What follows belongs to an exercise in optimizing a design on an open flow for small area, a short achievable clock period and few clock cycles per item; a production flow would make more cautious choices.
Where RTL was checked, it was by simulation tests only, not by an equivalence proof against the original.
Not every run is shown, and edits may drop behaviour that the tests do not exercise.
No functional check of the RTL was part of runs 2 to 4 and 8 to 10.

<file path="flow/config.mk">
export PLATFORM = sky130hd
export DESIGN_NAME = processor
export DESIGN_NICKNAME = processor
export VERILOG_FILES = /design/flow/design.v
export SDC_FILE = /design/flow/constraint.sdc
export NUM_CORES = 4
export LEC_CHECK = 0
export CAP_MARGIN = 20
export CORE_MARGIN = 2
export CORE_UTILIZATION = 40
export SLEW_MARGIN = 20
</file>
<file path="flow/constraint.sdc">
create_clock -name core_clock -period 5.5 [get_ports {clk}]
set_input_delay 1.1000 -clock core_clock [delete_from_list [all_inputs] [get_ports {clk}]]
set_output_delay 1.1000 -clock core_clock [all_outputs]
set_load 0.01 [all_outputs]
</file>
<file path="flow/design.v">
module processor(clk, reset, start_pc, max_pc, output_reg_addr,
                 instr_addr, instr, data_addr, data_in,
                 wb_en, wb_addr, wb_data, halted, OUTPUT_REG);
input clk;
input reset;
input [7:0] start_pc;           
input [7:0] max_pc;             
input [4:0] output_reg_addr;    
output [7:0] instr_addr;        
input [31:0] instr;             
output [4:0] data_addr;         
input [7:0] data_in;            
output reg wb_en;               
output reg [4:0] wb_addr;       
output reg [7:0] wb_data;       
output reg halted;              
output [7:0] OUTPUT_REG;        
reg [7:0] reg_file [0:31];  
integer index;
reg [2:0] fsm_state;  
reg [7:0] PC ;  
reg [4:0] source_1;  
reg [4:0] source_2;  
reg [7:0] srcval_1;  
reg [7:0] srcval_2; 
reg [4:0] designation;  
reg [7:0] desg_val;  
reg writes;  
reg [5:0] opcode;
reg [5:0] func_code;
reg [15:0] immediate;
reg [31:0] curr_instr;
reg [25:0] target;
reg [4:0] load_val;  
assign instr_addr = PC;
assign data_addr = load_val;
assign OUTPUT_REG = reg_file[output_reg_addr];
always @ ( posedge clk ) begin
  if (reset) begin
      for(index = 0; index < 32; index = index + 1)
        reg_file[index] <= 8'd0;
      PC <= start_pc;
      fsm_state <= 3'b000;
      halted <= 1'b0;
      wb_en <= 1'b0;
      writes <= 1'b0;
      load_val <= 5'd0;
  end else begin
    wb_en <= 1'b0;
    case(fsm_state)
      3'b000: begin
          curr_instr <= instr;
          fsm_state <= 3'b001;
      end
      3'b001: begin
          opcode <= curr_instr[31:26];
          if (curr_instr[31:26]== 6'b000000) begin
             source_1 <= curr_instr[25:21];  
             source_2 <= curr_instr[20:16];  
             designation <= curr_instr[15:11];  
             func_code <= curr_instr [5:0];
          end
          else if (curr_instr[31:26]== 6'b000011) begin
             target <= curr_instr[25:0];
          end
          else begin
             source_1 <= curr_instr[25:21];  
             source_2 <= curr_instr[20:16];  
             designation <= curr_instr[20:16];  
             immediate <= curr_instr [15:0];
          end
          fsm_state <= 3'b010;
      end
      3'b010: begin
          srcval_1 <= reg_file[source_1];
          srcval_2 <= reg_file[source_2];
          fsm_state <= 3'b011;
      end
      3'b011: begin
          writes <= 1'b0;
          if (opcode == 6'b000000) begin
              case (func_code)
                  6'b100001: begin
                      desg_val <= srcval_1 + srcval_2;
                      writes <= 1'b1;
                      PC <= PC + 8'd1;
                  end
                  6'b101010: begin
                      desg_val <= ($signed(srcval_1) < $signed(srcval_2)) ? 8'd1 : 8'd0;
                      writes <= 1'b1;
                      PC <= PC + 8'd1;
                  end
                  6'b001000: begin
                      PC <= srcval_1;
                  end
                  default: ;
              endcase
          end
          else if (opcode == 6'b001001) begin
              desg_val <= srcval_1 + immediate[7:0];
              writes <= 1'b1;
              PC <= PC + 8'd1;
          end
          else if (opcode == 6'b000100) begin
              PC <= (srcval_1 == srcval_2) ? PC + immediate[7:0] : PC + 8'd1;
          end
          else if (opcode == 6'b000101) begin
              PC <= (srcval_1 != srcval_2) ? PC + immediate[7:0] : PC + 8'd1;
          end
          else if (opcode == 6'b000011) begin
              PC <= target[7:0];
              reg_file[31] <= PC + 8'd1;
              wb_en <= 1'b1;
              wb_addr <= 5'd31;
              wb_data <= PC + 8'd1;
          end
          else if (opcode == 6'b100011) begin
              load_val <= srcval_1[4:0] + immediate[4:0];
              writes <= 1'b1;
              PC <= PC + 8'd1;
          end
          fsm_state <= 3'b100;
      end
      3'b100: begin
          if (opcode == 6'b100011)
              desg_val <= data_in;
          fsm_state <= 3'b101;
      end
      3'b101: begin
          if (writes && designation != 5'b00000) begin
              reg_file[designation] <= desg_val;
              wb_en <= 1'b1;
              wb_addr <= designation;
              wb_data <= desg_val;
          end
          if (PC < max_pc) fsm_state <= 3'b000;
          else begin
              fsm_state <= 3'b110;
              halted <= 1'b1;
          end
      end
      default: begin
          fsm_state <= 3'b110;
      end
    endcase
  end
end
endmodule
</file>
<file path="flow/run.sh">
#!/bin/bash
# synth_recipe.tcl (not shown) runs the flow's synth.tcl, then flattens the netlist and writes it again
# the make line also repeats each setting of config.mk as NAME=value (left out here)
make -C /OpenROAD-flow-scripts/flow DESIGN_CONFIG=/design/flow/config.mk WORK_HOME=/design/flow/orfs CLKGATE_MAP_FILE= SYNTH_SCRIPT=/design/flow/synth_recipe.tcl finish
</file>
==> run_results.csv, run 1 <==
group,metric,value,unit
status,status,"no timing/DRC/antenna violations",
global_route,grt_busiest_layer,"met1",
synthesis,avgSynthCellArea,15.0,µm²
clock_network,cts_tree,"built",
placement,pre_cts_ws,758,ps
final_layout,seq_area,11400,µm²
routing,drc,0,
synthesis,yosysSeqAreaShare,0.512,
global_route,use_met2,0.335,
placement,dp_hpwl,47.3,mm
clock_network,holdBufCountCts,0,
global_route,grt-ovfl-total,0,
setup_path,path_max_fanout,12,
setup_path,r2r_cells,5,
setup_path,arrival,3650,ps
final_layout,top_register,"reg_file",
final_layout,largest_register_ffs,256,
final_layout,final_cell_area,25400,µm²
die,ioPinCount,99,
setup_path,r2r_end,"reg_file[31][6]",
placement,portBuffers,95,
routing,dr.max_layer_used,"met5",
final_layout,drive_above_1_share,0.260,
die,core-area,55100,µm²
clock_network,clk_latency,590,ps
setup_path,crit_family,"multiplexers",
final_layout,fin_nets,1666,
routing,postRouteWirelength,66.3,mm
final_layout,multi_input_area_share,0.406,
final_layout,multi_input_area,10300,µm²
synthesis,yosysTopAreaCell,"edfxtp_1",
setup_path,critPathMaxStageDelay,580,ps
sta,worst_slack,748,ps
die,dieWidth,240,µm
synthesis,synth_xor_area_frac,0.00865,
global_route,antenna_found_initial,2,
die,die_h,240,µm
sta,worst_pin_slew,1040,ps
clock_network,clk_pin_slew_worst_paths,60,ps
clock_network,cts_setup_buffers,0,
final_layout,final_cell_mix,"edfxtp_1, and2_1, mux4_2",
final_layout,final_common_cell,"edfxtp_1",
setup_path,start_kind,"input port",
setup_path,worstSetupPathDepth,6,
final_layout,seq_share,0.450,
final_layout,buffer_area_frac,0.0494,
sta,max-slew-margin-rel,0.304,
final_layout,area_growth,13.8,%
sta,finClkSkew,22.4,ps
routing,drt_iter0_markers,1547,
synthesis,syn_inst,1486,
routing,met2_length,28.7,mm
synthesis,yosys.area_share.simple,0.122,
die,n_tap_cell,748,
setup_path,slowest_stage,"mux4_2",
synthesis,synth_cell_types,66,
synthesis,yosys.area_share.adder,0.0235,
hold_path,hold_path_depth,0,
final_layout,num-clock-buffers,50,
setup_path,critPathCaptureType,"output pin",
placement,dpl.cell_count,2267,
synthesis,synthArstFlopShare,0,
synthesis,synth_commonest_cells,"edfxtp_1, and2_1, mux4_2",
sta,finalSetupTns,0,ps
setup_path,critPathKind,"in2out",
synthesis,ys_ff_latch,384,
die,fp.dieArea,57600,µm²
routing,vias_per_cell,6.04,
clock_network,clock_tree.buffer_depth,3,
global_route,grt_pass1_vias,13500,
sta,setup_viol,0,
sta,fin_crit,4750,ps
die,row_count,86,
hold_path,min-delay-start,"curr_instr[22]",
die,start_util,0.405,
global_route,grt_pass1_wl,95.3,mm
setup_path,crit_chain,"buf_4, buf_4, mux4_2, mux4_2, mux2_2, clkdlybuf4s50_1",
final_layout,inverters,35,
final_layout,diodes,0,
routing,detail-route-antenna-nets,0,
placement,place_congestion,0.875,
clock_network,cts.sinks,384,
final_layout,num-multi-input-gates,973,
Testbench counts for the RTL of run 1, summed over its fixed seeds: cycles 49,152, instructions 8,192.
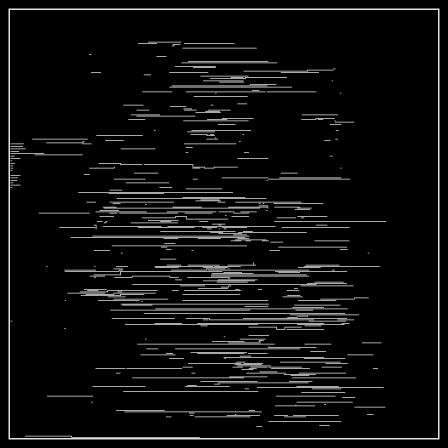
run_1/met3.png
nets with wire on the layer: 269
share of all routed wire: 11%
main direction: horizontal
longest straight run: 113 µm

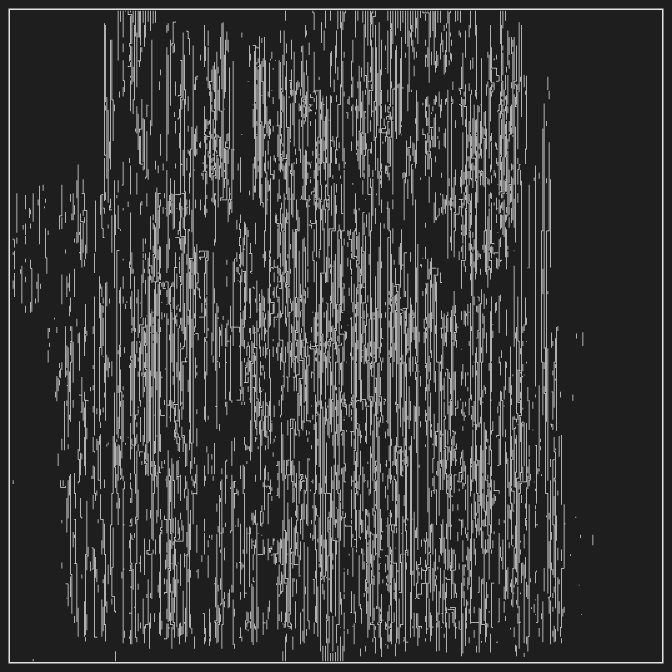
run_1/met2.png
wire length on this layer: 28.7 mm
main direction: vertical
longest straight run: 90.1 µm

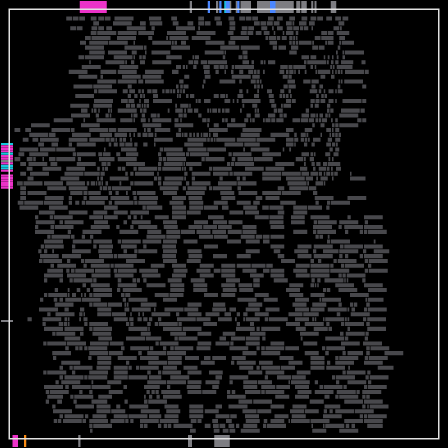
run_1/pins.png
Pins as bars across the die edge, other pins in gray.
| color | port | pins | direction | edge |
|---|---|---|---|---|
| blue | wb_data | 8 | output | top |
| cyan | wb_addr | 5 | output | 4 left, 1 top |
| orange | clk | 1 | input | bottom |
| magenta | instr | 32 | input | 16 top, 13 left, 3 bottom |

run_1/clock_map.png
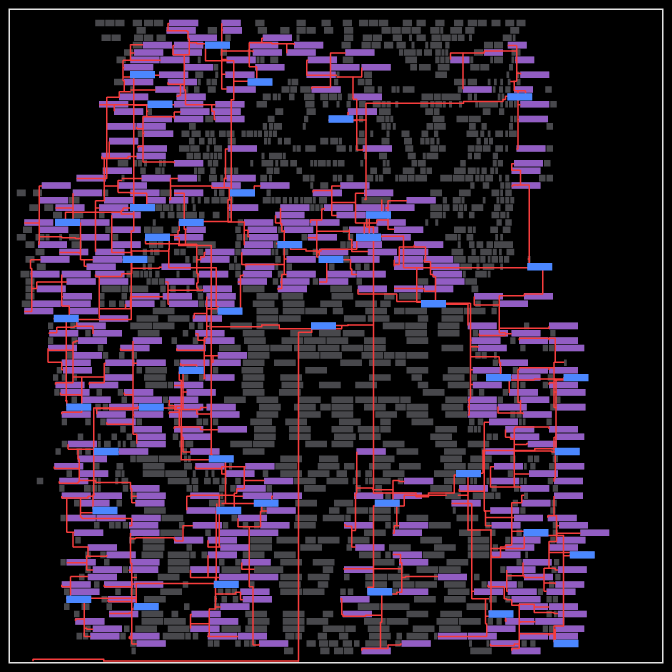

==> inputs of run 2 (changes only) <==
==> flow/design.v (replaced) <==
module processor(clk, reset, start_pc, max_pc, output_reg_addr,
                 instr_addr, instr, data_addr, data_in,
                 wb_en, wb_addr, wb_data, halted, OUTPUT_REG);
input clk;
input reset;
input [7:0] start_pc;
input [7:0] max_pc;
input [4:0] output_reg_addr;
output [7:0] instr_addr;
input [31:0] instr;
output [4:0] data_addr;
input [7:0] data_in;
output wb_en;
output [4:0] wb_addr;
output [7:0] wb_data;
output reg halted;
output [7:0] OUTPUT_REG;
reg [7:0] rf [1:31];    
reg [7:0] PC;
reg       stop;         
reg       w_valid;      
reg       w_lw;         
reg [4:0] w_rd;
reg [7:0] w_val;
reg [4:0] daddr;        
integer i;
assign instr_addr = PC;
assign data_addr  = daddr;
wire [7:0] w_data = w_lw ? data_in : w_val;
assign wb_en   = w_valid;
assign wb_addr = w_rd;
assign wb_data = w_data;
wire [5:0] op  = instr[31:26];
wire [4:0] rs  = instr[25:21];
wire [4:0] rt  = instr[20:16];
wire [4:0] rd  = instr[15:11];
wire [5:0] fn  = instr[5:0];
wire [7:0] imm = instr[7:0];
wire [4:0] rb = halted ? output_reg_addr : rt;
reg  [7:0] ra_val;
reg  [7:0] rb_val;
always @(*) begin
  ra_val = 8'd0;
  rb_val = 8'd0;
  for (i = 1; i < 32; i = i + 1) begin
    ra_val = ra_val | ({8{rs == i}} & rf[i]);
    rb_val = rb_val | ({8{rb == i}} & rf[i]);
  end
end
assign OUTPUT_REG = rb_val;
wire [7:0] va = (w_valid && w_rd == rs) ? w_data : ra_val;
wire [7:0] vb = (w_valid && w_rd == rt) ? w_data : rb_val;
wire is_r     = (op == 6'h00);
wire is_addu  = is_r & (fn == 6'h21);
wire is_slt   = is_r & (fn == 6'h2a);
wire is_jr    = is_r & (fn == 6'h08);
wire is_addiu = (op == 6'h09);
wire is_beq   = (op == 6'h04);
wire is_bne   = (op == 6'h05);
wire is_jal   = (op == 6'h03);
wire is_lw    = (op == 6'h23);
wire [7:0] pc1   = PC + 8'd1;
wire [7:0] pcimm = PC + imm;
wire       eq    = (va == vb);
wire       taken = (is_beq & eq) | (is_bne & ~eq);
wire [7:0] next_pc = is_jal ? imm :
                     is_jr  ? va :
                     taken  ? pcimm : pc1;
wire ge_pc1 = (pc1 >= max_pc);
wire ge_imm = (imm >= max_pc);
wire ge_va  = (va >= max_pc);
wire ge_br  = (pcimm >= max_pc);
wire halt_next = is_jal ? ge_imm :
                 is_jr  ? ge_va :
                 taken  ? ge_br : ge_pc1;
wire [7:0] sum = va + (is_addiu ? imm : vb);
wire       lt  = $signed(va) < $signed(vb);
wire [7:0] res = is_jal ? pc1 :
                 is_slt ? {7'd0, lt} : sum;
wire [4:0] wa  = is_jal ? 5'd31 : is_r ? rd : rt;
wire       wr  = (is_addu | is_slt | is_addiu | is_lw | is_jal) & (wa != 5'd0);
wire [7:0] rf_d = w_data & {8{~reset}};
always @(posedge clk) begin
  for (i = 1; i < 32; i = i + 1)
    if (reset | (w_valid & (w_rd == i)))
      rf[i] <= rf_d;
end
always @(posedge clk) begin
  w_val <= res;
  w_rd  <= wa;
  w_lw  <= is_lw;
  daddr <= va[4:0] + imm[4:0];
  if (reset) begin
    PC <= start_pc;
    stop <= 1'b0;
    halted <= 1'b0;
    w_valid <= 1'b0;
  end else begin
    halted <= stop;
    w_valid <= ~stop & wr;
    if (!stop) begin
      PC <= next_pc;
      stop <= halt_next;
    end
  end
end
endmodule
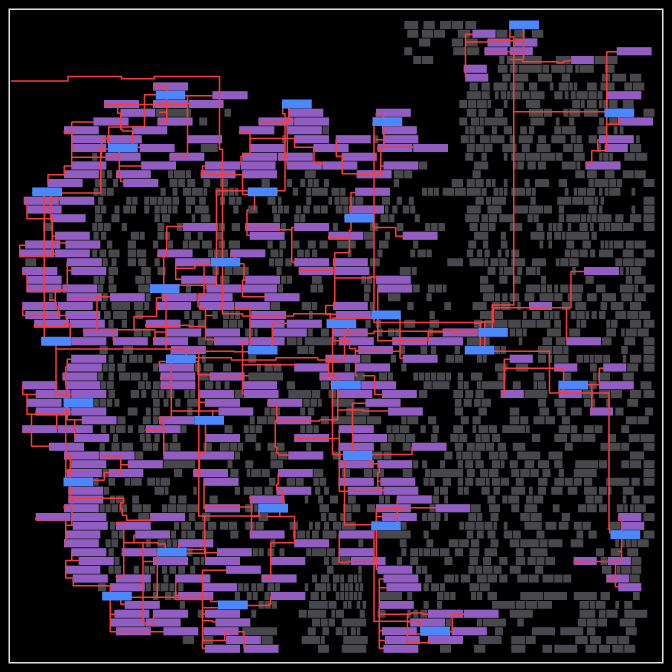
run_2/clock_map.png
[red] clock wires | length: 3,680 µm
[purple] flip-flops | count: 278
[blue] cells driving clock nets | count: 31
routed clock nets: 32

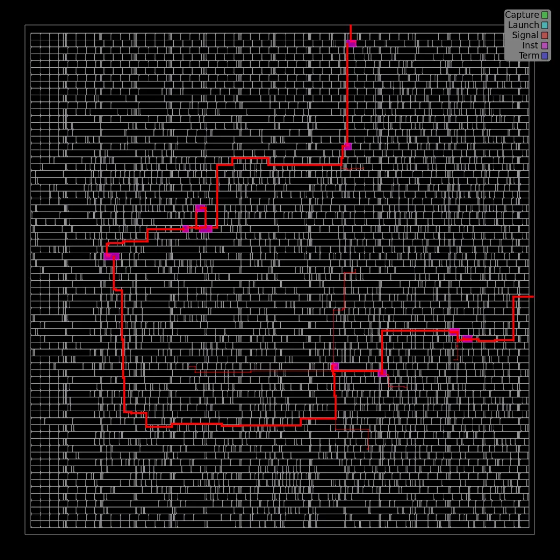
run_2/final_worst_path.png
Util after Layout: 0.520
Post-Layout Cell Count: 2,229
final worst-path setup slack: -4.64 ps
setup TNS: -4.64 ps

==> run 2 against run 1 <==
  * Largest cell class unchanged
  * First-iteration DRC count rose by 80%
  * The layout now fails its checks (setup timing)
  * Clock skew decreased by 3.6 ps
==> run_results.csv, run 2 <==
group,metric,value,unit
global_route,antenna_found_initial,2,
sta,finClkSkew,18.8,ps
final_layout,buffer_area_frac,0.144,
clock_network,cts.sinks,278,
routing,vias_per_cell,6.73,
hold_path,min_to,"w_valid",
clock_network,clk_pin_slew_worst_paths,60,ps
global_route,grt_pass1_vias,14300,
routing,dr.max_layer_used,"met4",
final_layout,seq_share,0.404,
setup_path,path_max_fanout,7,
setup_path,critPathMaxStageDelay,560,ps
die,start_util,0.405,
setup_path,arrival,4400,ps
placement,dpl.cell_count,2168,
sta,worst_pin_slew,1070,ps
clock_network,cts_setup_buffers,2,
synthesis,yosys.area_share.simple,0.213,
setup_path,start_kind,"input port",
hold_path,min-delay-start,"stop",
final_layout,final_cell_area,20100,µm²
final_layout,fin_nets,1812,
sta,fin_crit,5500,ps
sta,worst_slack,-4.64,ps
setup_path,crit_family,"buffers and inverters",
final_layout,num-multi-input-gates,1044,
global_route,grt_start_max_net_pins,50,
final_layout,seq_area,8130,µm²
routing,detail-route-antenna-nets,0,
routing,drc,0,
setup_path,r2r_cells,17,
clock_network,clock_tree.buffer_depth,3,
final_layout,final_common_cell,"nand3_1",
die,dieWidth,202,µm
die,fp.dieArea,40700,µm²
final_layout,num-clock-buffers,32,
final_layout,final_cell_mix,"nand3_1, edfxtp_1, buf_4",
final_layout,drive_above_1_share,0.200,
sta,max-slew-margin-rel,0.288,
sta,rsz0062_at_grt,"true",
synthesis,synthTopCellsByArea,"edfxtp_1, nand3_1, ha_1",
die,row_count,72,
placement,portBuffers,95,
placement,dp_hpwl,49.3,mm
status,so.violations,"setup timing",
final_layout,biggestCellCategory,"flip-flops and latches",
setup_path,critPathCaptureType,"output pin",
global_route,grt_busiest_layer,"met2",
synthesis,yosysTopAreaCell,"edfxtp_1",
synthesis,synthArstFlopShare,0,
global_route,met1_usage,0.453,
synthesis,synth_top_family_by_area,"simple AND/OR/NAND/NOR gates",
setup_path,crit_chain,"clkdlybuf4s50_1, and3b_2, or2_4, buf_4, a32oi_2, nand4_1, a2111oi_1, or4b_4, buf_4, clkdlybuf4s50_1",
routing,drt_iter0_markers,2788,
die,n_tap_cell,518,
final_layout,multi_input_area_share,0.361,
final_layout,area_growth,28.4,%
setup_path,critical_path.endpoint,"OUTPUT_REG[3]",
sta,layout_worst_path_cycle_share,1.00,
synthesis,ys.warnings.count,2,
sta,timing.fmax,182,MHz
synthesis,synth_top_area_share,0.491,
clock_network,cts_buffers,31,
die,die_h,202,µm
synthesis,synth_edf_count,256,
final_layout,inverters,21,
clock_network,holdBufCountCts,0,
hold_path,hold_path_depth,1,
synthesis,syn_inst,1448,
global_route,grt-ovfl-total,0,
synthesis,ys_ff_latch,278,
synthesis,synth_commonest_cells,"nand3_1, edfxtp_1, clkbuf_1",
final_layout,diodes,0,
clock_network,cts_tree,"built",
routing,met2_length,30.4,mm
setup_path,critPathKind,"in2out",
placement,place_congestion,1.03,
global_route,use_met2,0.514,
routing,postRouteWirelength,71.0,mm
placement,pre_cts_ws,-559,ps
global_route,grt_pass1_wl,101,mm
die,ioPinCount,99,
synthesis,synth_xor_area_frac,0.0173,
synthesis,avgSynthCellArea,10.8,µm²
final_layout,top_register,"rf",
synthesis,yosys.area_share.adder,0.0510,
sta,setup_viol,1,
synthesis,synth_cell_types,80,
die,core-area,38600,µm²
synthesis,yosysSeqAreaShare,0.519,
final_layout,multi_input_area,7260,µm²
final_layout,largest_register_ffs,248,
status,status,"failed layout checks",
setup_path,r2r_end,"w_val[6]",
setup_path,worstSetupPathDepth,10,
clock_network,clk_latency,610,ps
setup_path,slowest_stage,"or4b_4",
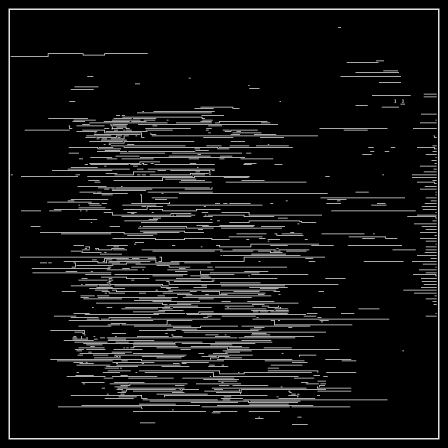
run_2/met3.png
Via Count: 15,000
M3 GR Usage: 0.0898

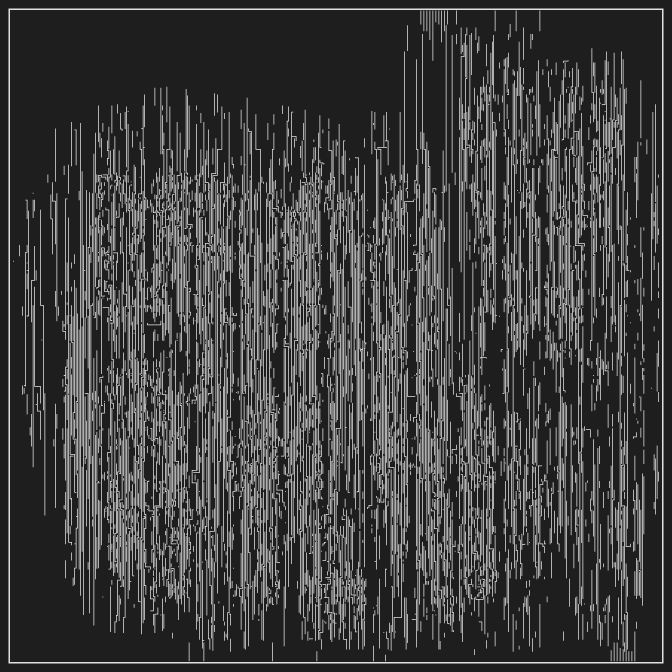
run_2/met2.png
nets with wire on the layer: 1,554
share of all routed wire: 43%

run_2/pins.png
Pins as bars across the die edge, other pins in gray.
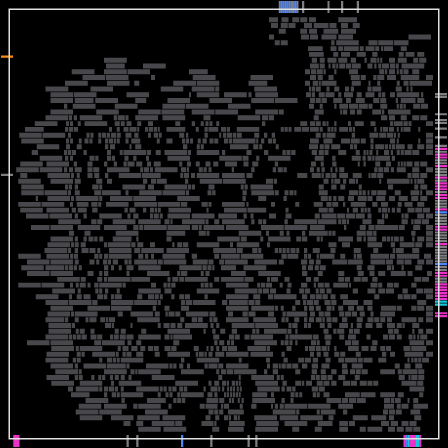

==> inputs of run 3 (changes only) <==
--- a/flow/config.mk
+++ b/flow/config.mk
@@ -8,4 +8,5 @@
 export CAP_MARGIN = 20
 export CORE_MARGIN = 2
 export CORE_UTILIZATION = 40
+export SETUP_SLACK_MARGIN = 1.5
 export SLEW_MARGIN = 20
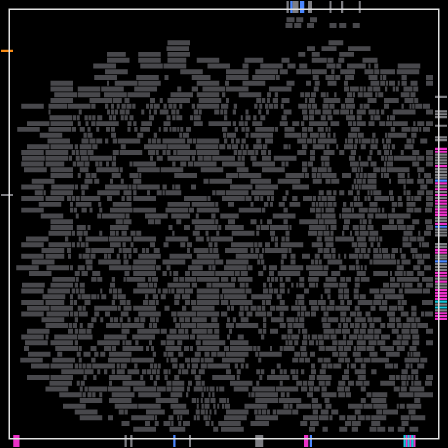
run_3/pins.png
Pins as bars across the die edge, other pins in gray.
| color | port | pins | direction | edge |
|---|---|---|---|---|
| orange | clk | 1 | input | left |
| cyan | wb_addr | 5 | output | 3 bottom, 2 right |
| magenta | instr | 32 | input | 24 right, 8 bottom |
| blue | wb_data | 8 | output | 3 right, 3 top, 2 bottom |

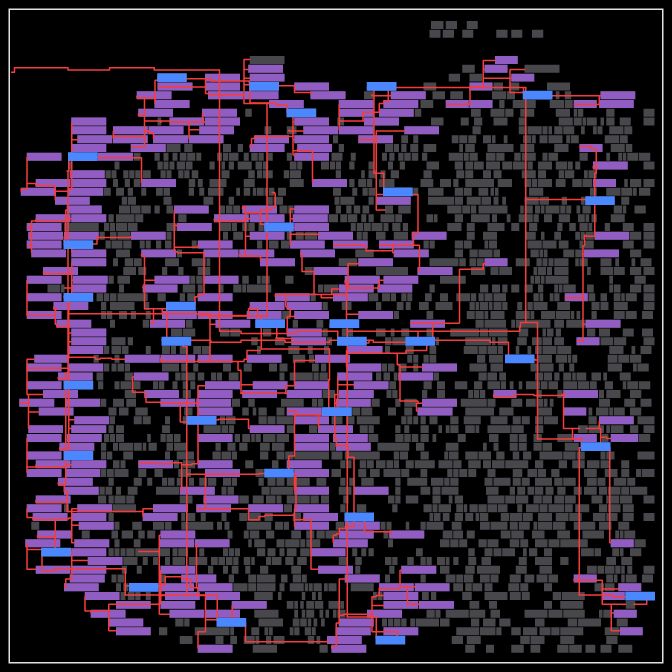
run_3/clock_map.png
[red] clock wires | length: 3,700 µm
[purple] flip-flops | count: 278
[blue] cells driving clock nets | count: 30
routed clock nets: 31

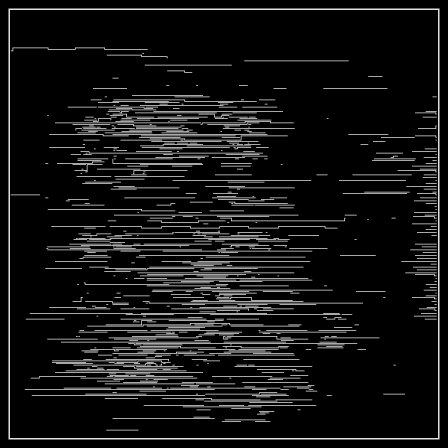
run_3/met3.png
Via Count: 15,300
detailed-route wire length: 72.6 mm

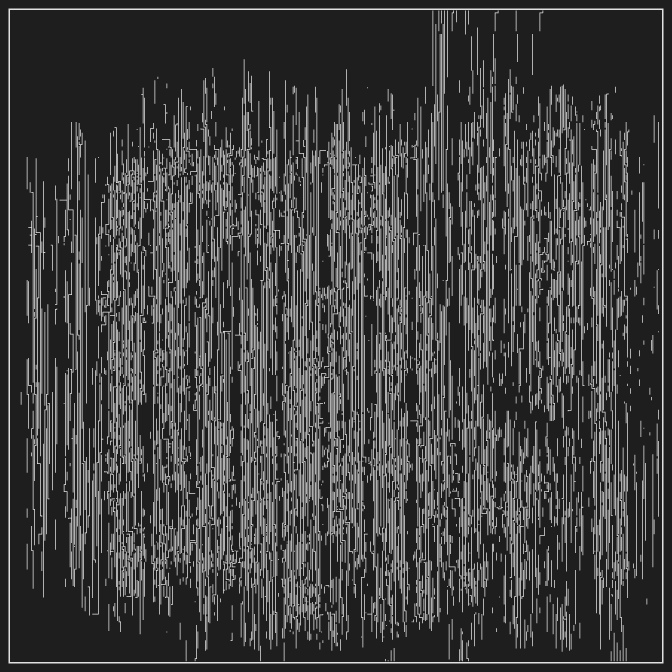
run_3/met2.png
share of all routed wire: 42%
nets with wire on the layer: 1,640
wire length on this layer: 30.7 mm

==> run 3 against run 2 <==
  * Now clean on timing, DRC and antenna
  * Clock-buffer cell count up 3
  * Non-clock buffer count up 83
  * Synthesized area unchanged
  * Worst hold slack better by 17 ps
  * Final cell count up 3.6%
  * Flip-flop and latch count unchanged
  * Global-route usage up 0.81 points
  * Synthesized cell count unchanged
  * Design area up 7.1%
==> run_results.csv, run 3 <==
group,metric,value,unit
status,status,"no timing/DRC/antenna violations",
clock_network,cts_buffers,30,
sta,fin_crit,4770,ps
synthesis,ys_ff_latch,278,
sta,timing.fmax,210,MHz
synthesis,yosysTopAreaCell,"edfxtp_1",
final_layout,area_growth,37.5,%
placement,place_congestion,0.979,
sta,layout_worst_path_cycle_share,0.867,
global_route,grt_pass1_wl,103,mm
final_layout,inverters,21,
clock_network,clk_pin_slew_worst_paths,60,ps
global_route,met3_usage,0.111,
synthesis,yosys.area_share.simple,0.213,
placement,dp_hpwl,50.5,mm
final_layout,final_cells,2310,
hold_path,min-delay-start,"stop",
die,ioPinCount,99,
clock_network,holdBufCountCts,0,
final_layout,biggestCellCategory,"flip-flops and latches",
routing,met2_length,30.7,mm
clock_network,clock_tree.buffer_depth,3,
final_layout,final_common_cell,"nand3_1",
global_route,met1_usage,0.455,
final_layout,seq_share,0.378,
hold_path,min_to,"w_valid",
setup_path,r2r_cells,21,
routing,detail-route-antenna-nets,0,
synthesis,synth_top_area_share,0.491,
synthesis,syn_inst,1448,
sta,finalSetupTns,0,ps
setup_path,r2r_end,"w_val[6]",
clock_network,cts_setup_buffers,34,
synthesis,avgSynthCellArea,10.8,µm²
synthesis,synth_top_family_by_area,"simple AND/OR/NAND/NOR gates",
global_route,grt_busiest_layer,"met2",
placement,dpl.cell_count,2193,
final_layout,largest_register_ffs,248,
final_layout,fin_nets,1894,
final_layout,num-clock-buffers,35,
setup_path,crit_family,"buffers and inverters",
die,start_util,0.405,
final_layout,seq_area,8130,µm²
global_route,use_met2,0.509,
setup_path,critPathCaptureType,"output pin",
die,dieWidth,202,µm
synthesis,yosysSeqAreaShare,0.519,
setup_path,crit_chain,"buf_8, and3b_2, a2bb2oi_2, buf_6, buf_8, buf_12, a222oi_1, buf_4, nand4_1, or4b_4, buf_4, buf_6, buf_6",
final_layout,final_cell_area,21500,µm²
synthesis,synth_xor_area_frac,0.0173,
placement,pre_cts_ws,-421,ps
clock_network,cts_tree,"built",
synthesis,synthArstFlopShare,0,
die,n_tap_cell,518,
final_layout,num-multi-input-gates,1044,
global_route,antenna_found_initial,2,
synthesis,synthTopCellsByArea,"edfxtp_1, nand3_1, ha_1",
routing,dr.max_layer_used,"met5",
synthesis,yosys.area_share.adder,0.0510,
final_layout,final_cell_mix,"nand3_1, edfxtp_1, buf_4",
setup_path,slowest_stage,"or4b_4",
die,core-area,38600,µm²
final_layout,multi_input_area_share,0.365,
sta,worst_pin_slew,1150,ps
routing,drt-pass1-iter-count,6,
die,fp.dieArea,40700,µm²
synthesis,synth_cell_types,80,
setup_path,critical_path.endpoint,"OUTPUT_REG[3]",
sta,rsz0062_at_grt,"true",
routing,drt_iter0_markers,2661,
global_route,grt_start_max_net_pins,58,
setup_path,path_max_fanout,5,
final_layout,multi_input_area,7850,µm²
setup_path,critPathMaxStageDelay,560,ps
sta,worst_slack,734,ps
sta,finClkSkew,48.0,ps
synthesis,synth_edf_count,256,
final_layout,diodes,0,
final_layout,utilization,0.557,
routing,drc,0,
clock_network,cts.sinks,278,
die,die_h,202,µm
sta,setup_viol,0,
setup_path,worstSetupPathDepth,13,
setup_path,critPathKind,"in2out",
run_3/final_worst_path.png
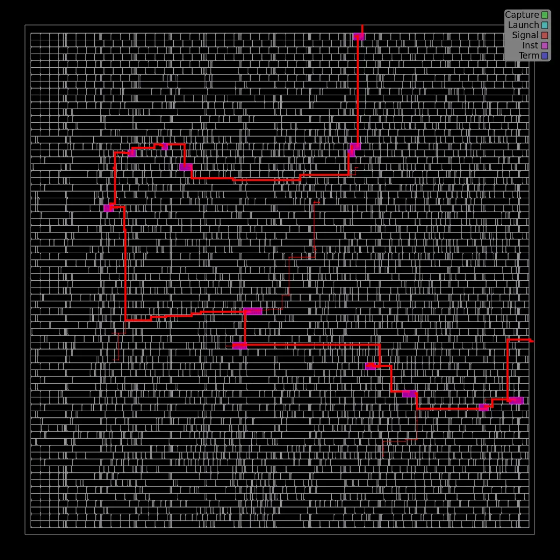

==> inputs of run 4 (changes only) <==
--- a/flow/config.mk
+++ b/flow/config.mk
@@ -8,5 +8,5 @@
 export CAP_MARGIN = 20
 export CORE_MARGIN = 2
 export CORE_UTILIZATION = 40
-export SETUP_SLACK_MARGIN = 1.5
+export SETUP_SLACK_MARGIN = 3
 export SLEW_MARGIN = 20
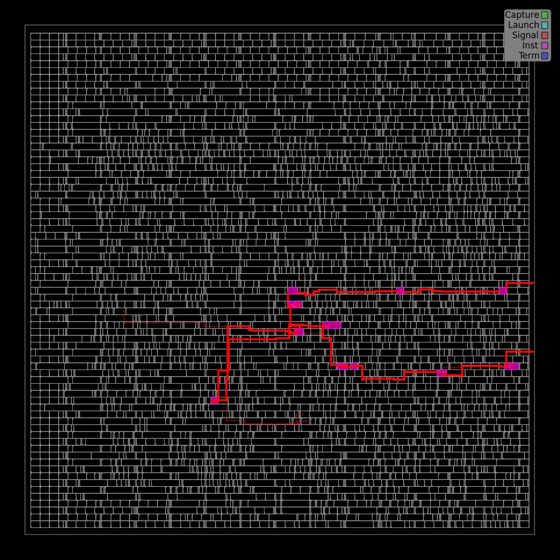
run_4/final_worst_path.png
Util after Layout: 0.581
Post-Layout Cell Count: 2,368
setup TNS: 0 ps
min Tclk post-route: 4740 ps

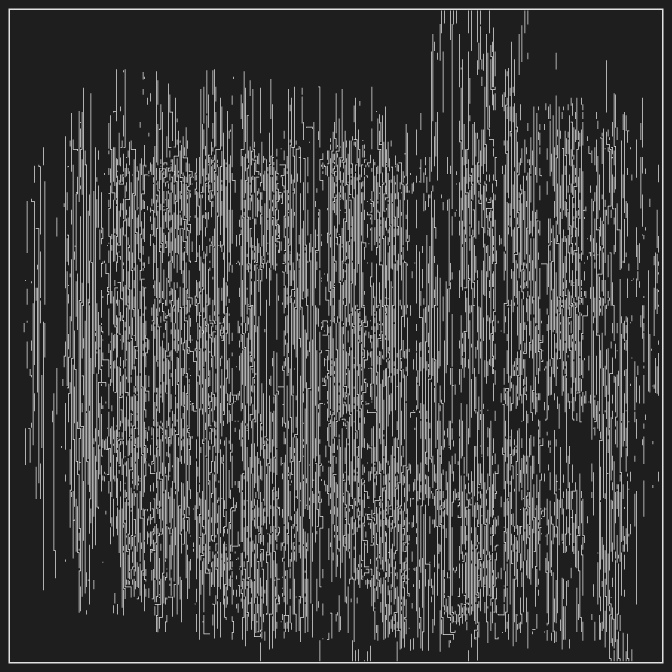
run_4/met2.png
Via Count: 16,100
detailed-route wire length: 75.0 mm
M2 GR Usage: 0.530

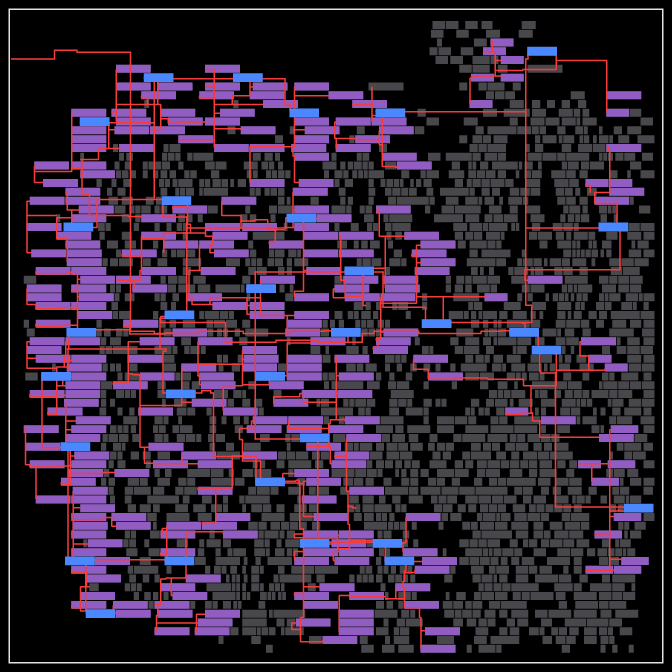
run_4/clock_map.png
[purple] flip-flops | count: 278
[blue] cells driving clock nets | count: 31
[red] clock wires | length: 3,730 µm
flops lie: all over the die

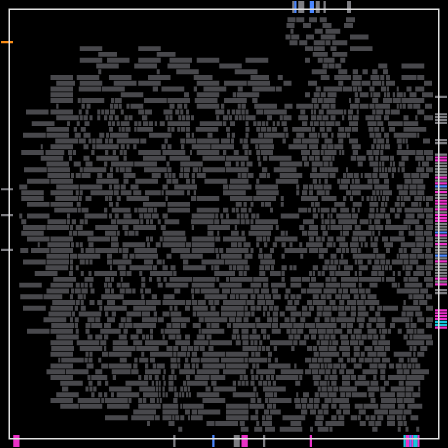
run_4/pins.png
Pins as bars across the die edge, other pins in gray.
| color | port | pins | direction | edge |
|---|---|---|---|---|
| cyan | wb_addr | 5 | output | 3 bottom, 2 right |
| orange | clk | 1 | input | left |
| magenta | instr | 32 | input | 21 right, 11 bottom |
| blue | wb_data | 8 | output | 3 right, 3 top, 2 bottom |
all pins by edge: 62 right, 21 bottom, 12 top, 4 left

==> run 4 against run 3 <==
  * Critical path depth down 1
  * Worst hold slack got worse by 63 ps
  * Still clean
  * Design area grew 4.3%
  * Wire length increased by 3.3%
  * Final cell count is 2.5% higher
  * Non-clock buffer count up 56
==> run_results.csv, run 4 <==
group,metric,value,unit
placement,pre_cts_ws,-331,ps
die,fp.dieArea,40700,µm²
global_route,met3_usage,0.122,
synthesis,synth_top_family_by_area,"simple AND/OR/NAND/NOR gates",
hold_path,min_to,"w_valid",
setup_path,r2r_end,"PC[1]",
setup_path,critical_path.endpoint,"OUTPUT_REG[6]",
routing,drt_iter0_markers,2907,
synthesis,yosysTopAreaCell,"edfxtp_1",
die,dieWidth,202,µm
final_layout,diodes,1,
hold_path,min-delay-start,"stop",
synthesis,synth_xor_area_frac,0.0173,
setup_path,critPathKind,"in2out",
final_layout,num-clock-buffers,32,
final_layout,inverters,21,
final_layout,final_cell_area,22400,µm²
synthesis,synthTopCellsByArea,"edfxtp_1, nand3_1, ha_1",
placement,dpl.cell_count,2167,
final_layout,multi_input_area_share,0.363,
synthesis,avgSynthCellArea,10.8,µm²
final_layout,largest_register_ffs,248,
clock_network,clock_tree.buffer_depth,3,
final_layout,seq_area,8160,µm²
routing,detail-route-antenna-nets,0,
setup_path,slowest_stage,"or4_4",
placement,dp_hpwl,49.1,mm
final_layout,multi_input_area,8140,µm²
routing,met2_length,31.5,mm
synthesis,yosys.area_share.simple,0.213,
final_layout,fin_nets,1951,
global_route,grt_start_max_net_pins,43,
setup_path,crit_chain,"buf_8, and3b_2, or2_1, buf_6, buf_12, buf_4, a32o_1, a221oi_1, nand4_1, or4_4, buf_4, dlygate4sd2_1",
routing,drc,0,
clock_network,cts_setup_buffers,95,
setup_path,critPathCaptureType,"output pin",
sta,worst_pin_slew,1150,ps
clock_network,clk_pin_slew_worst_paths,60,ps
status,status,"no timing/DRC/antenna violations",
sta,layout_worst_path_cycle_share,0.862,
final_layout,biggestCellCategory,"flip-flops and latches",
final_layout,num-multi-input-gates,1044,
sta,timing.fmax,211,MHz
setup_path,worstSetupPathDepth,12,
synthesis,synth_cell_types,80,
sta,worst_slack,759,ps
synthesis,synthArstFlopShare,0,
synthesis,synth_top_area_share,0.491,
routing,drt-pass1-iter-count,8,
setup_path,path_max_fanout,5,
global_route,antenna_found_initial,1,
final_layout,area_growth,43.4,%
die,n_tap_cell,518,
clock_network,cts_buffers,31,
synthesis,ys_ff_latch,278,
run_4/met3.png
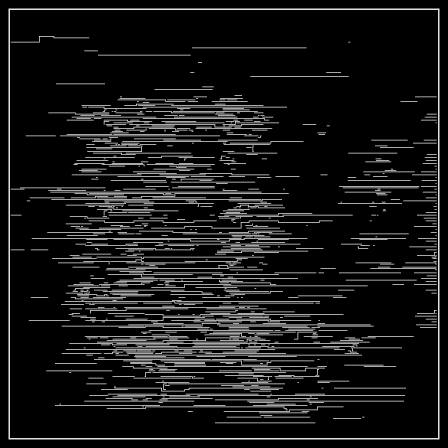

==> inputs of run 5 (changes only) <==
--- a/flow/design.v
+++ b/flow/design.v
@@ -16,20 +16,28 @@
 output reg halted;
 output [7:0] OUTPUT_REG;
 reg [7:0] rf [1:31];    
-reg [7:0] PC;
-reg       stop;         
+reg [7:0] pc_seq;       
+reg [7:0] pc_br;        
+reg       pc_sel;       
+reg       first;        
+reg       stopped;      
 reg       w_valid;      
 reg       w_lw;         
+reg       w_slt;        
 reg [4:0] w_rd;
-reg [7:0] w_val;
-reg [4:0] daddr;        
+reg [7:0] w_a;
+reg [7:0] w_b;
 integer i;
+wire [7:0] PC = pc_sel ? pc_br : pc_seq;
 assign instr_addr = PC;
-assign data_addr  = daddr;
-wire [7:0] w_data = w_lw ? data_in : w_val;
+wire [7:0] w_sum  = w_a + w_b;
+wire       w_lt   = $signed(w_a) < $signed(w_b);
+wire [7:0] w_data = w_lw ? data_in : w_slt ? {7'd0, w_lt} : w_sum;
+assign data_addr = w_sum[4:0];
 assign wb_en   = w_valid;
 assign wb_addr = w_rd;
 assign wb_data = w_data;
+wire squash = stopped | (~first & (PC >= max_pc));
 wire [5:0] op  = instr[31:26];
 wire [4:0] rs  = instr[25:21];
 wire [4:0] rt  = instr[20:16];
@@ -60,23 +68,8 @@
 wire is_jal   = (op == 6'h03);
 wire is_lw    = (op == 6'h23);
 wire [7:0] pc1   = PC + 8'd1;
-wire [7:0] pcimm = PC + imm;
 wire       eq    = (va == vb);
 wire       taken = (is_beq & eq) | (is_bne & ~eq);
-wire [7:0] next_pc = is_jal ? imm :
-                     is_jr  ? va :
-                     taken  ? pcimm : pc1;
-wire ge_pc1 = (pc1 >= max_pc);
-wire ge_imm = (imm >= max_pc);
-wire ge_va  = (va >= max_pc);
-wire ge_br  = (pcimm >= max_pc);
-wire halt_next = is_jal ? ge_imm :
-                 is_jr  ? ge_va :
-                 taken  ? ge_br : ge_pc1;
-wire [7:0] sum = va + (is_addiu ? imm : vb);
-wire       lt  = $signed(va) < $signed(vb);
-wire [7:0] res = is_jal ? pc1 :
-                 is_slt ? {7'd0, lt} : sum;
 wire [4:0] wa  = is_jal ? 5'd31 : is_r ? rd : rt;
 wire       wr  = (is_addu | is_slt | is_addiu | is_lw | is_jal) & (wa != 5'd0);
 wire [7:0] rf_d = w_data & {8{~reset}};
@@ -86,22 +79,26 @@
       rf[i] <= rf_d;
 end
 always @(posedge clk) begin
-  w_val <= res;
+  pc_br <= PC + imm;
+  w_a   <= is_jal ? pc1 : va;
+  w_b   <= is_jal ? 8'd0 : (is_addiu | is_lw) ? imm : vb;
   w_rd  <= wa;
   w_lw  <= is_lw;
-  daddr <= va[4:0] + imm[4:0];
+  w_slt <= is_slt;
   if (reset) begin
-    PC <= start_pc;
-    stop <= 1'b0;
-    halted <= 1'b0;
+    pc_seq  <= start_pc;
+    pc_sel  <= 1'b0;
+    first   <= 1'b1;
+    stopped <= 1'b0;
+    halted  <= 1'b0;
     w_valid <= 1'b0;
   end else begin
-    halted <= stop;
-    w_valid <= ~stop & wr;
-    if (!stop) begin
-      PC <= next_pc;
-      stop <= halt_next;
-    end
+    pc_seq  <= is_jal ? imm : is_jr ? va : pc1;
+    pc_sel  <= taken;
+    first   <= 1'b0;
+    stopped <= squash;
+    halted  <= squash;
+    w_valid <= ~squash & wr;
   end
 end
 endmodule
--- a/flow/config.mk
+++ b/flow/config.mk
@@ -5,8 +5,9 @@
 export SDC_FILE = /design/flow/constraint.sdc
 export NUM_CORES = 4
 export LEC_CHECK = 0
+export ABC_CLOCK_PERIOD_IN_PS = 1500
 export CAP_MARGIN = 20
 export CORE_MARGIN = 2
 export CORE_UTILIZATION = 40
-export SETUP_SLACK_MARGIN = 3
+export SETUP_SLACK_MARGIN = 1.5
 export SLEW_MARGIN = 20
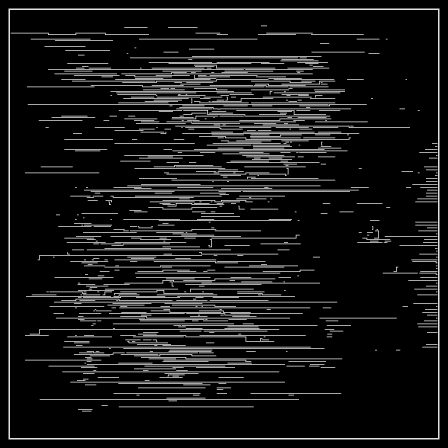
run_5/met3.png
share of all routed wire: 14%
main direction: horizontal

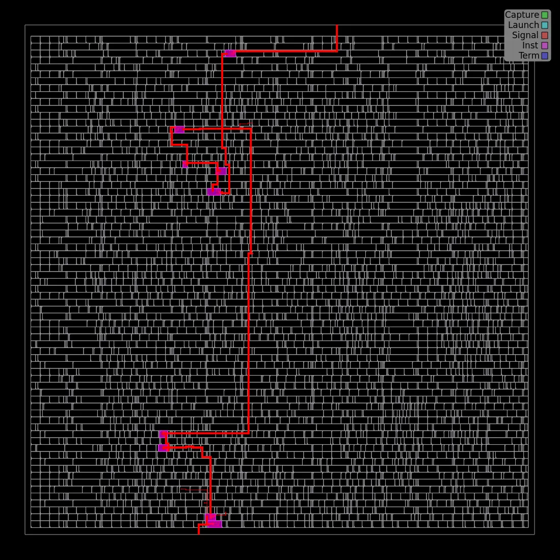
run_5/final_worst_path.png
Post-Layout Cell Count: 2,229
min Tclk post-route: 4500 ps
final worst-path setup slack: 1000 ps
Util after Layout: 0.547

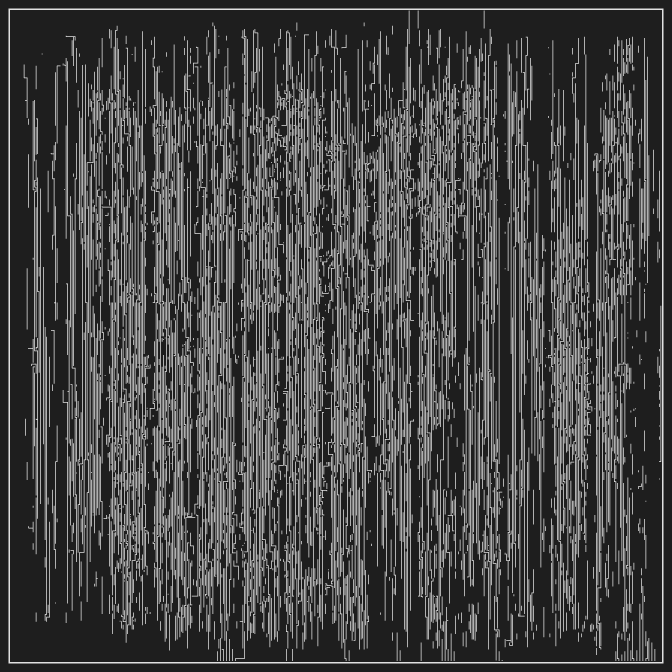
run_5/met2.png
Via Count: 15,100
M2 GR Usage: 0.611
detailed-route wire length: 84.2 mm

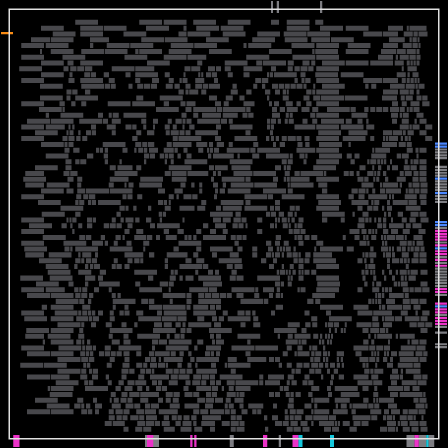
run_5/pins.png
Pins as bars across the die edge, other pins in gray.
| color | port | pins | direction | edge |
|---|---|---|---|---|
| cyan | wb_addr | 5 | output | bottom |
| orange | clk | 1 | input | left |
| magenta | instr | 32 | input | 17 right, 15 bottom |
| blue | wb_data | 8 | output | right |
all pins by edge: 57 right, 38 bottom, 3 top, 1 left

==> run 5 against run 4 <==
  * Wire length rose by 12%
  * Worst hold slack better by 140 ps
  * Non-clock buffer count is 89 lower
  * Critical path depth is 3 lower
==> run_results.csv, run 5 <==
group,metric,value,unit
routing,detail-route-antenna-nets,0,
global_route,antenna_found_initial,1,
synthesis,synth_xor_area_frac,0.0199,
global_route,grt_busiest_layer,"met2",
setup_path,path_max_fanout,5,
setup_path,ff2ff_setup_slack,1580,ps
synthesis,dominantRegCellSynth,"edfxtp_1",
setup_path,crit_chain,"buf_8, buf_6, and4b_1, or2_4, a222oi_1, a21oi_1, a2111o_1, or4b_4, buf_6",
setup_path,r2r_end,"pc_sel",
placement,dp_hpwl,60.9,mm
global_route,met3_usage,0.137,
hold_path,min_to,"stopped",
setup_path,slowest_stage,"or4b_4",
final_layout,inverters,51,
setup_path,critical_path.endpoint,"OUTPUT_REG[3]",
synthesis,synth_cell_types,84,
synthesis,synth_top_family_by_area,"compound AO/OA/AOI/OAI gates",
global_route,grt_pass1_wl,114,mm
sta,worst_hold_slack,572,ps
synthesis,synthArstFlopShare,0,
placement,pre_cts_ws,-11.9,ps
sta,timing.fmax,222,MHz
final_layout,final_common_cell,"edfxtp_1",
sta,hold_violations,0,
final_layout,largest_register_ffs,248,
final_layout,top_register,"rf",
final_layout,num-clock-buffers,37,
sta,layout_worst_path_cycle_share,0.818,
setup_path,start_kind,"input port",
sta,worst_pin_slew,1090,ps
die,n_tap_cell,511,
synthesis,avgSynthCellArea,11.2,µm²
final_layout,final_cell_area,20600,µm²
setup_path,path_common_cell,"buf_6",
synthesis,synth_commonest_cells,"edfxtp_1, a22oi_1, nor2_1",
synthesis,synth_top_area_share,0.483,
setup_path,critPathMaxStageDelay,520,ps
die,start_util,0.408,
final_layout,num-multi-input-gates,956,
sta,max-slew-margin-rel,0.273,
routing,dr.max_layer_used,"met4",
clock_network,cts_buffers,31,
final_layout,seq_share,0.403,
hold_path,worst_hold_path_type,"reg2reg",
die,core-area,37800,µm²
setup_path,arrival,3400,ps
sta,maxSlewViolCount,0,
final_layout,fin_nets,1788,
clock_network,cts_resized,184,
setup_path,r2r_cells,15,
synthesis,yosysSeqAreaShare,0.539,
routing,routedWlPerCell,37.8,µm
die,fp.dieArea,40100,µm²
status,status,"no timing/DRC/antenna violations",
synthesis,syn_inst,1380,
final_layout,seq_cell_count,291,
synthesis,synth_area,15400,µm²
sta,finalSetupTns,0,ps
synthesis,synthTopCellsByArea,"edfxtp_1, dfxtp_1, a22oi_1",
routing,met2_length,35.7,mm
routing,drc,0,
routing,drt-pass1-iter-count,9,
final_layout,diodes,1,
clock_network,clk_pin_slew_worst_paths,60,ps
sta,rsz0062_at_grt,"true",
synthesis,yosys.area_share.simple,0.145,
routing,drt_iter0_markers,2584,
setup_path,critPathCaptureType,"output pin",
final_layout,biggestCellCategory,"flip-flops and latches",
final_layout,drive_above_1_share,0.274,
final_layout,area_growth,34.0,%
setup_path,worstSetupPathDepth,9,
clock_network,cts_setup_buffers,47,
final_layout,multi_input_area_share,0.344,
routing,drt-met1-wl,30.5,mm
global_route,grt_pass1_vias,14400,
clock_network,cts_root_buf,"clkbuf_16",
clock_network,clock_tree.buffer_depth,3,
final_layout,multi_input_area,7110,µm²
placement,dpl.cell_count,2094,
setup_path,critPathKind,"in2out",
global_route,grt_start_max_net_pins,33,
synthesis,ys.warnings.count,2,
hold_path,min-delay-start,"first",
synthesis,ys_ff_latch,291,
synthesis,yosysTopAreaCell,"edfxtp_1",
final_layout,seq_area,8310,µm²
die,dieWidth,200,µm
sta,setup_viol,0,
Testbench counts for the RTL of run 5, summed over its fixed seeds: cycles 8,384, instructions 8,192.
==> inputs of run 6 (changes only) <==
--- a/flow/config.mk
+++ b/flow/config.mk
@@ -5,7 +5,6 @@
 export SDC_FILE = /design/flow/constraint.sdc
 export NUM_CORES = 4
 export LEC_CHECK = 0
-export ABC_CLOCK_PERIOD_IN_PS = 1500
 export CAP_MARGIN = 20
 export CORE_MARGIN = 2
 export CORE_UTILIZATION = 40
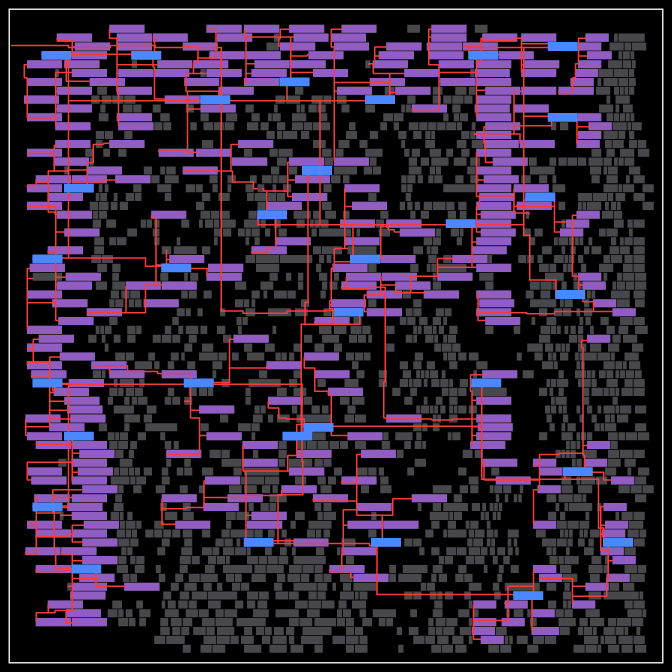
run_6/clock_map.png
[red] clock wires | length: 3,720 µm
[purple] flip-flops | count: 291
[blue] cells driving clock nets | count: 31
routed clock nets: 32

==> run 6 against run 5 <==
  * Synthesized area unchanged
  * Highest routed layer unchanged
  * Core utilization unchanged
  * First-iteration DRC count is the same
  * Critical path type unchanged
  * Via count unchanged
==> run_results.csv, run 6 <==
group,metric,value,unit
synthesis,synth_xor_area_frac,0.0199,
routing,routedWlPerCell,37.8,µm
setup_path,critPathCaptureType,"output pin",
routing,drt-pass1-iter-count,9,
final_layout,top_register,"rf",
global_route,grt_pass1_vias,14400,
die,core-area,37800,µm²
final_layout,seq_cell_count,291,
sta,timing.fmax,222,MHz
setup_path,worstSetupPathDepth,9,
final_layout,drive_above_1_share,0.274,
setup_path,path_common_cell,"buf_6",
final_layout,num-multi-input-gates,956,
final_layout,final_cell_area,20600,µm²
sta,fin_crit,4500,ps
setup_path,ff2ff_setup_slack,1580,ps
global_route,grt_pass1_wl,114,mm
synthesis,yosysSeqAreaShare,0.539,
clock_network,cts_buffers,31,
synthesis,dominantRegCellSynth,"edfxtp_1",
status,status,"no timing/DRC/antenna violations",
synthesis,synth_top_area_share,0.483,
final_layout,utilization,0.547,
clock_network,clock_tree.buffer_depth,3,
die,dieWidth,200,µm
routing,drc,0,
routing,postRouteWirelength,84.2,mm
global_route,met3_usage,0.137,
sta,hold_violations,0,
setup_path,slowest_stage,"or4b_4",
sta,rsz0062_at_grt,"true",
setup_path,start_kind,"input port",
synthesis,synthTopCellsByArea,"edfxtp_1, dfxtp_1, a22oi_1",
final_layout,final_cells,2229,
clock_network,clk_pin_slew_worst_paths,60,ps
die,n_tap_cell,511,
setup_path,critPathKind,"in2out",
clock_network,cts_resized,184,
==> inputs of run 7 (changes only) <==
--- a/flow/config.mk
+++ b/flow/config.mk
@@ -5,6 +5,7 @@
 export SDC_FILE = /design/flow/constraint.sdc
 export NUM_CORES = 4
 export LEC_CHECK = 0
+export ABC_CLOCK_PERIOD_IN_PS = 2500
 export CAP_MARGIN = 20
 export CORE_MARGIN = 2
 export CORE_UTILIZATION = 40
==> run 7 against run 6 <==
  * Critical endpoint unchanged
  * Clock-buffer cell count is the same
  * Synthesized area unchanged
  * Clock skew stayed put
  * First-iteration DRC count did not move
  * Non-clock buffer count unchanged
==> run_results.csv, run 7 <==
group,metric,value,unit
final_layout,top_register,"rf",
sta,max-slew-margin-rel,0.273,
hold_path,min-delay-start,"first",
setup_path,critPathCaptureType,"output pin",
setup_path,start_kind,"input port",
routing,postRouteWirelength,84.2,mm
synthesis,synth_top_area_share,0.483,
clock_network,holdBufCountCts,0,
die,row_count,71,
sta,worst_slack,1000,ps
setup_path,path_common_cell,"buf_6",
global_route,grt_pass1_wl,114,mm
setup_path,worstSetupPathDepth,9,
synthesis,yosysSeqAreaShare,0.539,
synthesis,dominantRegCellSynth,"edfxtp_1",
final_layout,num-multi-input-gates,956,
synthesis,synth_edf_count,248,
clock_network,cts.sinks,291,
sta,setup_viol,0,
final_layout,largest_register_ffs,248,
final_layout,final_cells,2229,
setup_path,path_max_fanout,5,
routing,routedWlPerCell,37.8,µm
sta,timing.fmax,222,MHz
die,dieWidth,200,µm
die,start_util,0.408,
final_layout,seq_cell_count,291,
status,status,"no timing/DRC/antenna violations",
global_route,grt-ovfl-total,0,
sta,fin_crit,4500,ps
routing,drc,0,
global_route,grt_start_max_net_pins,33,
global_route,met1_usage,0.508,
global_route,use_met2,0.611,
clock_network,clk_pin_slew_worst_paths,60,ps
setup_path,ff2ff_setup_slack,1580,ps
placement,portBuffers,95,
final_layout,drive_above_1_share,0.274,
synthesis,synthArstFlopShare,0,
final_layout,seq_area,8310,µm²
final_layout,seq_share,0.403,
placement,place_congestion,1.12,
synthesis,synth_commonest_cells,"edfxtp_1, a22oi_1, nor2_1",
synthesis,synth_compound_area_frac,0.206,
routing,detail-route-antenna-nets,0,
final_layout,utilization,0.547,
final_layout,multi_input_area,7110,µm²
synthesis,syn_inst,1380,
sta,hold_violations,0,
final_layout,final_cell_mix,"edfxtp_1, buf_4, a22oi_1",
clock_network,cts_resized,184,
synthesis,synthTopCellsByArea,"edfxtp_1, dfxtp_1, a22oi_1",
setup_path,critical_path.startpoint,"output_reg_addr[3]",
die,n_tap_cell,511,
final_layout,final_cell_area,20600,µm²
hold_path,min_to,"stopped",
clock_network,clock_tree.buffer_depth,3,
routing,dr.max_layer_used,"met4",
die,core-area,37800,µm²
routing,drt-pass1-iter-count,9,
sta,rsz0062_at_grt,"true",
setup_path,slowest_stage,"or4b_4",
die,fp.dieArea,40100,µm²
clock_network,cts_root_buf,"clkbuf_16",
global_route,grt_pass1_vias,14400,
final_layout,clockNetworkAreaShare,0.0541,
final_layout,biggestCellCategory,"flip-flops and latches",
global_route,grt_busiest_layer,"met2",
synthesis,synth_xor_area_frac,0.0199,
global_route,met3_usage,0.137,
clock_network,cts_buffers,31,
placement,dp_hpwl,60.9,mm
setup_path,arrival,3400,ps
setup_path,critPathKind,"in2out",
==> inputs of run 8 (changes only) <==
--- a/flow/design.v
+++ b/flow/design.v
@@ -46,15 +46,21 @@
 wire [7:0] imm = instr[7:0];
 wire [4:0] rb = halted ? output_reg_addr : rt;
 reg  [7:0] ra_val;
-reg  [7:0] rb_val;
+reg  [7:0] rb_lo;
+reg  [7:0] rb_hi;
 always @(*) begin
   ra_val = 8'd0;
-  rb_val = 8'd0;
-  for (i = 1; i < 32; i = i + 1) begin
+  rb_lo = 8'd0;
+  rb_hi = 8'd0;
+  for (i = 1; i < 32; i = i + 1)
     ra_val = ra_val | ({8{rs == i}} & rf[i]);
-    rb_val = rb_val | ({8{rb == i}} & rf[i]);
+  for (i = 1; i < 16; i = i + 1) begin
+    rb_lo = rb_lo | ({8{rb[3:0] == i}} & rf[i]);
+    rb_hi = rb_hi | ({8{rb[3:0] == i}} & rf[i+16]);
   end
+  rb_hi = rb_hi | ({8{rb[3:0] == 0}} & rf[16]);
 end
+wire [7:0] rb_val = rb[4] ? rb_hi : rb_lo;
 assign OUTPUT_REG = rb_val;
 wire [7:0] va = (w_valid && w_rd == rs) ? w_data : ra_val;
 wire [7:0] vb = (w_valid && w_rd == rt) ? w_data : rb_val;
--- a/flow/config.mk
+++ b/flow/config.mk
@@ -5,7 +5,6 @@
 export SDC_FILE = /design/flow/constraint.sdc
 export NUM_CORES = 4
 export LEC_CHECK = 0
-export ABC_CLOCK_PERIOD_IN_PS = 2500
 export CAP_MARGIN = 20
 export CORE_MARGIN = 2
 export CORE_UTILIZATION = 40
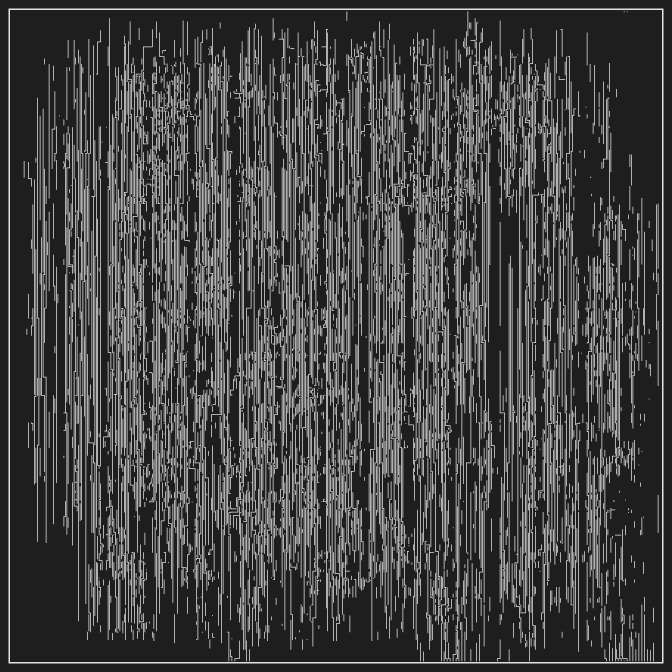
run_8/met2.png
nets with wire on the layer: 1,673
main direction: vertical
longest straight run: 101 µm
wire length on this layer: 35.0 mm

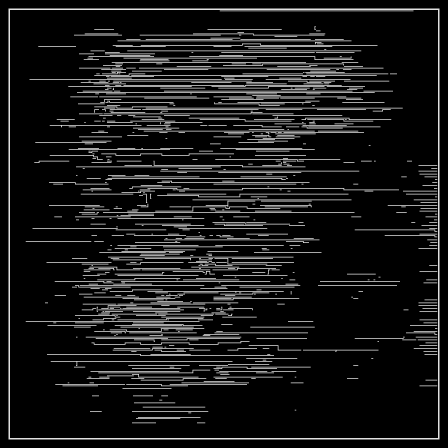
run_8/met3.png
main direction: horizontal
wire length on this layer: 12,100 µm

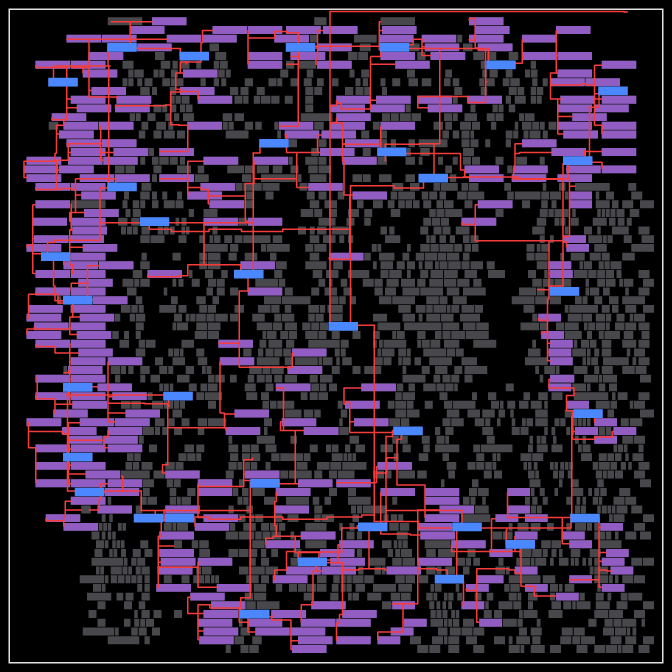
run_8/clock_map.png
[red] clock wires | length: 3,980 µm
[blue] cells driving clock nets | count: 34
[purple] flip-flops | count: 291
routed clock nets: 35

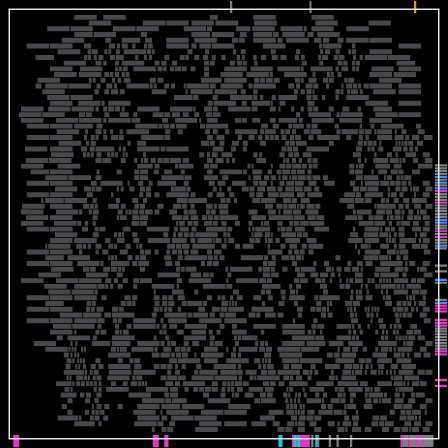
run_8/pins.png
Pins as bars across the die edge, other pins in gray.
| color | port | pins | direction | edge |
|---|---|---|---|---|
| cyan | wb_addr | 5 | output | bottom |
| orange | clk | 1 | input | top |
| magenta | instr | 32 | input | 18 bottom, 14 right |
| blue | wb_data | 8 | output | right |
all pins by edge: 54 right, 42 bottom, 3 top

==> run 8 against run 7 <==
  * Still clean on timing, DRC and antenna
  * Design area is 6.0% higher
  * Register-to-register slack hardly changed
  * Maximum frequency is 7.2% higher
  * Worst hold slack hardly changed
  * Global-route usage is 1.2 points lower
  * Sequential share of layout area is 2.3 points lower
  * First-iteration DRC count is 19% higher
  * Critical path depth is 3 higher
  * Flip-flop and latch count stayed put
  * Largest cell class unchanged
==> run_results.csv, run 8 <==
group,metric,value,unit
status,status,"no timing/DRC/antenna violations",
final_layout,clockNetworkAreaShare,0.0565,
setup_path,arrival,3100,ps
final_layout,utilization,0.554,
die,dieWidth,203,µm
synthesis,synth_edf_count,248,
final_layout,seq_cell_count,291,
setup_path,critical_path.startpoint,"output_reg_addr[3]",
die,core-area,39500,µm²
global_route,grt-ovfl-total,0,
synthesis,synth_compound_area_frac,0.174,
hold_path,min-delay-start,"first",
sta,setup_viol,0,
placement,portBuffers,95,
clock_network,cts_root_buf,"clkbuf_16",
setup_path,slowest_stage,"or3b_4",
die,row_count,73,
final_layout,final_cell_mix,"edfxtp_1, buf_4, nand3_1",
setup_path,worstSetupPathDepth,12,
clock_network,cts_resized,288,
routing,drc,0,
global_route,grt_pass1_vias,15200,
synthesis,synthArstFlopShare,0,
final_layout,final_cells,2359,
setup_path,critPathKind,"in2out",
hold_path,min_to,"w_valid",
global_route,grt_busiest_layer,"met2",
global_route,use_met2,0.588,
routing,routedWlPerCell,35.2,µm
setup_path,ff2ff_setup_slack,1580,ps
synthesis,synth_top_area_share,0.468,
routing,detail-route-antenna-nets,0,
final_layout,seq_share,0.380,
clock_network,cts_buffers,34,
clock_network,clk_pin_slew_worst_paths,60,ps
clock_network,cts.sinks,291,
die,n_tap_cell,525,
routing,postRouteWirelength,83.0,mm
final_layout,top_register,"rf",
global_route,met1_usage,0.515,
final_layout,seq_area,8310,µm²
synthesis,yosysSeqAreaShare,0.522,
clock_network,clock_tree.buffer_depth,3,
placement,dp_hpwl,59.0,mm
synthesis,syn_inst,1500,
routing,dr.max_layer_used,"met5",
setup_path,path_max_fanout,7,
clock_network,holdBufCountCts,0,
final_layout,drive_above_1_share,0.272,
run_8/final_worst_path.png
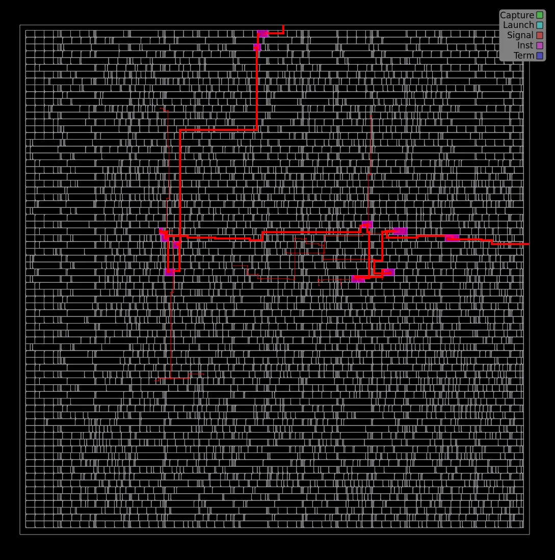

==> inputs of run 9 (changes only) <==
--- a/flow/design.v
+++ b/flow/design.v
@@ -44,24 +44,25 @@
 wire [4:0] rd  = instr[15:11];
 wire [5:0] fn  = instr[5:0];
 wire [7:0] imm = instr[7:0];
-wire [4:0] rb = halted ? output_reg_addr : rt;
 reg  [7:0] ra_val;
-reg  [7:0] rb_lo;
-reg  [7:0] rb_hi;
+reg  [7:0] rb_val;
+reg  [7:0] ro_lo;
+reg  [7:0] ro_hi;
 always @(*) begin
   ra_val = 8'd0;
-  rb_lo = 8'd0;
-  rb_hi = 8'd0;
-  for (i = 1; i < 32; i = i + 1)
+  rb_val = 8'd0;
+  ro_lo = 8'd0;
+  ro_hi = 8'd0;
+  for (i = 1; i < 32; i = i + 1) begin
     ra_val = ra_val | ({8{rs == i}} & rf[i]);
-  for (i = 1; i < 16; i = i + 1) begin
-    rb_lo = rb_lo | ({8{rb[3:0] == i}} & rf[i]);
-    rb_hi = rb_hi | ({8{rb[3:0] == i}} & rf[i+16]);
+    rb_val = rb_val | ({8{rt == i}} & rf[i]);
   end
-  rb_hi = rb_hi | ({8{rb[3:0] == 0}} & rf[16]);
+  for (i = 0; i < 16; i = i + 1) begin
+    if (i != 0) ro_lo = ro_lo | ({8{output_reg_addr[3:0] == i}} & rf[i]);
+    ro_hi = ro_hi | ({8{output_reg_addr[3:0] == i}} & rf[i+16]);
+  end
 end
-wire [7:0] rb_val = rb[4] ? rb_hi : rb_lo;
-assign OUTPUT_REG = rb_val;
+assign OUTPUT_REG = output_reg_addr[4] ? ro_hi : ro_lo;
 wire [7:0] va = (w_valid && w_rd == rs) ? w_data : ra_val;
 wire [7:0] vb = (w_valid && w_rd == rt) ? w_data : rb_val;
 wire is_r     = (op == 6'h00);
--- a/flow/config.mk
+++ b/flow/config.mk
@@ -5,8 +5,8 @@
 export SDC_FILE = /design/flow/constraint.sdc
 export NUM_CORES = 4
 export LEC_CHECK = 0
-export CAP_MARGIN = 20
+export CAP_MARGIN = 0
 export CORE_MARGIN = 2
 export CORE_UTILIZATION = 40
 export SETUP_SLACK_MARGIN = 1.5
-export SLEW_MARGIN = 20
+export SLEW_MARGIN = 0
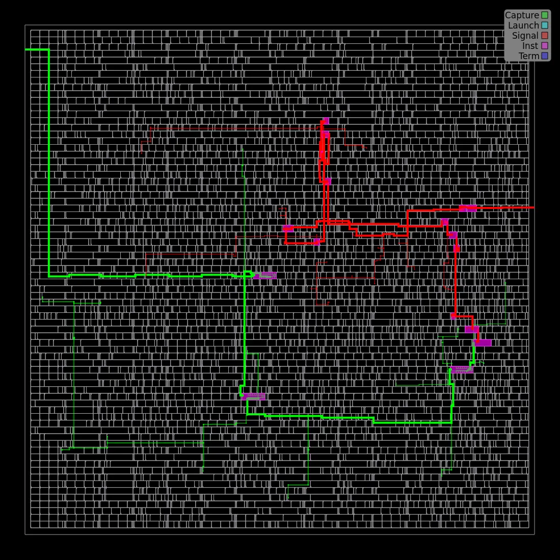
run_9/final_worst_path.png
Post-Layout Cell Count: 2,303
final worst-path setup slack: 1320 ps

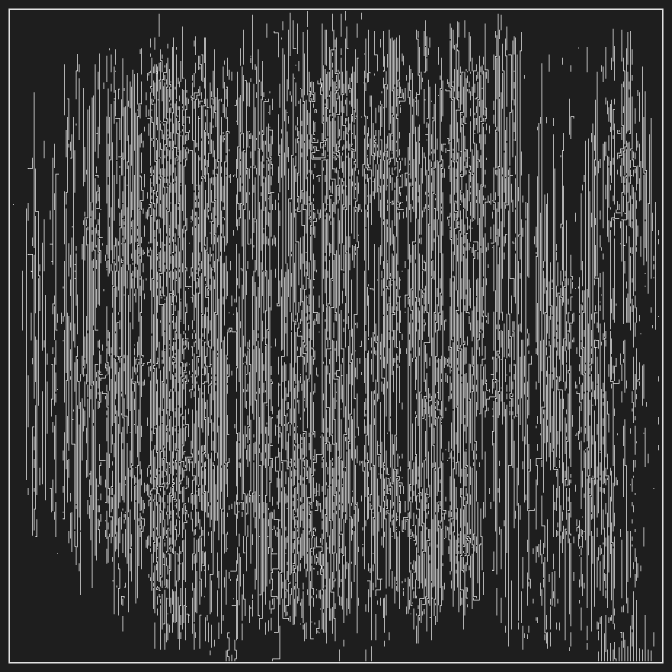
run_9/met2.png
Via Count: 16,700
detailed-route wire length: 94.9 mm

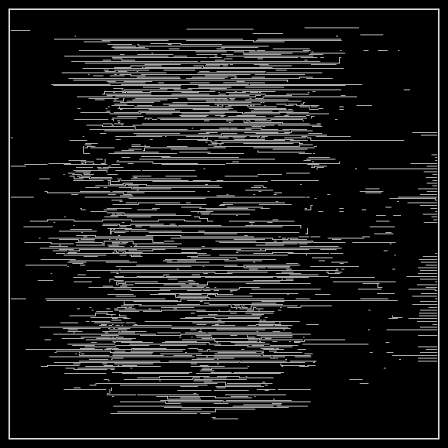
run_9/met3.png
share of all routed wire: 16%
main direction: horizontal

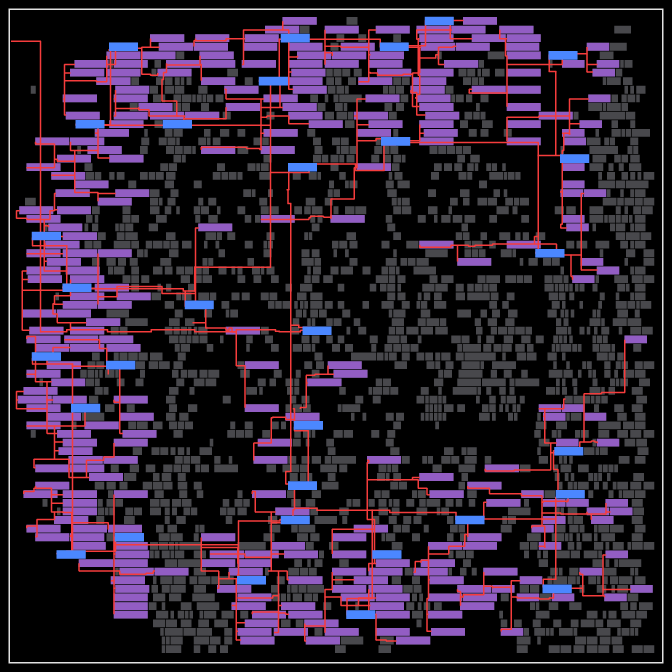
run_9/clock_map.png
worst skew pair latency: 610 ps
Setup Skew: 33.5 ps

==> run 9 against run 8 <==
  * Register-to-register slack improved by 440 ps
  * Now fails the layout checks on capacitance limit, slew limit
  * Synthesized area increased by 2.7%
  * Sequential share of layout area increased by 2.5 points
  * Die area increased by 2.7%
  * Clock-buffer cell count increased by 2
  * Highest routed layer is now met4
  * Core utilization decreased by 4.8 points
  * Critical path depth increased by 1
==> run_results.csv, run 9 <==
group,metric,value,unit
sta,fin_crit,4180,ps
synthesis,synthArstFlopShare,0,
clock_network,clk_pin_slew_worst_paths,60,ps
routing,routedWlPerCell,41.2,µm
die,row_count,74,
global_route,met1_usage,0.529,
setup_path,r2r_cells,10,
synthesis,avgSynthCellArea,10.9,µm²
synthesis,synth_compound_area_frac,0.223,
final_layout,nNonClkBuffers,290,
final_layout,top_register,"rf",
final_layout,buffer_area_frac,0.126,
sta,finalSetupTns,0,ps
setup_path,worstSetupPathDepth,13,
final_layout,seq_area,8310,µm²
synthesis,synth_top_area_share,0.456,
synthesis,synth_edf_count,248,
setup_path,path_max_fanout,19,
final_layout,fin_nets,1840,
run,cap_viol_max_count,2,
routing,met2_length,37.2,mm
synthesis,synth_area,16300,µm²
sta,maxSlewViolCount,12,
global_route,use_met2,0.616,
setup_path,slowest_stage,"nor2_2",
placement,dp_hpwl,65.3,mm
global_route,grt_pass1_vias,15700,
final_layout,final_cell_mix,"edfxtp_1, a22oi_1, buf_4",
synthesis,yosysTopAreaCell,"edfxtp_1",
synthesis,dominantRegCellSynth,"edfxtp_1",
synthesis,ys.warnings.count,2,
final_layout,drive_above_1_share,0.215,
die,dieWidth,206,µm
synthesis,yosysSeqAreaShare,0.509,
hold_path,min_to,"w_valid",
die,n_tap_cell,532,
status,status,"failed layout checks",
final_layout,final_cell_area,20500,µm²
placement,portBuffers,95,
global_route,grt_busiest_layer,"met2",
die,fp.dieArea,42500,µm²
routing,detail-route-antenna-nets,0,
sta,setup_viol,0,
global_route,grt_pass1_wl,127,mm
placement,pre_cts_ws,511,ps
clock_network,cts_root_buf,"clkbuf_16",
setup_path,arrival,4650,ps
final_layout,inverters,45,
sta,layout_worst_path_cycle_share,0.761,
final_layout,clockNetworkAreaShare,0.0451,
final_layout,seq_cell_count,291,
routing,met3_wirelength,15.2,mm
clock_network,clock_tree.buffer_depth,3,
setup_path,critical_path.startpoint,"instr[23]",
global_route,grt_start_max_net_pins,34,
routing,drc,0,
final_layout,n_fill_cell,3694,
final_layout,final_common_cell,"edfxtp_1",
final_layout,num-multi-input-gates,1085,
sta,hold_violations,0,
setup_path,ff2ff_setup_slack,2020,ps
clock_network,cts_resized,101,
global_route,grt-ovfl-total,0,
global_route,grtUsageTotal,0.442,
routing,dr.max_layer_used,"met4",
clock_network,cts_buffers,31,
synthesis,synth_commonest_cells,"edfxtp_1, a22oi_1, nand2_1",
clock_network,cts_setup_buffers,49,
global_route,met3_usage,0.195,
status,so.violations,"capacitance limit, slew limit",
final_layout,seq_share,0.405,
final_layout,utilization,0.506,
clock_network,cts.sinks,291,
clock_network,holdBufCountCts,0,
hold_path,min-delay-start,"stopped",
die,core-area,40600,µm²
clock_network,h-tree-depth,1,
synthesis,syn_inst,1497,
setup_path,critPathKind,"in2reg",
sta,timing.fmax,239,MHz
die,die_h,206,µm
run_9/pins.png
Pins as bars across the die edge, other pins in gray.
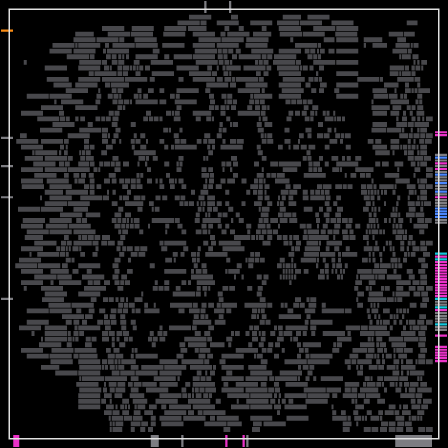

==> inputs of run 10 (changes only) <==
--- a/flow/config.mk
+++ b/flow/config.mk
@@ -5,8 +5,8 @@
 export SDC_FILE = /design/flow/constraint.sdc
 export NUM_CORES = 4
 export LEC_CHECK = 0
-export CAP_MARGIN = 0
+export CAP_MARGIN = 20
 export CORE_MARGIN = 2
 export CORE_UTILIZATION = 40
 export SETUP_SLACK_MARGIN = 1.5
-export SLEW_MARGIN = 0
+export SLEW_MARGIN = 20
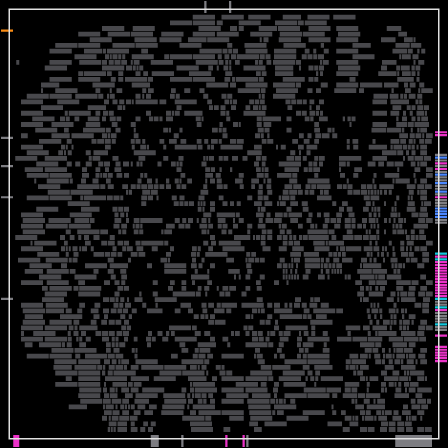
run_10/pins.png
Pins as bars across the die edge, other pins in gray.
Die H: 206 µm
die width: 206 µm
IO buf count: 95

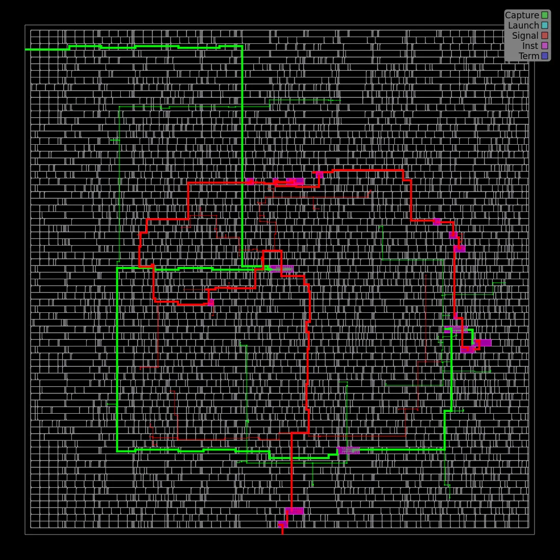
run_10/final_worst_path.png
final worst-path setup slack: 1410 ps
Post-Layout Cell Count: 2,299

==> run 10 against run 9 <==
  * Now clean on timing, DRC and antenna
  * Critical path depth stayed put
  * Wire length is 0.39% higher
  * Synthesized cell count stayed put
  * Clock-buffer cell count is 3 lower
  * Largest cell class unchanged
  * Clock skew is 8.5 ps higher
==> run_results.csv, run 10 <==
group,metric,value,unit
sta,layout_worst_path_cycle_share,0.744,
die,n_tap_cell,532,
routing,detail-route-antenna-nets,0,
final_layout,clockNetworkAreaShare,0.0558,
clock_network,cts_root_buf,"clkbuf_16",
global_route,grt_start_max_net_pins,34,
setup_path,arrival,4580,ps
global_route,grt_pass1_vias,15500,
synthesis,avgSynthCellArea,10.9,µm²
routing,vias,16700,
clock_network,h-tree-depth,2,
clock_network,clk_pin_slew_worst_paths,80,ps
clock_network,cts_setup_buffers,28,
synthesis,synth_compound_area_frac,0.223,
synthesis,synthArstFlopShare,0,
global_route,met1_usage,0.528,
final_layout,top_register,"rf",
synthesis,synth_area,16300,µm²
clock_network,holdBufCountCts,0,
sta,timing.fmax,244,MHz
final_layout,buffer_area_frac,0.119,
setup_path,path_max_fanout,33,
setup_path,r2r_cells,14,
global_route,use_met2,0.627,
synthesis,yosysTopAreaCell,"edfxtp_1",
final_layout,final_cell_area,20800,µm²
sta,finClkSkew,42.0,ps
final_layout,seq_cell_count,291,
global_route,grt_pass1_wl,126,mm
setup_path,critical_path.startpoint,"instr[16]",
die,core-area,40600,µm²
final_layout,seq_share,0.400,
run,cap_viol_max_count,0,
placement,pre_cts_ws,455,ps
routing,drc,0,
final_layout,seq_area,8310,µm²
final_layout,drive_above_1_share,0.221,
routing,dr.max_layer_used,"met4",
setup_path,ff2ff_setup_slack,2140,ps
synthesis,syn_inst,1497,
synthesis,synth_commonest_cells,"edfxtp_1, a22oi_1, nand2_1",
status,status,"no timing/DRC/antenna violations",
clock_network,cts_buffers,35,
setup_path,slowest_stage,"nor2b_1",
synthesis,ys.warnings.count,2,
routing,routedWlPerCell,41.4,µm
synthesis,yosysSeqAreaShare,0.509,
routing,met2_length,37.9,mm
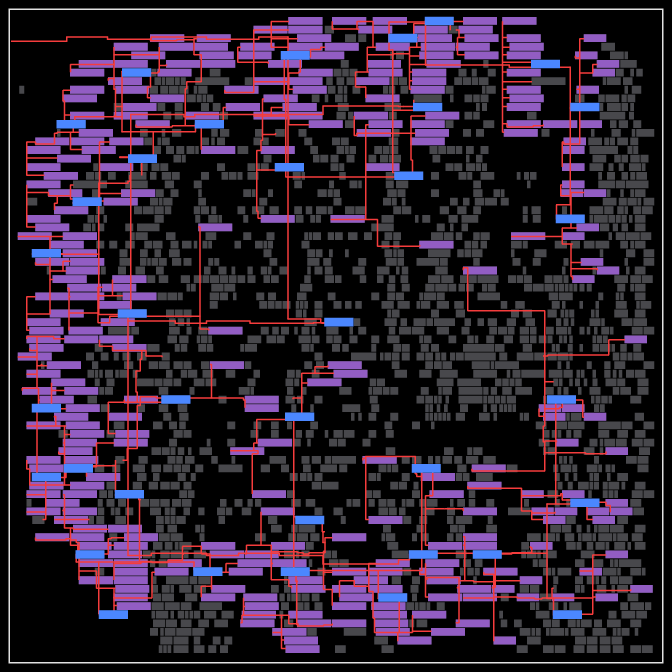
run_10/clock_map.png

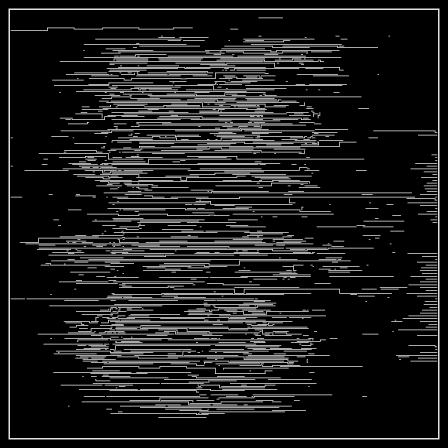
run_10/met3.png
M3 GR Usage: 0.209
detailed-route wire length: 95.3 mm

run_10/met2.png
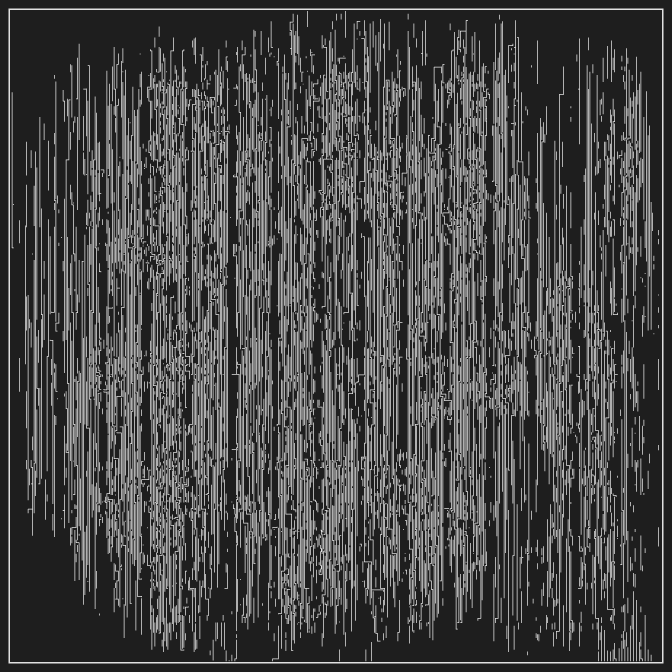

==> inputs of run 11 (changes only) <==
--- a/flow/design.v
+++ b/flow/design.v
@@ -18,7 +18,8 @@
 reg [7:0] rf [1:31];    
 reg [7:0] pc_seq;       
 reg [7:0] pc_br;        
-reg       pc_sel;       
+reg       w_beq;        
+reg       w_bne;        
 reg       first;        
 reg       stopped;      
 reg       w_valid;      
@@ -28,7 +29,8 @@
 reg [7:0] w_a;
 reg [7:0] w_b;
 integer i;
-wire [7:0] PC = pc_sel ? pc_br : pc_seq;
+wire       taken = (w_beq & (w_a == w_b)) | (w_bne & (w_a != w_b));
+wire [7:0] PC = taken ? pc_br : pc_seq;
 assign instr_addr = PC;
 wire [7:0] w_sum  = w_a + w_b;
 wire       w_lt   = $signed(w_a) < $signed(w_b);
@@ -75,8 +77,6 @@
 wire is_jal   = (op == 6'h03);
 wire is_lw    = (op == 6'h23);
 wire [7:0] pc1   = PC + 8'd1;
-wire       eq    = (va == vb);
-wire       taken = (is_beq & eq) | (is_bne & ~eq);
 wire [4:0] wa  = is_jal ? 5'd31 : is_r ? rd : rt;
 wire       wr  = (is_addu | is_slt | is_addiu | is_lw | is_jal) & (wa != 5'd0);
 wire [7:0] rf_d = w_data & {8{~reset}};
@@ -94,14 +94,16 @@
   w_slt <= is_slt;
   if (reset) begin
     pc_seq  <= start_pc;
-    pc_sel  <= 1'b0;
+    w_beq   <= 1'b0;
+    w_bne   <= 1'b0;
     first   <= 1'b1;
     stopped <= 1'b0;
     halted  <= 1'b0;
     w_valid <= 1'b0;
   end else begin
     pc_seq  <= is_jal ? imm : is_jr ? va : pc1;
-    pc_sel  <= taken;
+    w_beq   <= is_beq;
+    w_bne   <= is_bne;
     first   <= 1'b0;
     stopped <= squash;
     halted  <= squash;
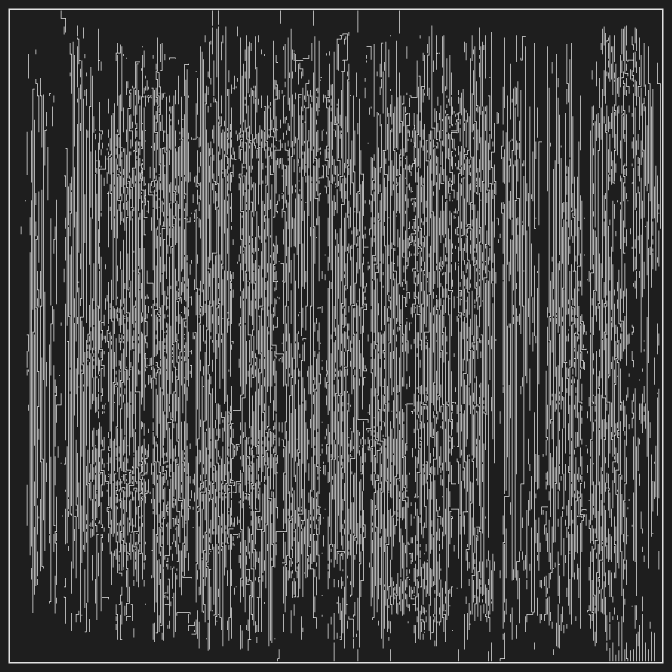
run_11/met2.png
nets with wire on the layer: 1,551
main direction: vertical
longest straight run: 163 µm

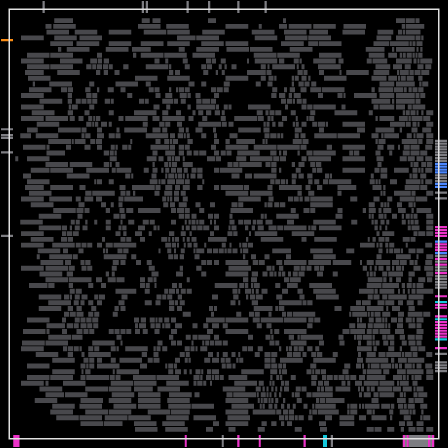
run_11/pins.png
Pins as bars across the die edge, other pins in gray.
| color | port | pins | direction | edge |
|---|---|---|---|---|
| cyan | wb_addr | 5 | output | 3 right, 2 bottom |
| magenta | instr | 32 | input | 21 right, 11 bottom |
| blue | wb_data | 8 | output | right |
| orange | clk | 1 | input | left |
all pins by edge: 59 right, 27 bottom, 7 top, 6 left

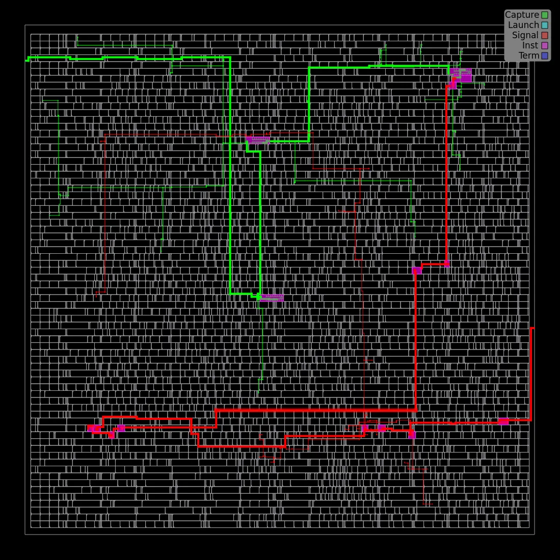
run_11/final_worst_path.png
Util after Layout: 0.523
final worst-path setup slack: 1360 ps

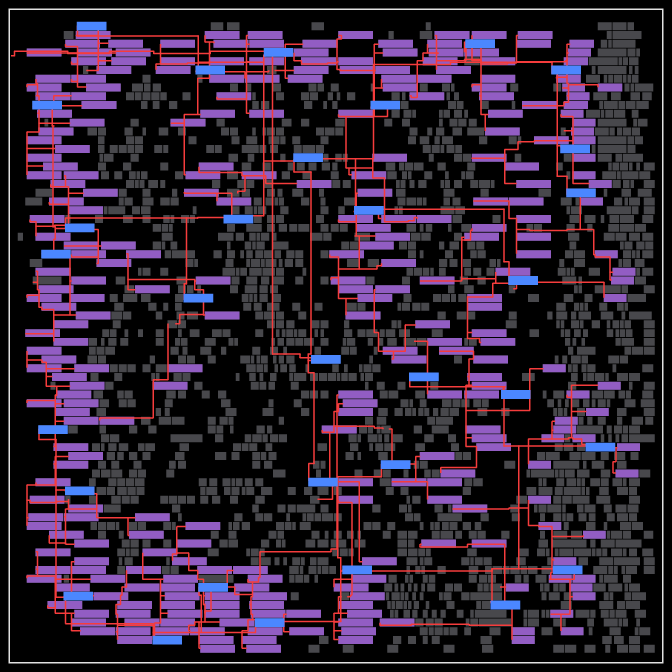
run_11/clock_map.png
Setup Skew: 28.1 ps

==> run 11 against run 10 <==
  * Die area down 3.7%
  * Design area down 2.5%
  * Global-route usage up 1.8 points
  * Worst hold slack better by 33 ps
  * Clock skew down 14 ps
  * Synthesized area down 3.8%
  * Critical endpoint is now w_b[3]
  * Highest routed layer is now met5
==> run_results.csv, run 11 <==
group,metric,value,unit
routing,postRouteWirelength,96.6,mm
final_layout,seq_share,0.412,
global_route,grt_pass1_vias,15600,
routing,routedWlPerCell,42.9,µm
synthesis,ys.warnings.count,2,
synthesis,yosysSeqAreaShare,0.530,
die,dieWidth,202,µm
setup_path,ff2ff_setup_slack,1890,ps
final_layout,clockNetworkAreaShare,0.0515,
global_route,met3_usage,0.195,
setup_path,arrival,4690,ps
routing,met2_length,38.8,mm
final_layout,seq_cell_count,292,
synthesis,yosysTopAreaCell,"edfxtp_1",
setup_path,r2r_cells,17,
synthesis,synth_area,15700,µm²
final_layout,seq_area,8330,µm²
sta,timing.fmax,242,MHz
routing,vias,16700,
final_layout,final_cells,2252,
synthesis,syn_inst,1445,
status,status,"no timing/DRC/antenna violations",
synthesis,avgSynthCellArea,10.9,µm²
routing,detail-route-antenna-nets,0,
synthesis,synthArstFlopShare,0,
run,cap_viol_max_count,0,
final_layout,drive_above_1_share,0.227,
synthesis,synth_commonest_cells,"a22oi_1, edfxtp_1, nor2_1",
clock_network,cts_buffers,31,
routing,dr.max_layer_used,"met5",
die,n_tap_cell,518,
global_route,use_met2,0.664,
clock_network,holdBufCountCts,0,
setup_path,slowest_stage,"nor2_2",
global_route,met1_usage,0.545,
Testbench counts for the RTL of run 11, summed over its fixed seeds: cycles 8,384, instructions 8,192.
run_11/met3.png
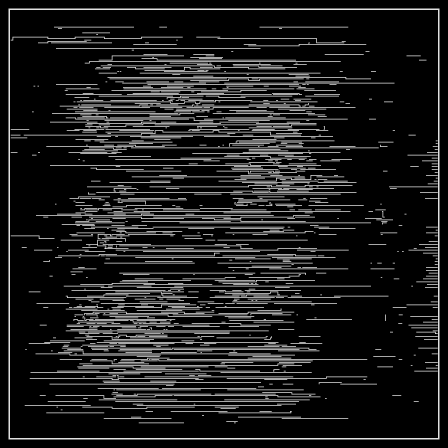

==> inputs of run 12 (changes only) <==
--- a/flow/config.mk
+++ b/flow/config.mk
@@ -8,5 +8,5 @@
 export CAP_MARGIN = 20
 export CORE_MARGIN = 2
 export CORE_UTILIZATION = 40
-export SETUP_SLACK_MARGIN = 1.5
+export SETUP_SLACK_MARGIN = 2.5
 export SLEW_MARGIN = 20
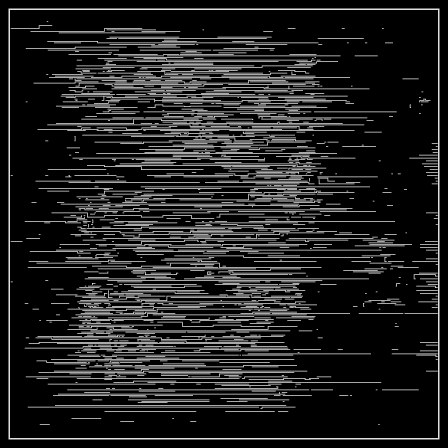
run_12/met3.png
nets with wire on the layer: 545
share of all routed wire: 17%
main direction: horizontal

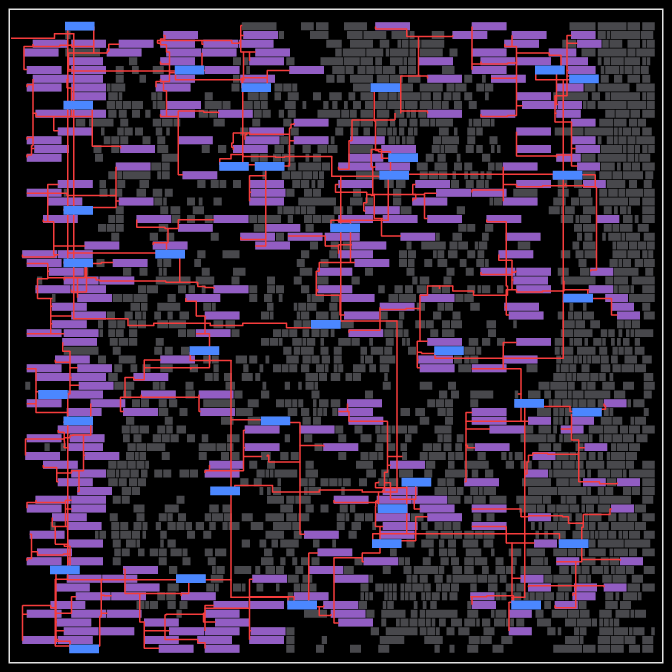
run_12/clock_map.png
Setup Skew: 41.0 ps
worst skew pair latency: 560 ps

==> run 12 against run 11 <==
  * Still clean
  * Synthesized area did not move
  * Sequential share of layout area fell by 4.4 points
  * First-iteration DRC count rose by 16%
  * Worst hold slack improved by 12 ps
  * Synthesized cell count did not move
  * Clock skew rose by 13 ps
  * Flip-flop and latch count did not move
==> run_results.csv, run 12 <==
group,metric,value,unit
die,start_util,0.406,
global_route,use_met2,0.686,
final_layout,seq_area,8360,µm²
synthesis,ys.warnings.count,2,
sta,rsz0062_at_grt,"true",
setup_path,crit_chain,"buf_8, buf_8, or2_4, nor2_4, buf_12, buf_8, a22oi_1, nand4_1, nor2_2, a31oi_2, buf_2",
setup_path,ff2ff_setup_slack,1850,ps
synthesis,synthArstFlopShare,0,
setup_path,r2r_end,"stopped",
setup_path,path_common_cell,"buf_8",
global_route,grt_pass1_wl,135,mm
setup_path,critPathRequiredTime,4400,ps
synthesis,syn_inst,1445,
final_layout,seq_share,0.367,
hold_path,worst_hold_path_type,"reg2reg",
sta,max-slew-margin-rel,0.311,
global_route,grt_pass1_vias,16400,
setup_path,worstSetupPathDepth,11,
routing,drt_iter0_markers,3797,
global_route,antenna_found_initial,5,
synthesis,synth_mux_area_frac,0.0223,
placement,dpl.cell_count,2141,
run,cap_viol_max_count,0,
setup_path,crit_buf_inv,5,
final_layout,seq_cell_count,292,
setup_path,critPathKind,"in2out",
final_layout,buffer_area_frac,0.170,
clock_network,cts_resized,427,
synthesis,yosysSeqAreaShare,0.530,
placement,pre_cts_ws,495,ps
sta,finalSetupTns,0,ps
synthesis,synth_edf_count,248,
clock_network,cts_tree,"built",
die,ioPinCount,99,
sta,worst_hold_slack,624,ps
setup_path,r2r-start,"w_b[3]",
synthesis,yosys.area_share.adder,0.0272,
final_layout,n_fill_cell,3153,
final_layout,multi_input_area_share,0.374,
global_route,grt_busiest_layer,"met2",
final_layout,area_growth,44.8,%
setup_path,start_kind,"input port",
die,dieWidth,202,µm
synthesis,avgSynthCellArea,10.9,µm²
final_layout,inverters,45,
die,n_tap_cell,518,
clock_network,clock_tree.buffer_depth,3,
synthesis,synth_commonest_cells,"a22oi_1, edfxtp_1, nor2_1",
final_layout,final_cell_mix,"a22oi_1, edfxtp_1, buf_4",
final_layout,final_cells,2384,
global_route,met1_usage,0.553,
die,row_count,72,
routing,postRouteWirelength,102,mm
setup_path,slowest_stage,"or2_4",
placement,portBuffers,95,
sta,worst_slack,1630,ps
synthesis,synth_area,15700,µm²
setup_path,arrival,2770,ps
final_layout,clockNetworkAreaShare,0.0521,
global_route,met3_usage,0.247,
final_layout,utilization,0.588,
final_layout,num-multi-input-gates,1046,
sta,layout_worst_path_cycle_share,0.703,
placement,place_congestion,1.12,
die,core-area,38700,µm²
die,fp.dieArea,40900,µm²
final_layout,drive_above_1_share,0.374,
global_route,grt_start_max_net_pins,33,
status,status,"no timing/DRC/antenna violations",
setup_path,path_max_fanout,6,
sta,fin_crit,3870,ps
synthesis,synth_top_area_share,0.474,
synthesis,ys_ff_latch,292,
final_layout,final_cell_area,22800,µm²
final_layout,largest_register_ffs,248,
final_layout,top_register,"rf",
setup_path,r2r_cells,20,
clock_network,cts_setup_buffers,133,
routing,routedWlPerCell,43.0,µm
synthesis,synth_compound_area_frac,0.231,
routing,dr.max_layer_used,"met5",
sta,maxSlewViolCount,0,
synthesis,yosysTopAreaCell,"edfxtp_1",
routing,detail-route-antenna-nets,0,
clock_network,cts_buffers,35,
final_layout,multi_input_area,8510,µm²
sta,hold_violations,0,
hold_path,min_to,"w_valid",
clock_network,holdBufCountCts,0,
sta,setup_viol,0,
sta,timing.fmax,259,MHz
routing,vias,17800,
routing,met2_length,40.6,mm
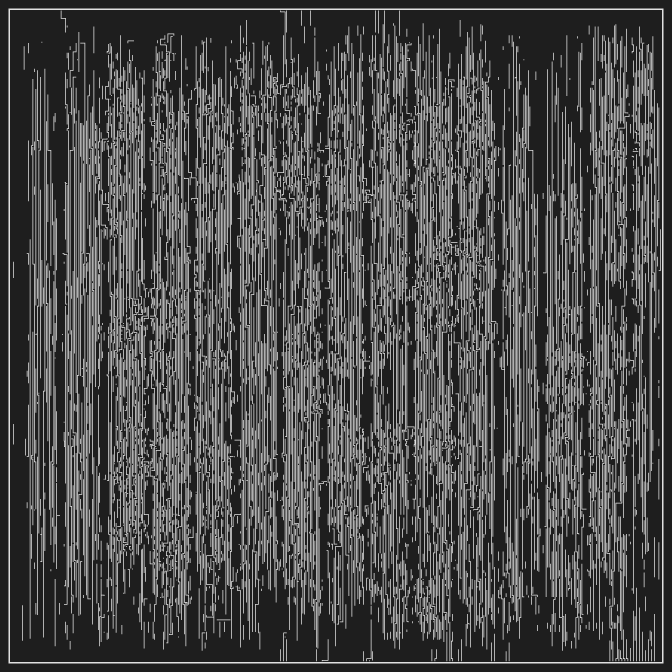
run_12/met2.png
wire length on this layer: 40.6 mm
nets with wire on the layer: 1,710
main direction: vertical
longest straight run: 124 µm

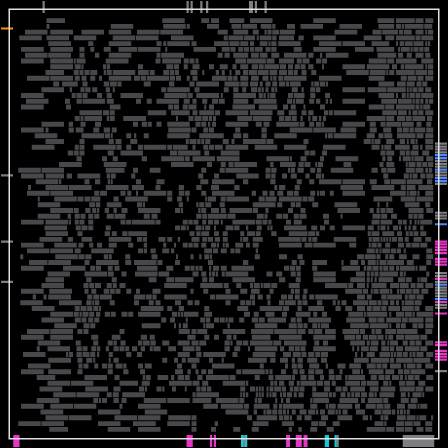
run_12/pins.png
Pins as bars across the die edge, other pins in gray.
| color | port | pins | direction | edge |
|---|---|---|---|---|
| orange | clk | 1 | input | left |
| magenta | instr | 32 | input | 17 right, 15 bottom |
| blue | wb_data | 8 | output | right |
| cyan | wb_addr | 5 | output | bottom |
all pins by edge: 48 right, 38 bottom, 9 top, 4 left

run_12/final_worst_path.png
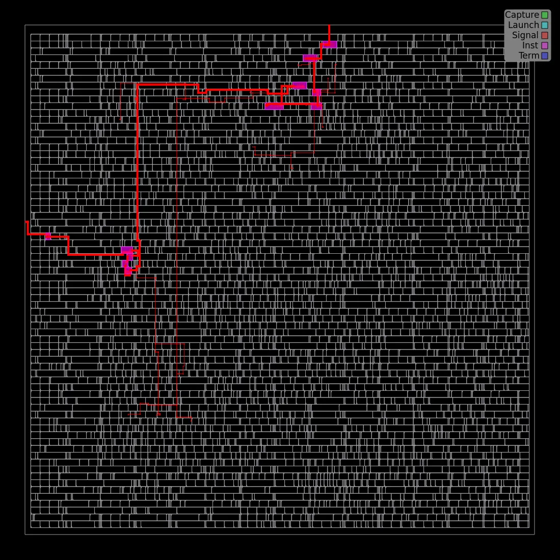

==> inputs of run 13 (changes only) <==
--- a/flow/config.mk
+++ b/flow/config.mk
@@ -8,5 +8,5 @@
 export CAP_MARGIN = 20
 export CORE_MARGIN = 2
 export CORE_UTILIZATION = 40
-export SETUP_SLACK_MARGIN = 2.5
+export SETUP_SLACK_MARGIN = 1.0
 export SLEW_MARGIN = 20
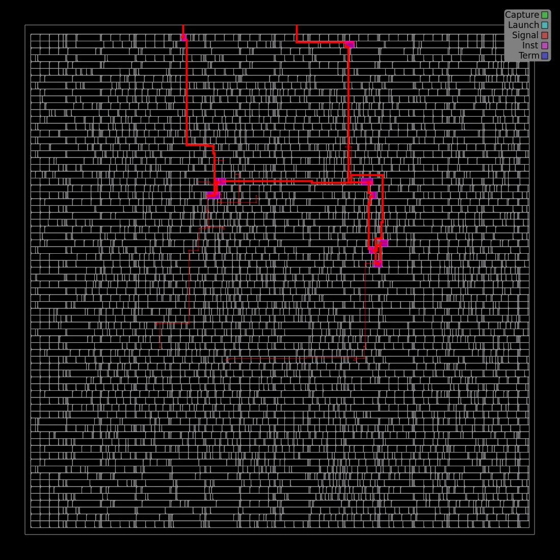
run_13/final_worst_path.png
final worst-path setup slack: 1100 ps
min Tclk post-route: 4400 ps

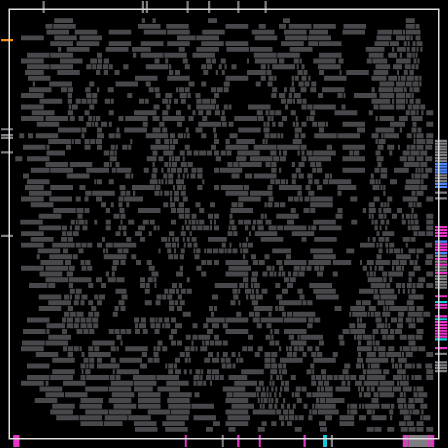
run_13/pins.png
Pins as bars across the die edge, other pins in gray.
| color | port | pins | direction | edge |
|---|---|---|---|---|
| orange | clk | 1 | input | left |
| magenta | instr | 32 | input | 21 right, 11 bottom |
| cyan | wb_addr | 5 | output | 3 right, 2 bottom |
| blue | wb_data | 8 | output | right |

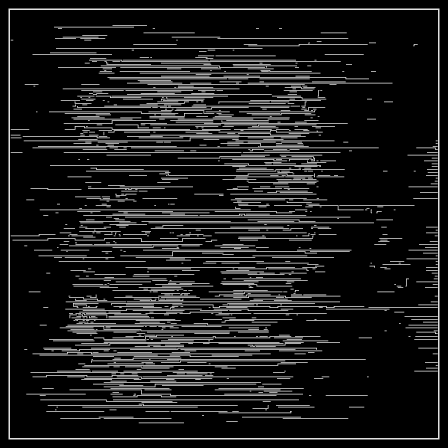
run_13/met3.png
Via Count: 16,600
M3 GR Usage: 0.189
detailed-route wire length: 95.4 mm

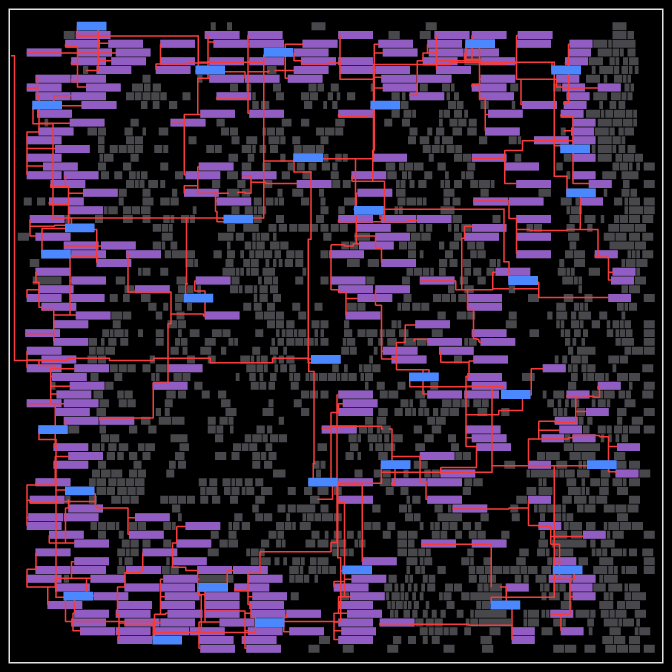
run_13/clock_map.png
worst skew pair latency: 620 ps
Setup Skew: 34.2 ps

==> run 13 against run 12 <==
  * Still clean on timing, DRC and antenna
  * Final cell count fell by 6.7%
  * Wire length fell by 6.9%
  * Design area fell by 14%
  * First-iteration DRC count fell by 9.1%
  * Flip-flop and latch count did not move
  * Via count fell by 6.6%
  * Clock skew fell by 6.8 ps
  * Maximum frequency fell by 12%
==> run_results.csv, run 13 <==
group,metric,value,unit
setup_path,r2r-start,"w_b[1]",
clock_network,holdBufCountCts,0,
setup_path,r2r_cells,15,
global_route,antenna_found_initial,3,
clock_network,cts_tree,"built",
synthesis,synth_compound_area_frac,0.231,
setup_path,slowest_stage,"clkdlybuf4s50_1",
hold_path,hold_path_depth,2,
status,status,"no timing/DRC/antenna violations",
die,ioPinCount,99,
final_layout,multi_input_area_share,0.369,
setup_path,worstSetupPathDepth,10,
global_route,grt_pass1_wl,128,mm
synthesis,yosys.area_share.adder,0.0272,
synthesis,ys_ff_latch,292,
final_layout,area_growth,25.0,%
final_layout,buffer_area_frac,0.112,
final_layout,clockNetworkAreaShare,0.0530,
clock_network,cts_setup_buffers,0,
clock_network,cts_resized,27,
routing,detail-route-antenna-nets,0,
final_layout,final_cell_mix,"a22oi_1, edfxtp_1, buf_4",
setup_path,ff2ff_setup_slack,1770,ps
setup_path,crit_chain,"buf_2, nand2b_4, nor2_1, buf_4, a22o_1, a221oi_1, nand3_1, a21oi_1, a31oi_2, clkdlybuf4s50_1",
synthesis,synth_mux_area_frac,0.0223,
final_layout,multi_input_area,7260,µm²
routing,met2_length,38.4,mm
synthesis,syn_inst,1445,
setup_path,critPathRequiredTime,4400,ps
die,fp.dieArea,40900,µm²
synthesis,synth_area,15700,µm²
routing,dr.max_layer_used,"met5",
global_route,use_met2,0.657,
run,cap_viol_max_count,0,
clock_network,clock_tree.buffer_depth,3,
sta,setup_viol,0,
global_route,grt_start_max_net_pins,32,
final_layout,inverters,45,
sta,max-slew-margin-rel,0.153,
setup_path,arrival,3300,ps
synthesis,yosysSeqAreaShare,0.530,
hold_path,min_to,"w_valid",
die,dieWidth,202,µm
global_route,grt_pass1_vias,15400,
final_layout,seq_area,8330,µm²
routing,drt_iter0_markers,3451,
synthesis,synthArstFlopShare,0,
die,core-area,38700,µm²
placement,dpl.cell_count,2162,
sta,hold_violations,0,
final_layout,seq_cell_count,292,
final_layout,drive_above_1_share,0.179,
routing,routedWlPerCell,42.9,µm
global_route,grt_busiest_layer,"met2",
setup_path,start_kind,"input port",
die,row_count,72,
placement,pre_cts_ws,445,ps
setup_path,r2r_end,"pc_br[7]",
synthesis,ys.warnings.count,2,
final_layout,utilization,0.507,
final_layout,largest_register_ffs,248,
final_layout,final_cells,2224,
final_layout,top_register,"rf",
sta,timing.fmax,227,MHz
final_layout,final_cell_area,19600,µm²
sta,layout_worst_path_cycle_share,0.800,
sta,maxSlewViolCount,0,
die,n_tap_cell,518,
synthesis,synth_commonest_cells,"a22oi_1, edfxtp_1, nor2_1",
synthesis,avgSynthCellArea,10.9,µm²
synthesis,yosysTopAreaCell,"edfxtp_1",
sta,finalSetupTns,0,ps
run_13/met2.png
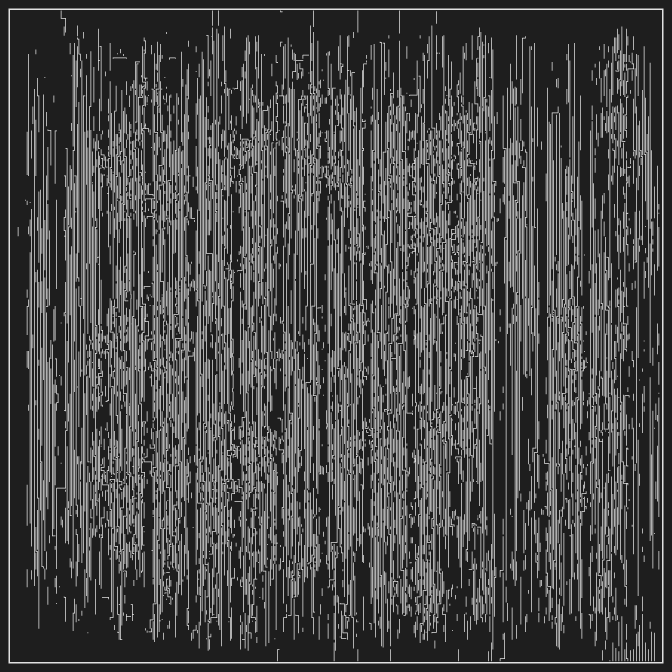

==> inputs of run 14 (changes only) <==
--- a/flow/config.mk
+++ b/flow/config.mk
@@ -8,5 +8,6 @@
 export CAP_MARGIN = 20
 export CORE_MARGIN = 2
 export CORE_UTILIZATION = 40
-export SETUP_SLACK_MARGIN = 1.0
+export CTS_BUF_LIST = sky130_fd_sc_hd__clkbuf_4 sky130_fd_sc_hd__clkbuf_8
+export SETUP_SLACK_MARGIN = 1.5
 export SLEW_MARGIN = 20
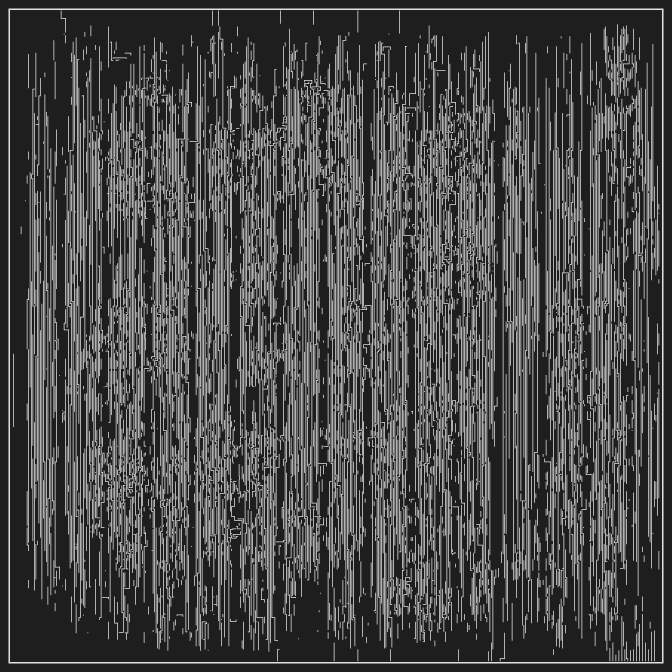
run_14/met2.png
nets with wire on the layer: 1,558
share of all routed wire: 40%
wire length on this layer: 39.3 mm
main direction: vertical
longest straight run: 117 µm

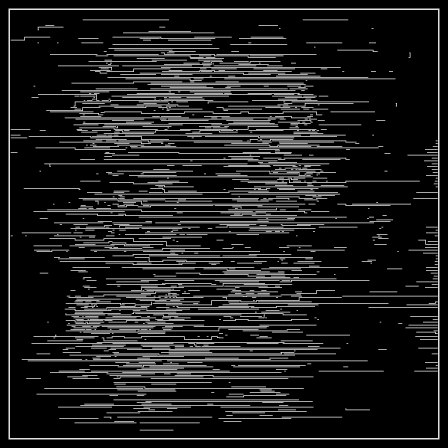
run_14/met3.png
wire length on this layer: 15,300 µm
longest straight run: 123 µm
main direction: horizontal
share of all routed wire: 16%
nets with wire on the layer: 474

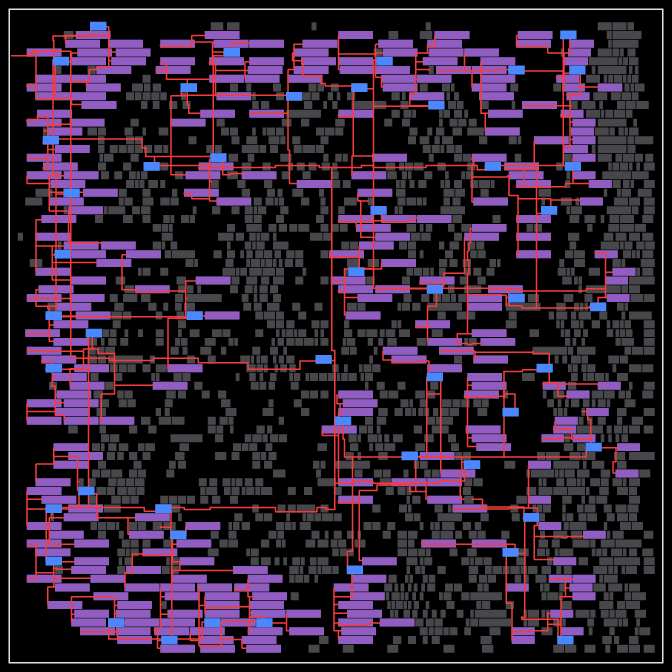
run_14/clock_map.png
[blue] cells driving clock nets | count: 49
[red] clock wires | length: 4,290 µm
[purple] flip-flops | count: 292
flops lie: all over the die
routed clock nets: 50

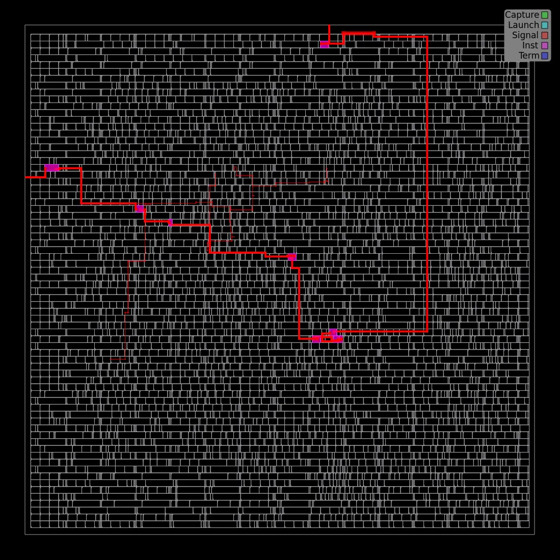
run_14/final_worst_path.png
min Tclk post-route: 4010 ps
final worst-path setup slack: 1490 ps
Post-Layout Cell Count: 2,271
Util after Layout: 0.522

==> run 14 against run 13 <==
  * Still clean on timing, DRC and antenna
  * Maximum frequency up 9.7%
  * Via count up 0.94%
  * Flip-flop and latch count unchanged
  * Die area unchanged
  * Global-route usage up 0.99 points
  * Wire length up 2.0%
  * Sequential share of layout area down 1.2 points
  * Core utilization up 1.5 points
  * Synthesized area unchanged
==> run_results.csv, run 14 <==
group,metric,value,unit
synthesis,synth_commonest_cells,"a22oi_1, edfxtp_1, nor2_1",
final_layout,final_cell_area,20200,µm²
clock_network,cts_tree,"built",
global_route,grt_pass1_vias,15700,
sta,finClkSkew,43.2,ps
final_layout,seq_cell_count,292,
die,row_count,72,
final_layout,drive_above_1_share,0.234,
synthesis,ys_ff_latch,292,
global_route,grt_pass1_wl,130,mm
synthesis,yosysSeqAreaShare,0.530,
hold_path,min_to,"w_valid",
routing,detail-route-antenna-nets,0,
die,dieWidth,202,µm
routing,dr.max_layer_used,"met5",
final_layout,multi_input_area,7610,µm²
hold_path,hold_path_depth,2,
final_layout,top_register,"rf",
clock_network,cts_setup_buffers,13,
sta,finalSetupTns,0,ps
setup_path,worstSetupPathDepth,9,
final_layout,largest_register_ffs,248,
routing,met2_length,39.3,mm
sta,max-slew-margin-rel,0.200,
status,status,"no timing/DRC/antenna violations",
routing,postRouteWirelength,97.2,mm
final_layout,area_growth,28.8,%
final_layout,num-clock-buffers,57,
setup_path,r2r_cells,17,
die,core-area,38700,µm²
setup_path,start_kind,"input port",
die,ioPinCount,99,
clock_network,cts_resized,123,
synthesis,dominantRegCellSynth,"edfxtp_1",
final_layout,buffer_area_frac,0.116,
clock_network,clock_tree.buffer_depth,3,
synthesis,syn_inst,1445,
placement,dpl.cell_count,2162,
setup_path,r2r-start,"w_b[1]",
clock_network,cts_root_buf,"clkbuf_8",
final_layout,seq_area,8330,µm²
synthesis,synth_compound_area_frac,0.231,
clock_network,clk_latency,670,ps
synthesis,yosysTopAreaCell,"edfxtp_1",
final_layout,multi_input_area_share,0.376,
global_route,met3_usage,0.210,
sta,setup_viol,0,
run,cap_viol_max_count,0,
sta,hold_violations,0,
routing,vias,16800,
placement,pre_cts_ws,445,ps
synthesis,synth_mux_area_frac,0.0223,
global_route,grt_start_max_net_pins,32,
hold_path,min-delay-start,"stopped",
synthesis,synth_area,15700,µm²
setup_path,critPathRequiredTime,4400,ps
synthesis,synthArstFlopShare,0,
die,fp.dieArea,40900,µm²
sta,layout_worst_path_cycle_share,0.729,
setup_path,arrival,2910,ps
global_route,grt_busiest_layer,"met2",
final_layout,clockNetworkAreaShare,0.0559,
synthesis,yosys.area_share.adder,0.0272,
sta,timing.fmax,249,MHz
global_route,antenna_found_initial,5,
synthesis,avgSynthCellArea,10.9,µm²
global_route,use_met2,0.677,
setup_path,crit_chain,"buf_8, buf_4, nor2_1, a32oi_1, o2111ai_1, nor2_1, a31oi_1, buf_4, dlygate4sd2_1",

[afterwards: timing with drivers on the ports]
How much do the figures lean on ideal ports? The routed layouts below were timed once more, with nothing changed but the port constraints. Step 1: set_driving_cell puts a clkbuf_16 on clk and a buf_2 on each other input, an assumption about the parent block. Step 2, shift: input delay + t, output delay - t, t = (earliest + latest rising clock arrival at the registers) / 2. This alone moves slack from input paths to output paths. Slacks: ideal / step 1 / step 2; pairs: ideal / step 1.
run	shift t [ns]	setup slack, ns	hold WS [ns]
run 1	0.632	0.748 / 0.721 / 0.721	0.416 / 0.416 / 0.416
run 2	0.655	-0.005 / -0.057 / -0.565	0.476 / 0.476 / 0.476
run 3	0.655	0.734 / 0.680 / 0.173	0.492 / 0.492 / 0.492
run 4	0.663	0.759 / 0.701 / 0.109	0.429 / 0.429 / 0.429
run 5	0.657	1.000 / 0.961 / 0.834	0.572 / 0.572 / 0.572
run 6	0.657	1.000 / 0.961 / 0.834	0.572 / 0.572 / 0.572
run 7	0.657	1.000 / 0.961 / 0.834	0.572 / 0.572 / 0.572
run 8	0.601	1.302 / 1.238 / 0.910	0.573 / 0.573 / 0.573
run 9	0.646	1.316 / 1.332 / 0.686	0.584 / 0.584 / 0.584
run 10	0.637	1.409 / 1.444 / 0.807	0.579 / 0.579 / 0.579
run 11	0.658	1.360 / 1.360 / 0.702	0.612 / 0.612 / 0.612
run 12	0.600	1.633 / 1.592 / 1.592	0.624 / 0.624 / 0.624
run 13	0.653	1.102 / 1.078 / 0.622	0.614 / 0.614 / 0.614
run 14	0.712	1.490 / 1.447 / 0.778	0.626 / 0.626 / 0.626
For run 14, which loses most, drivers alone change the setup slack by -0.043 ns; drivers and shift together by -0.712 ns.
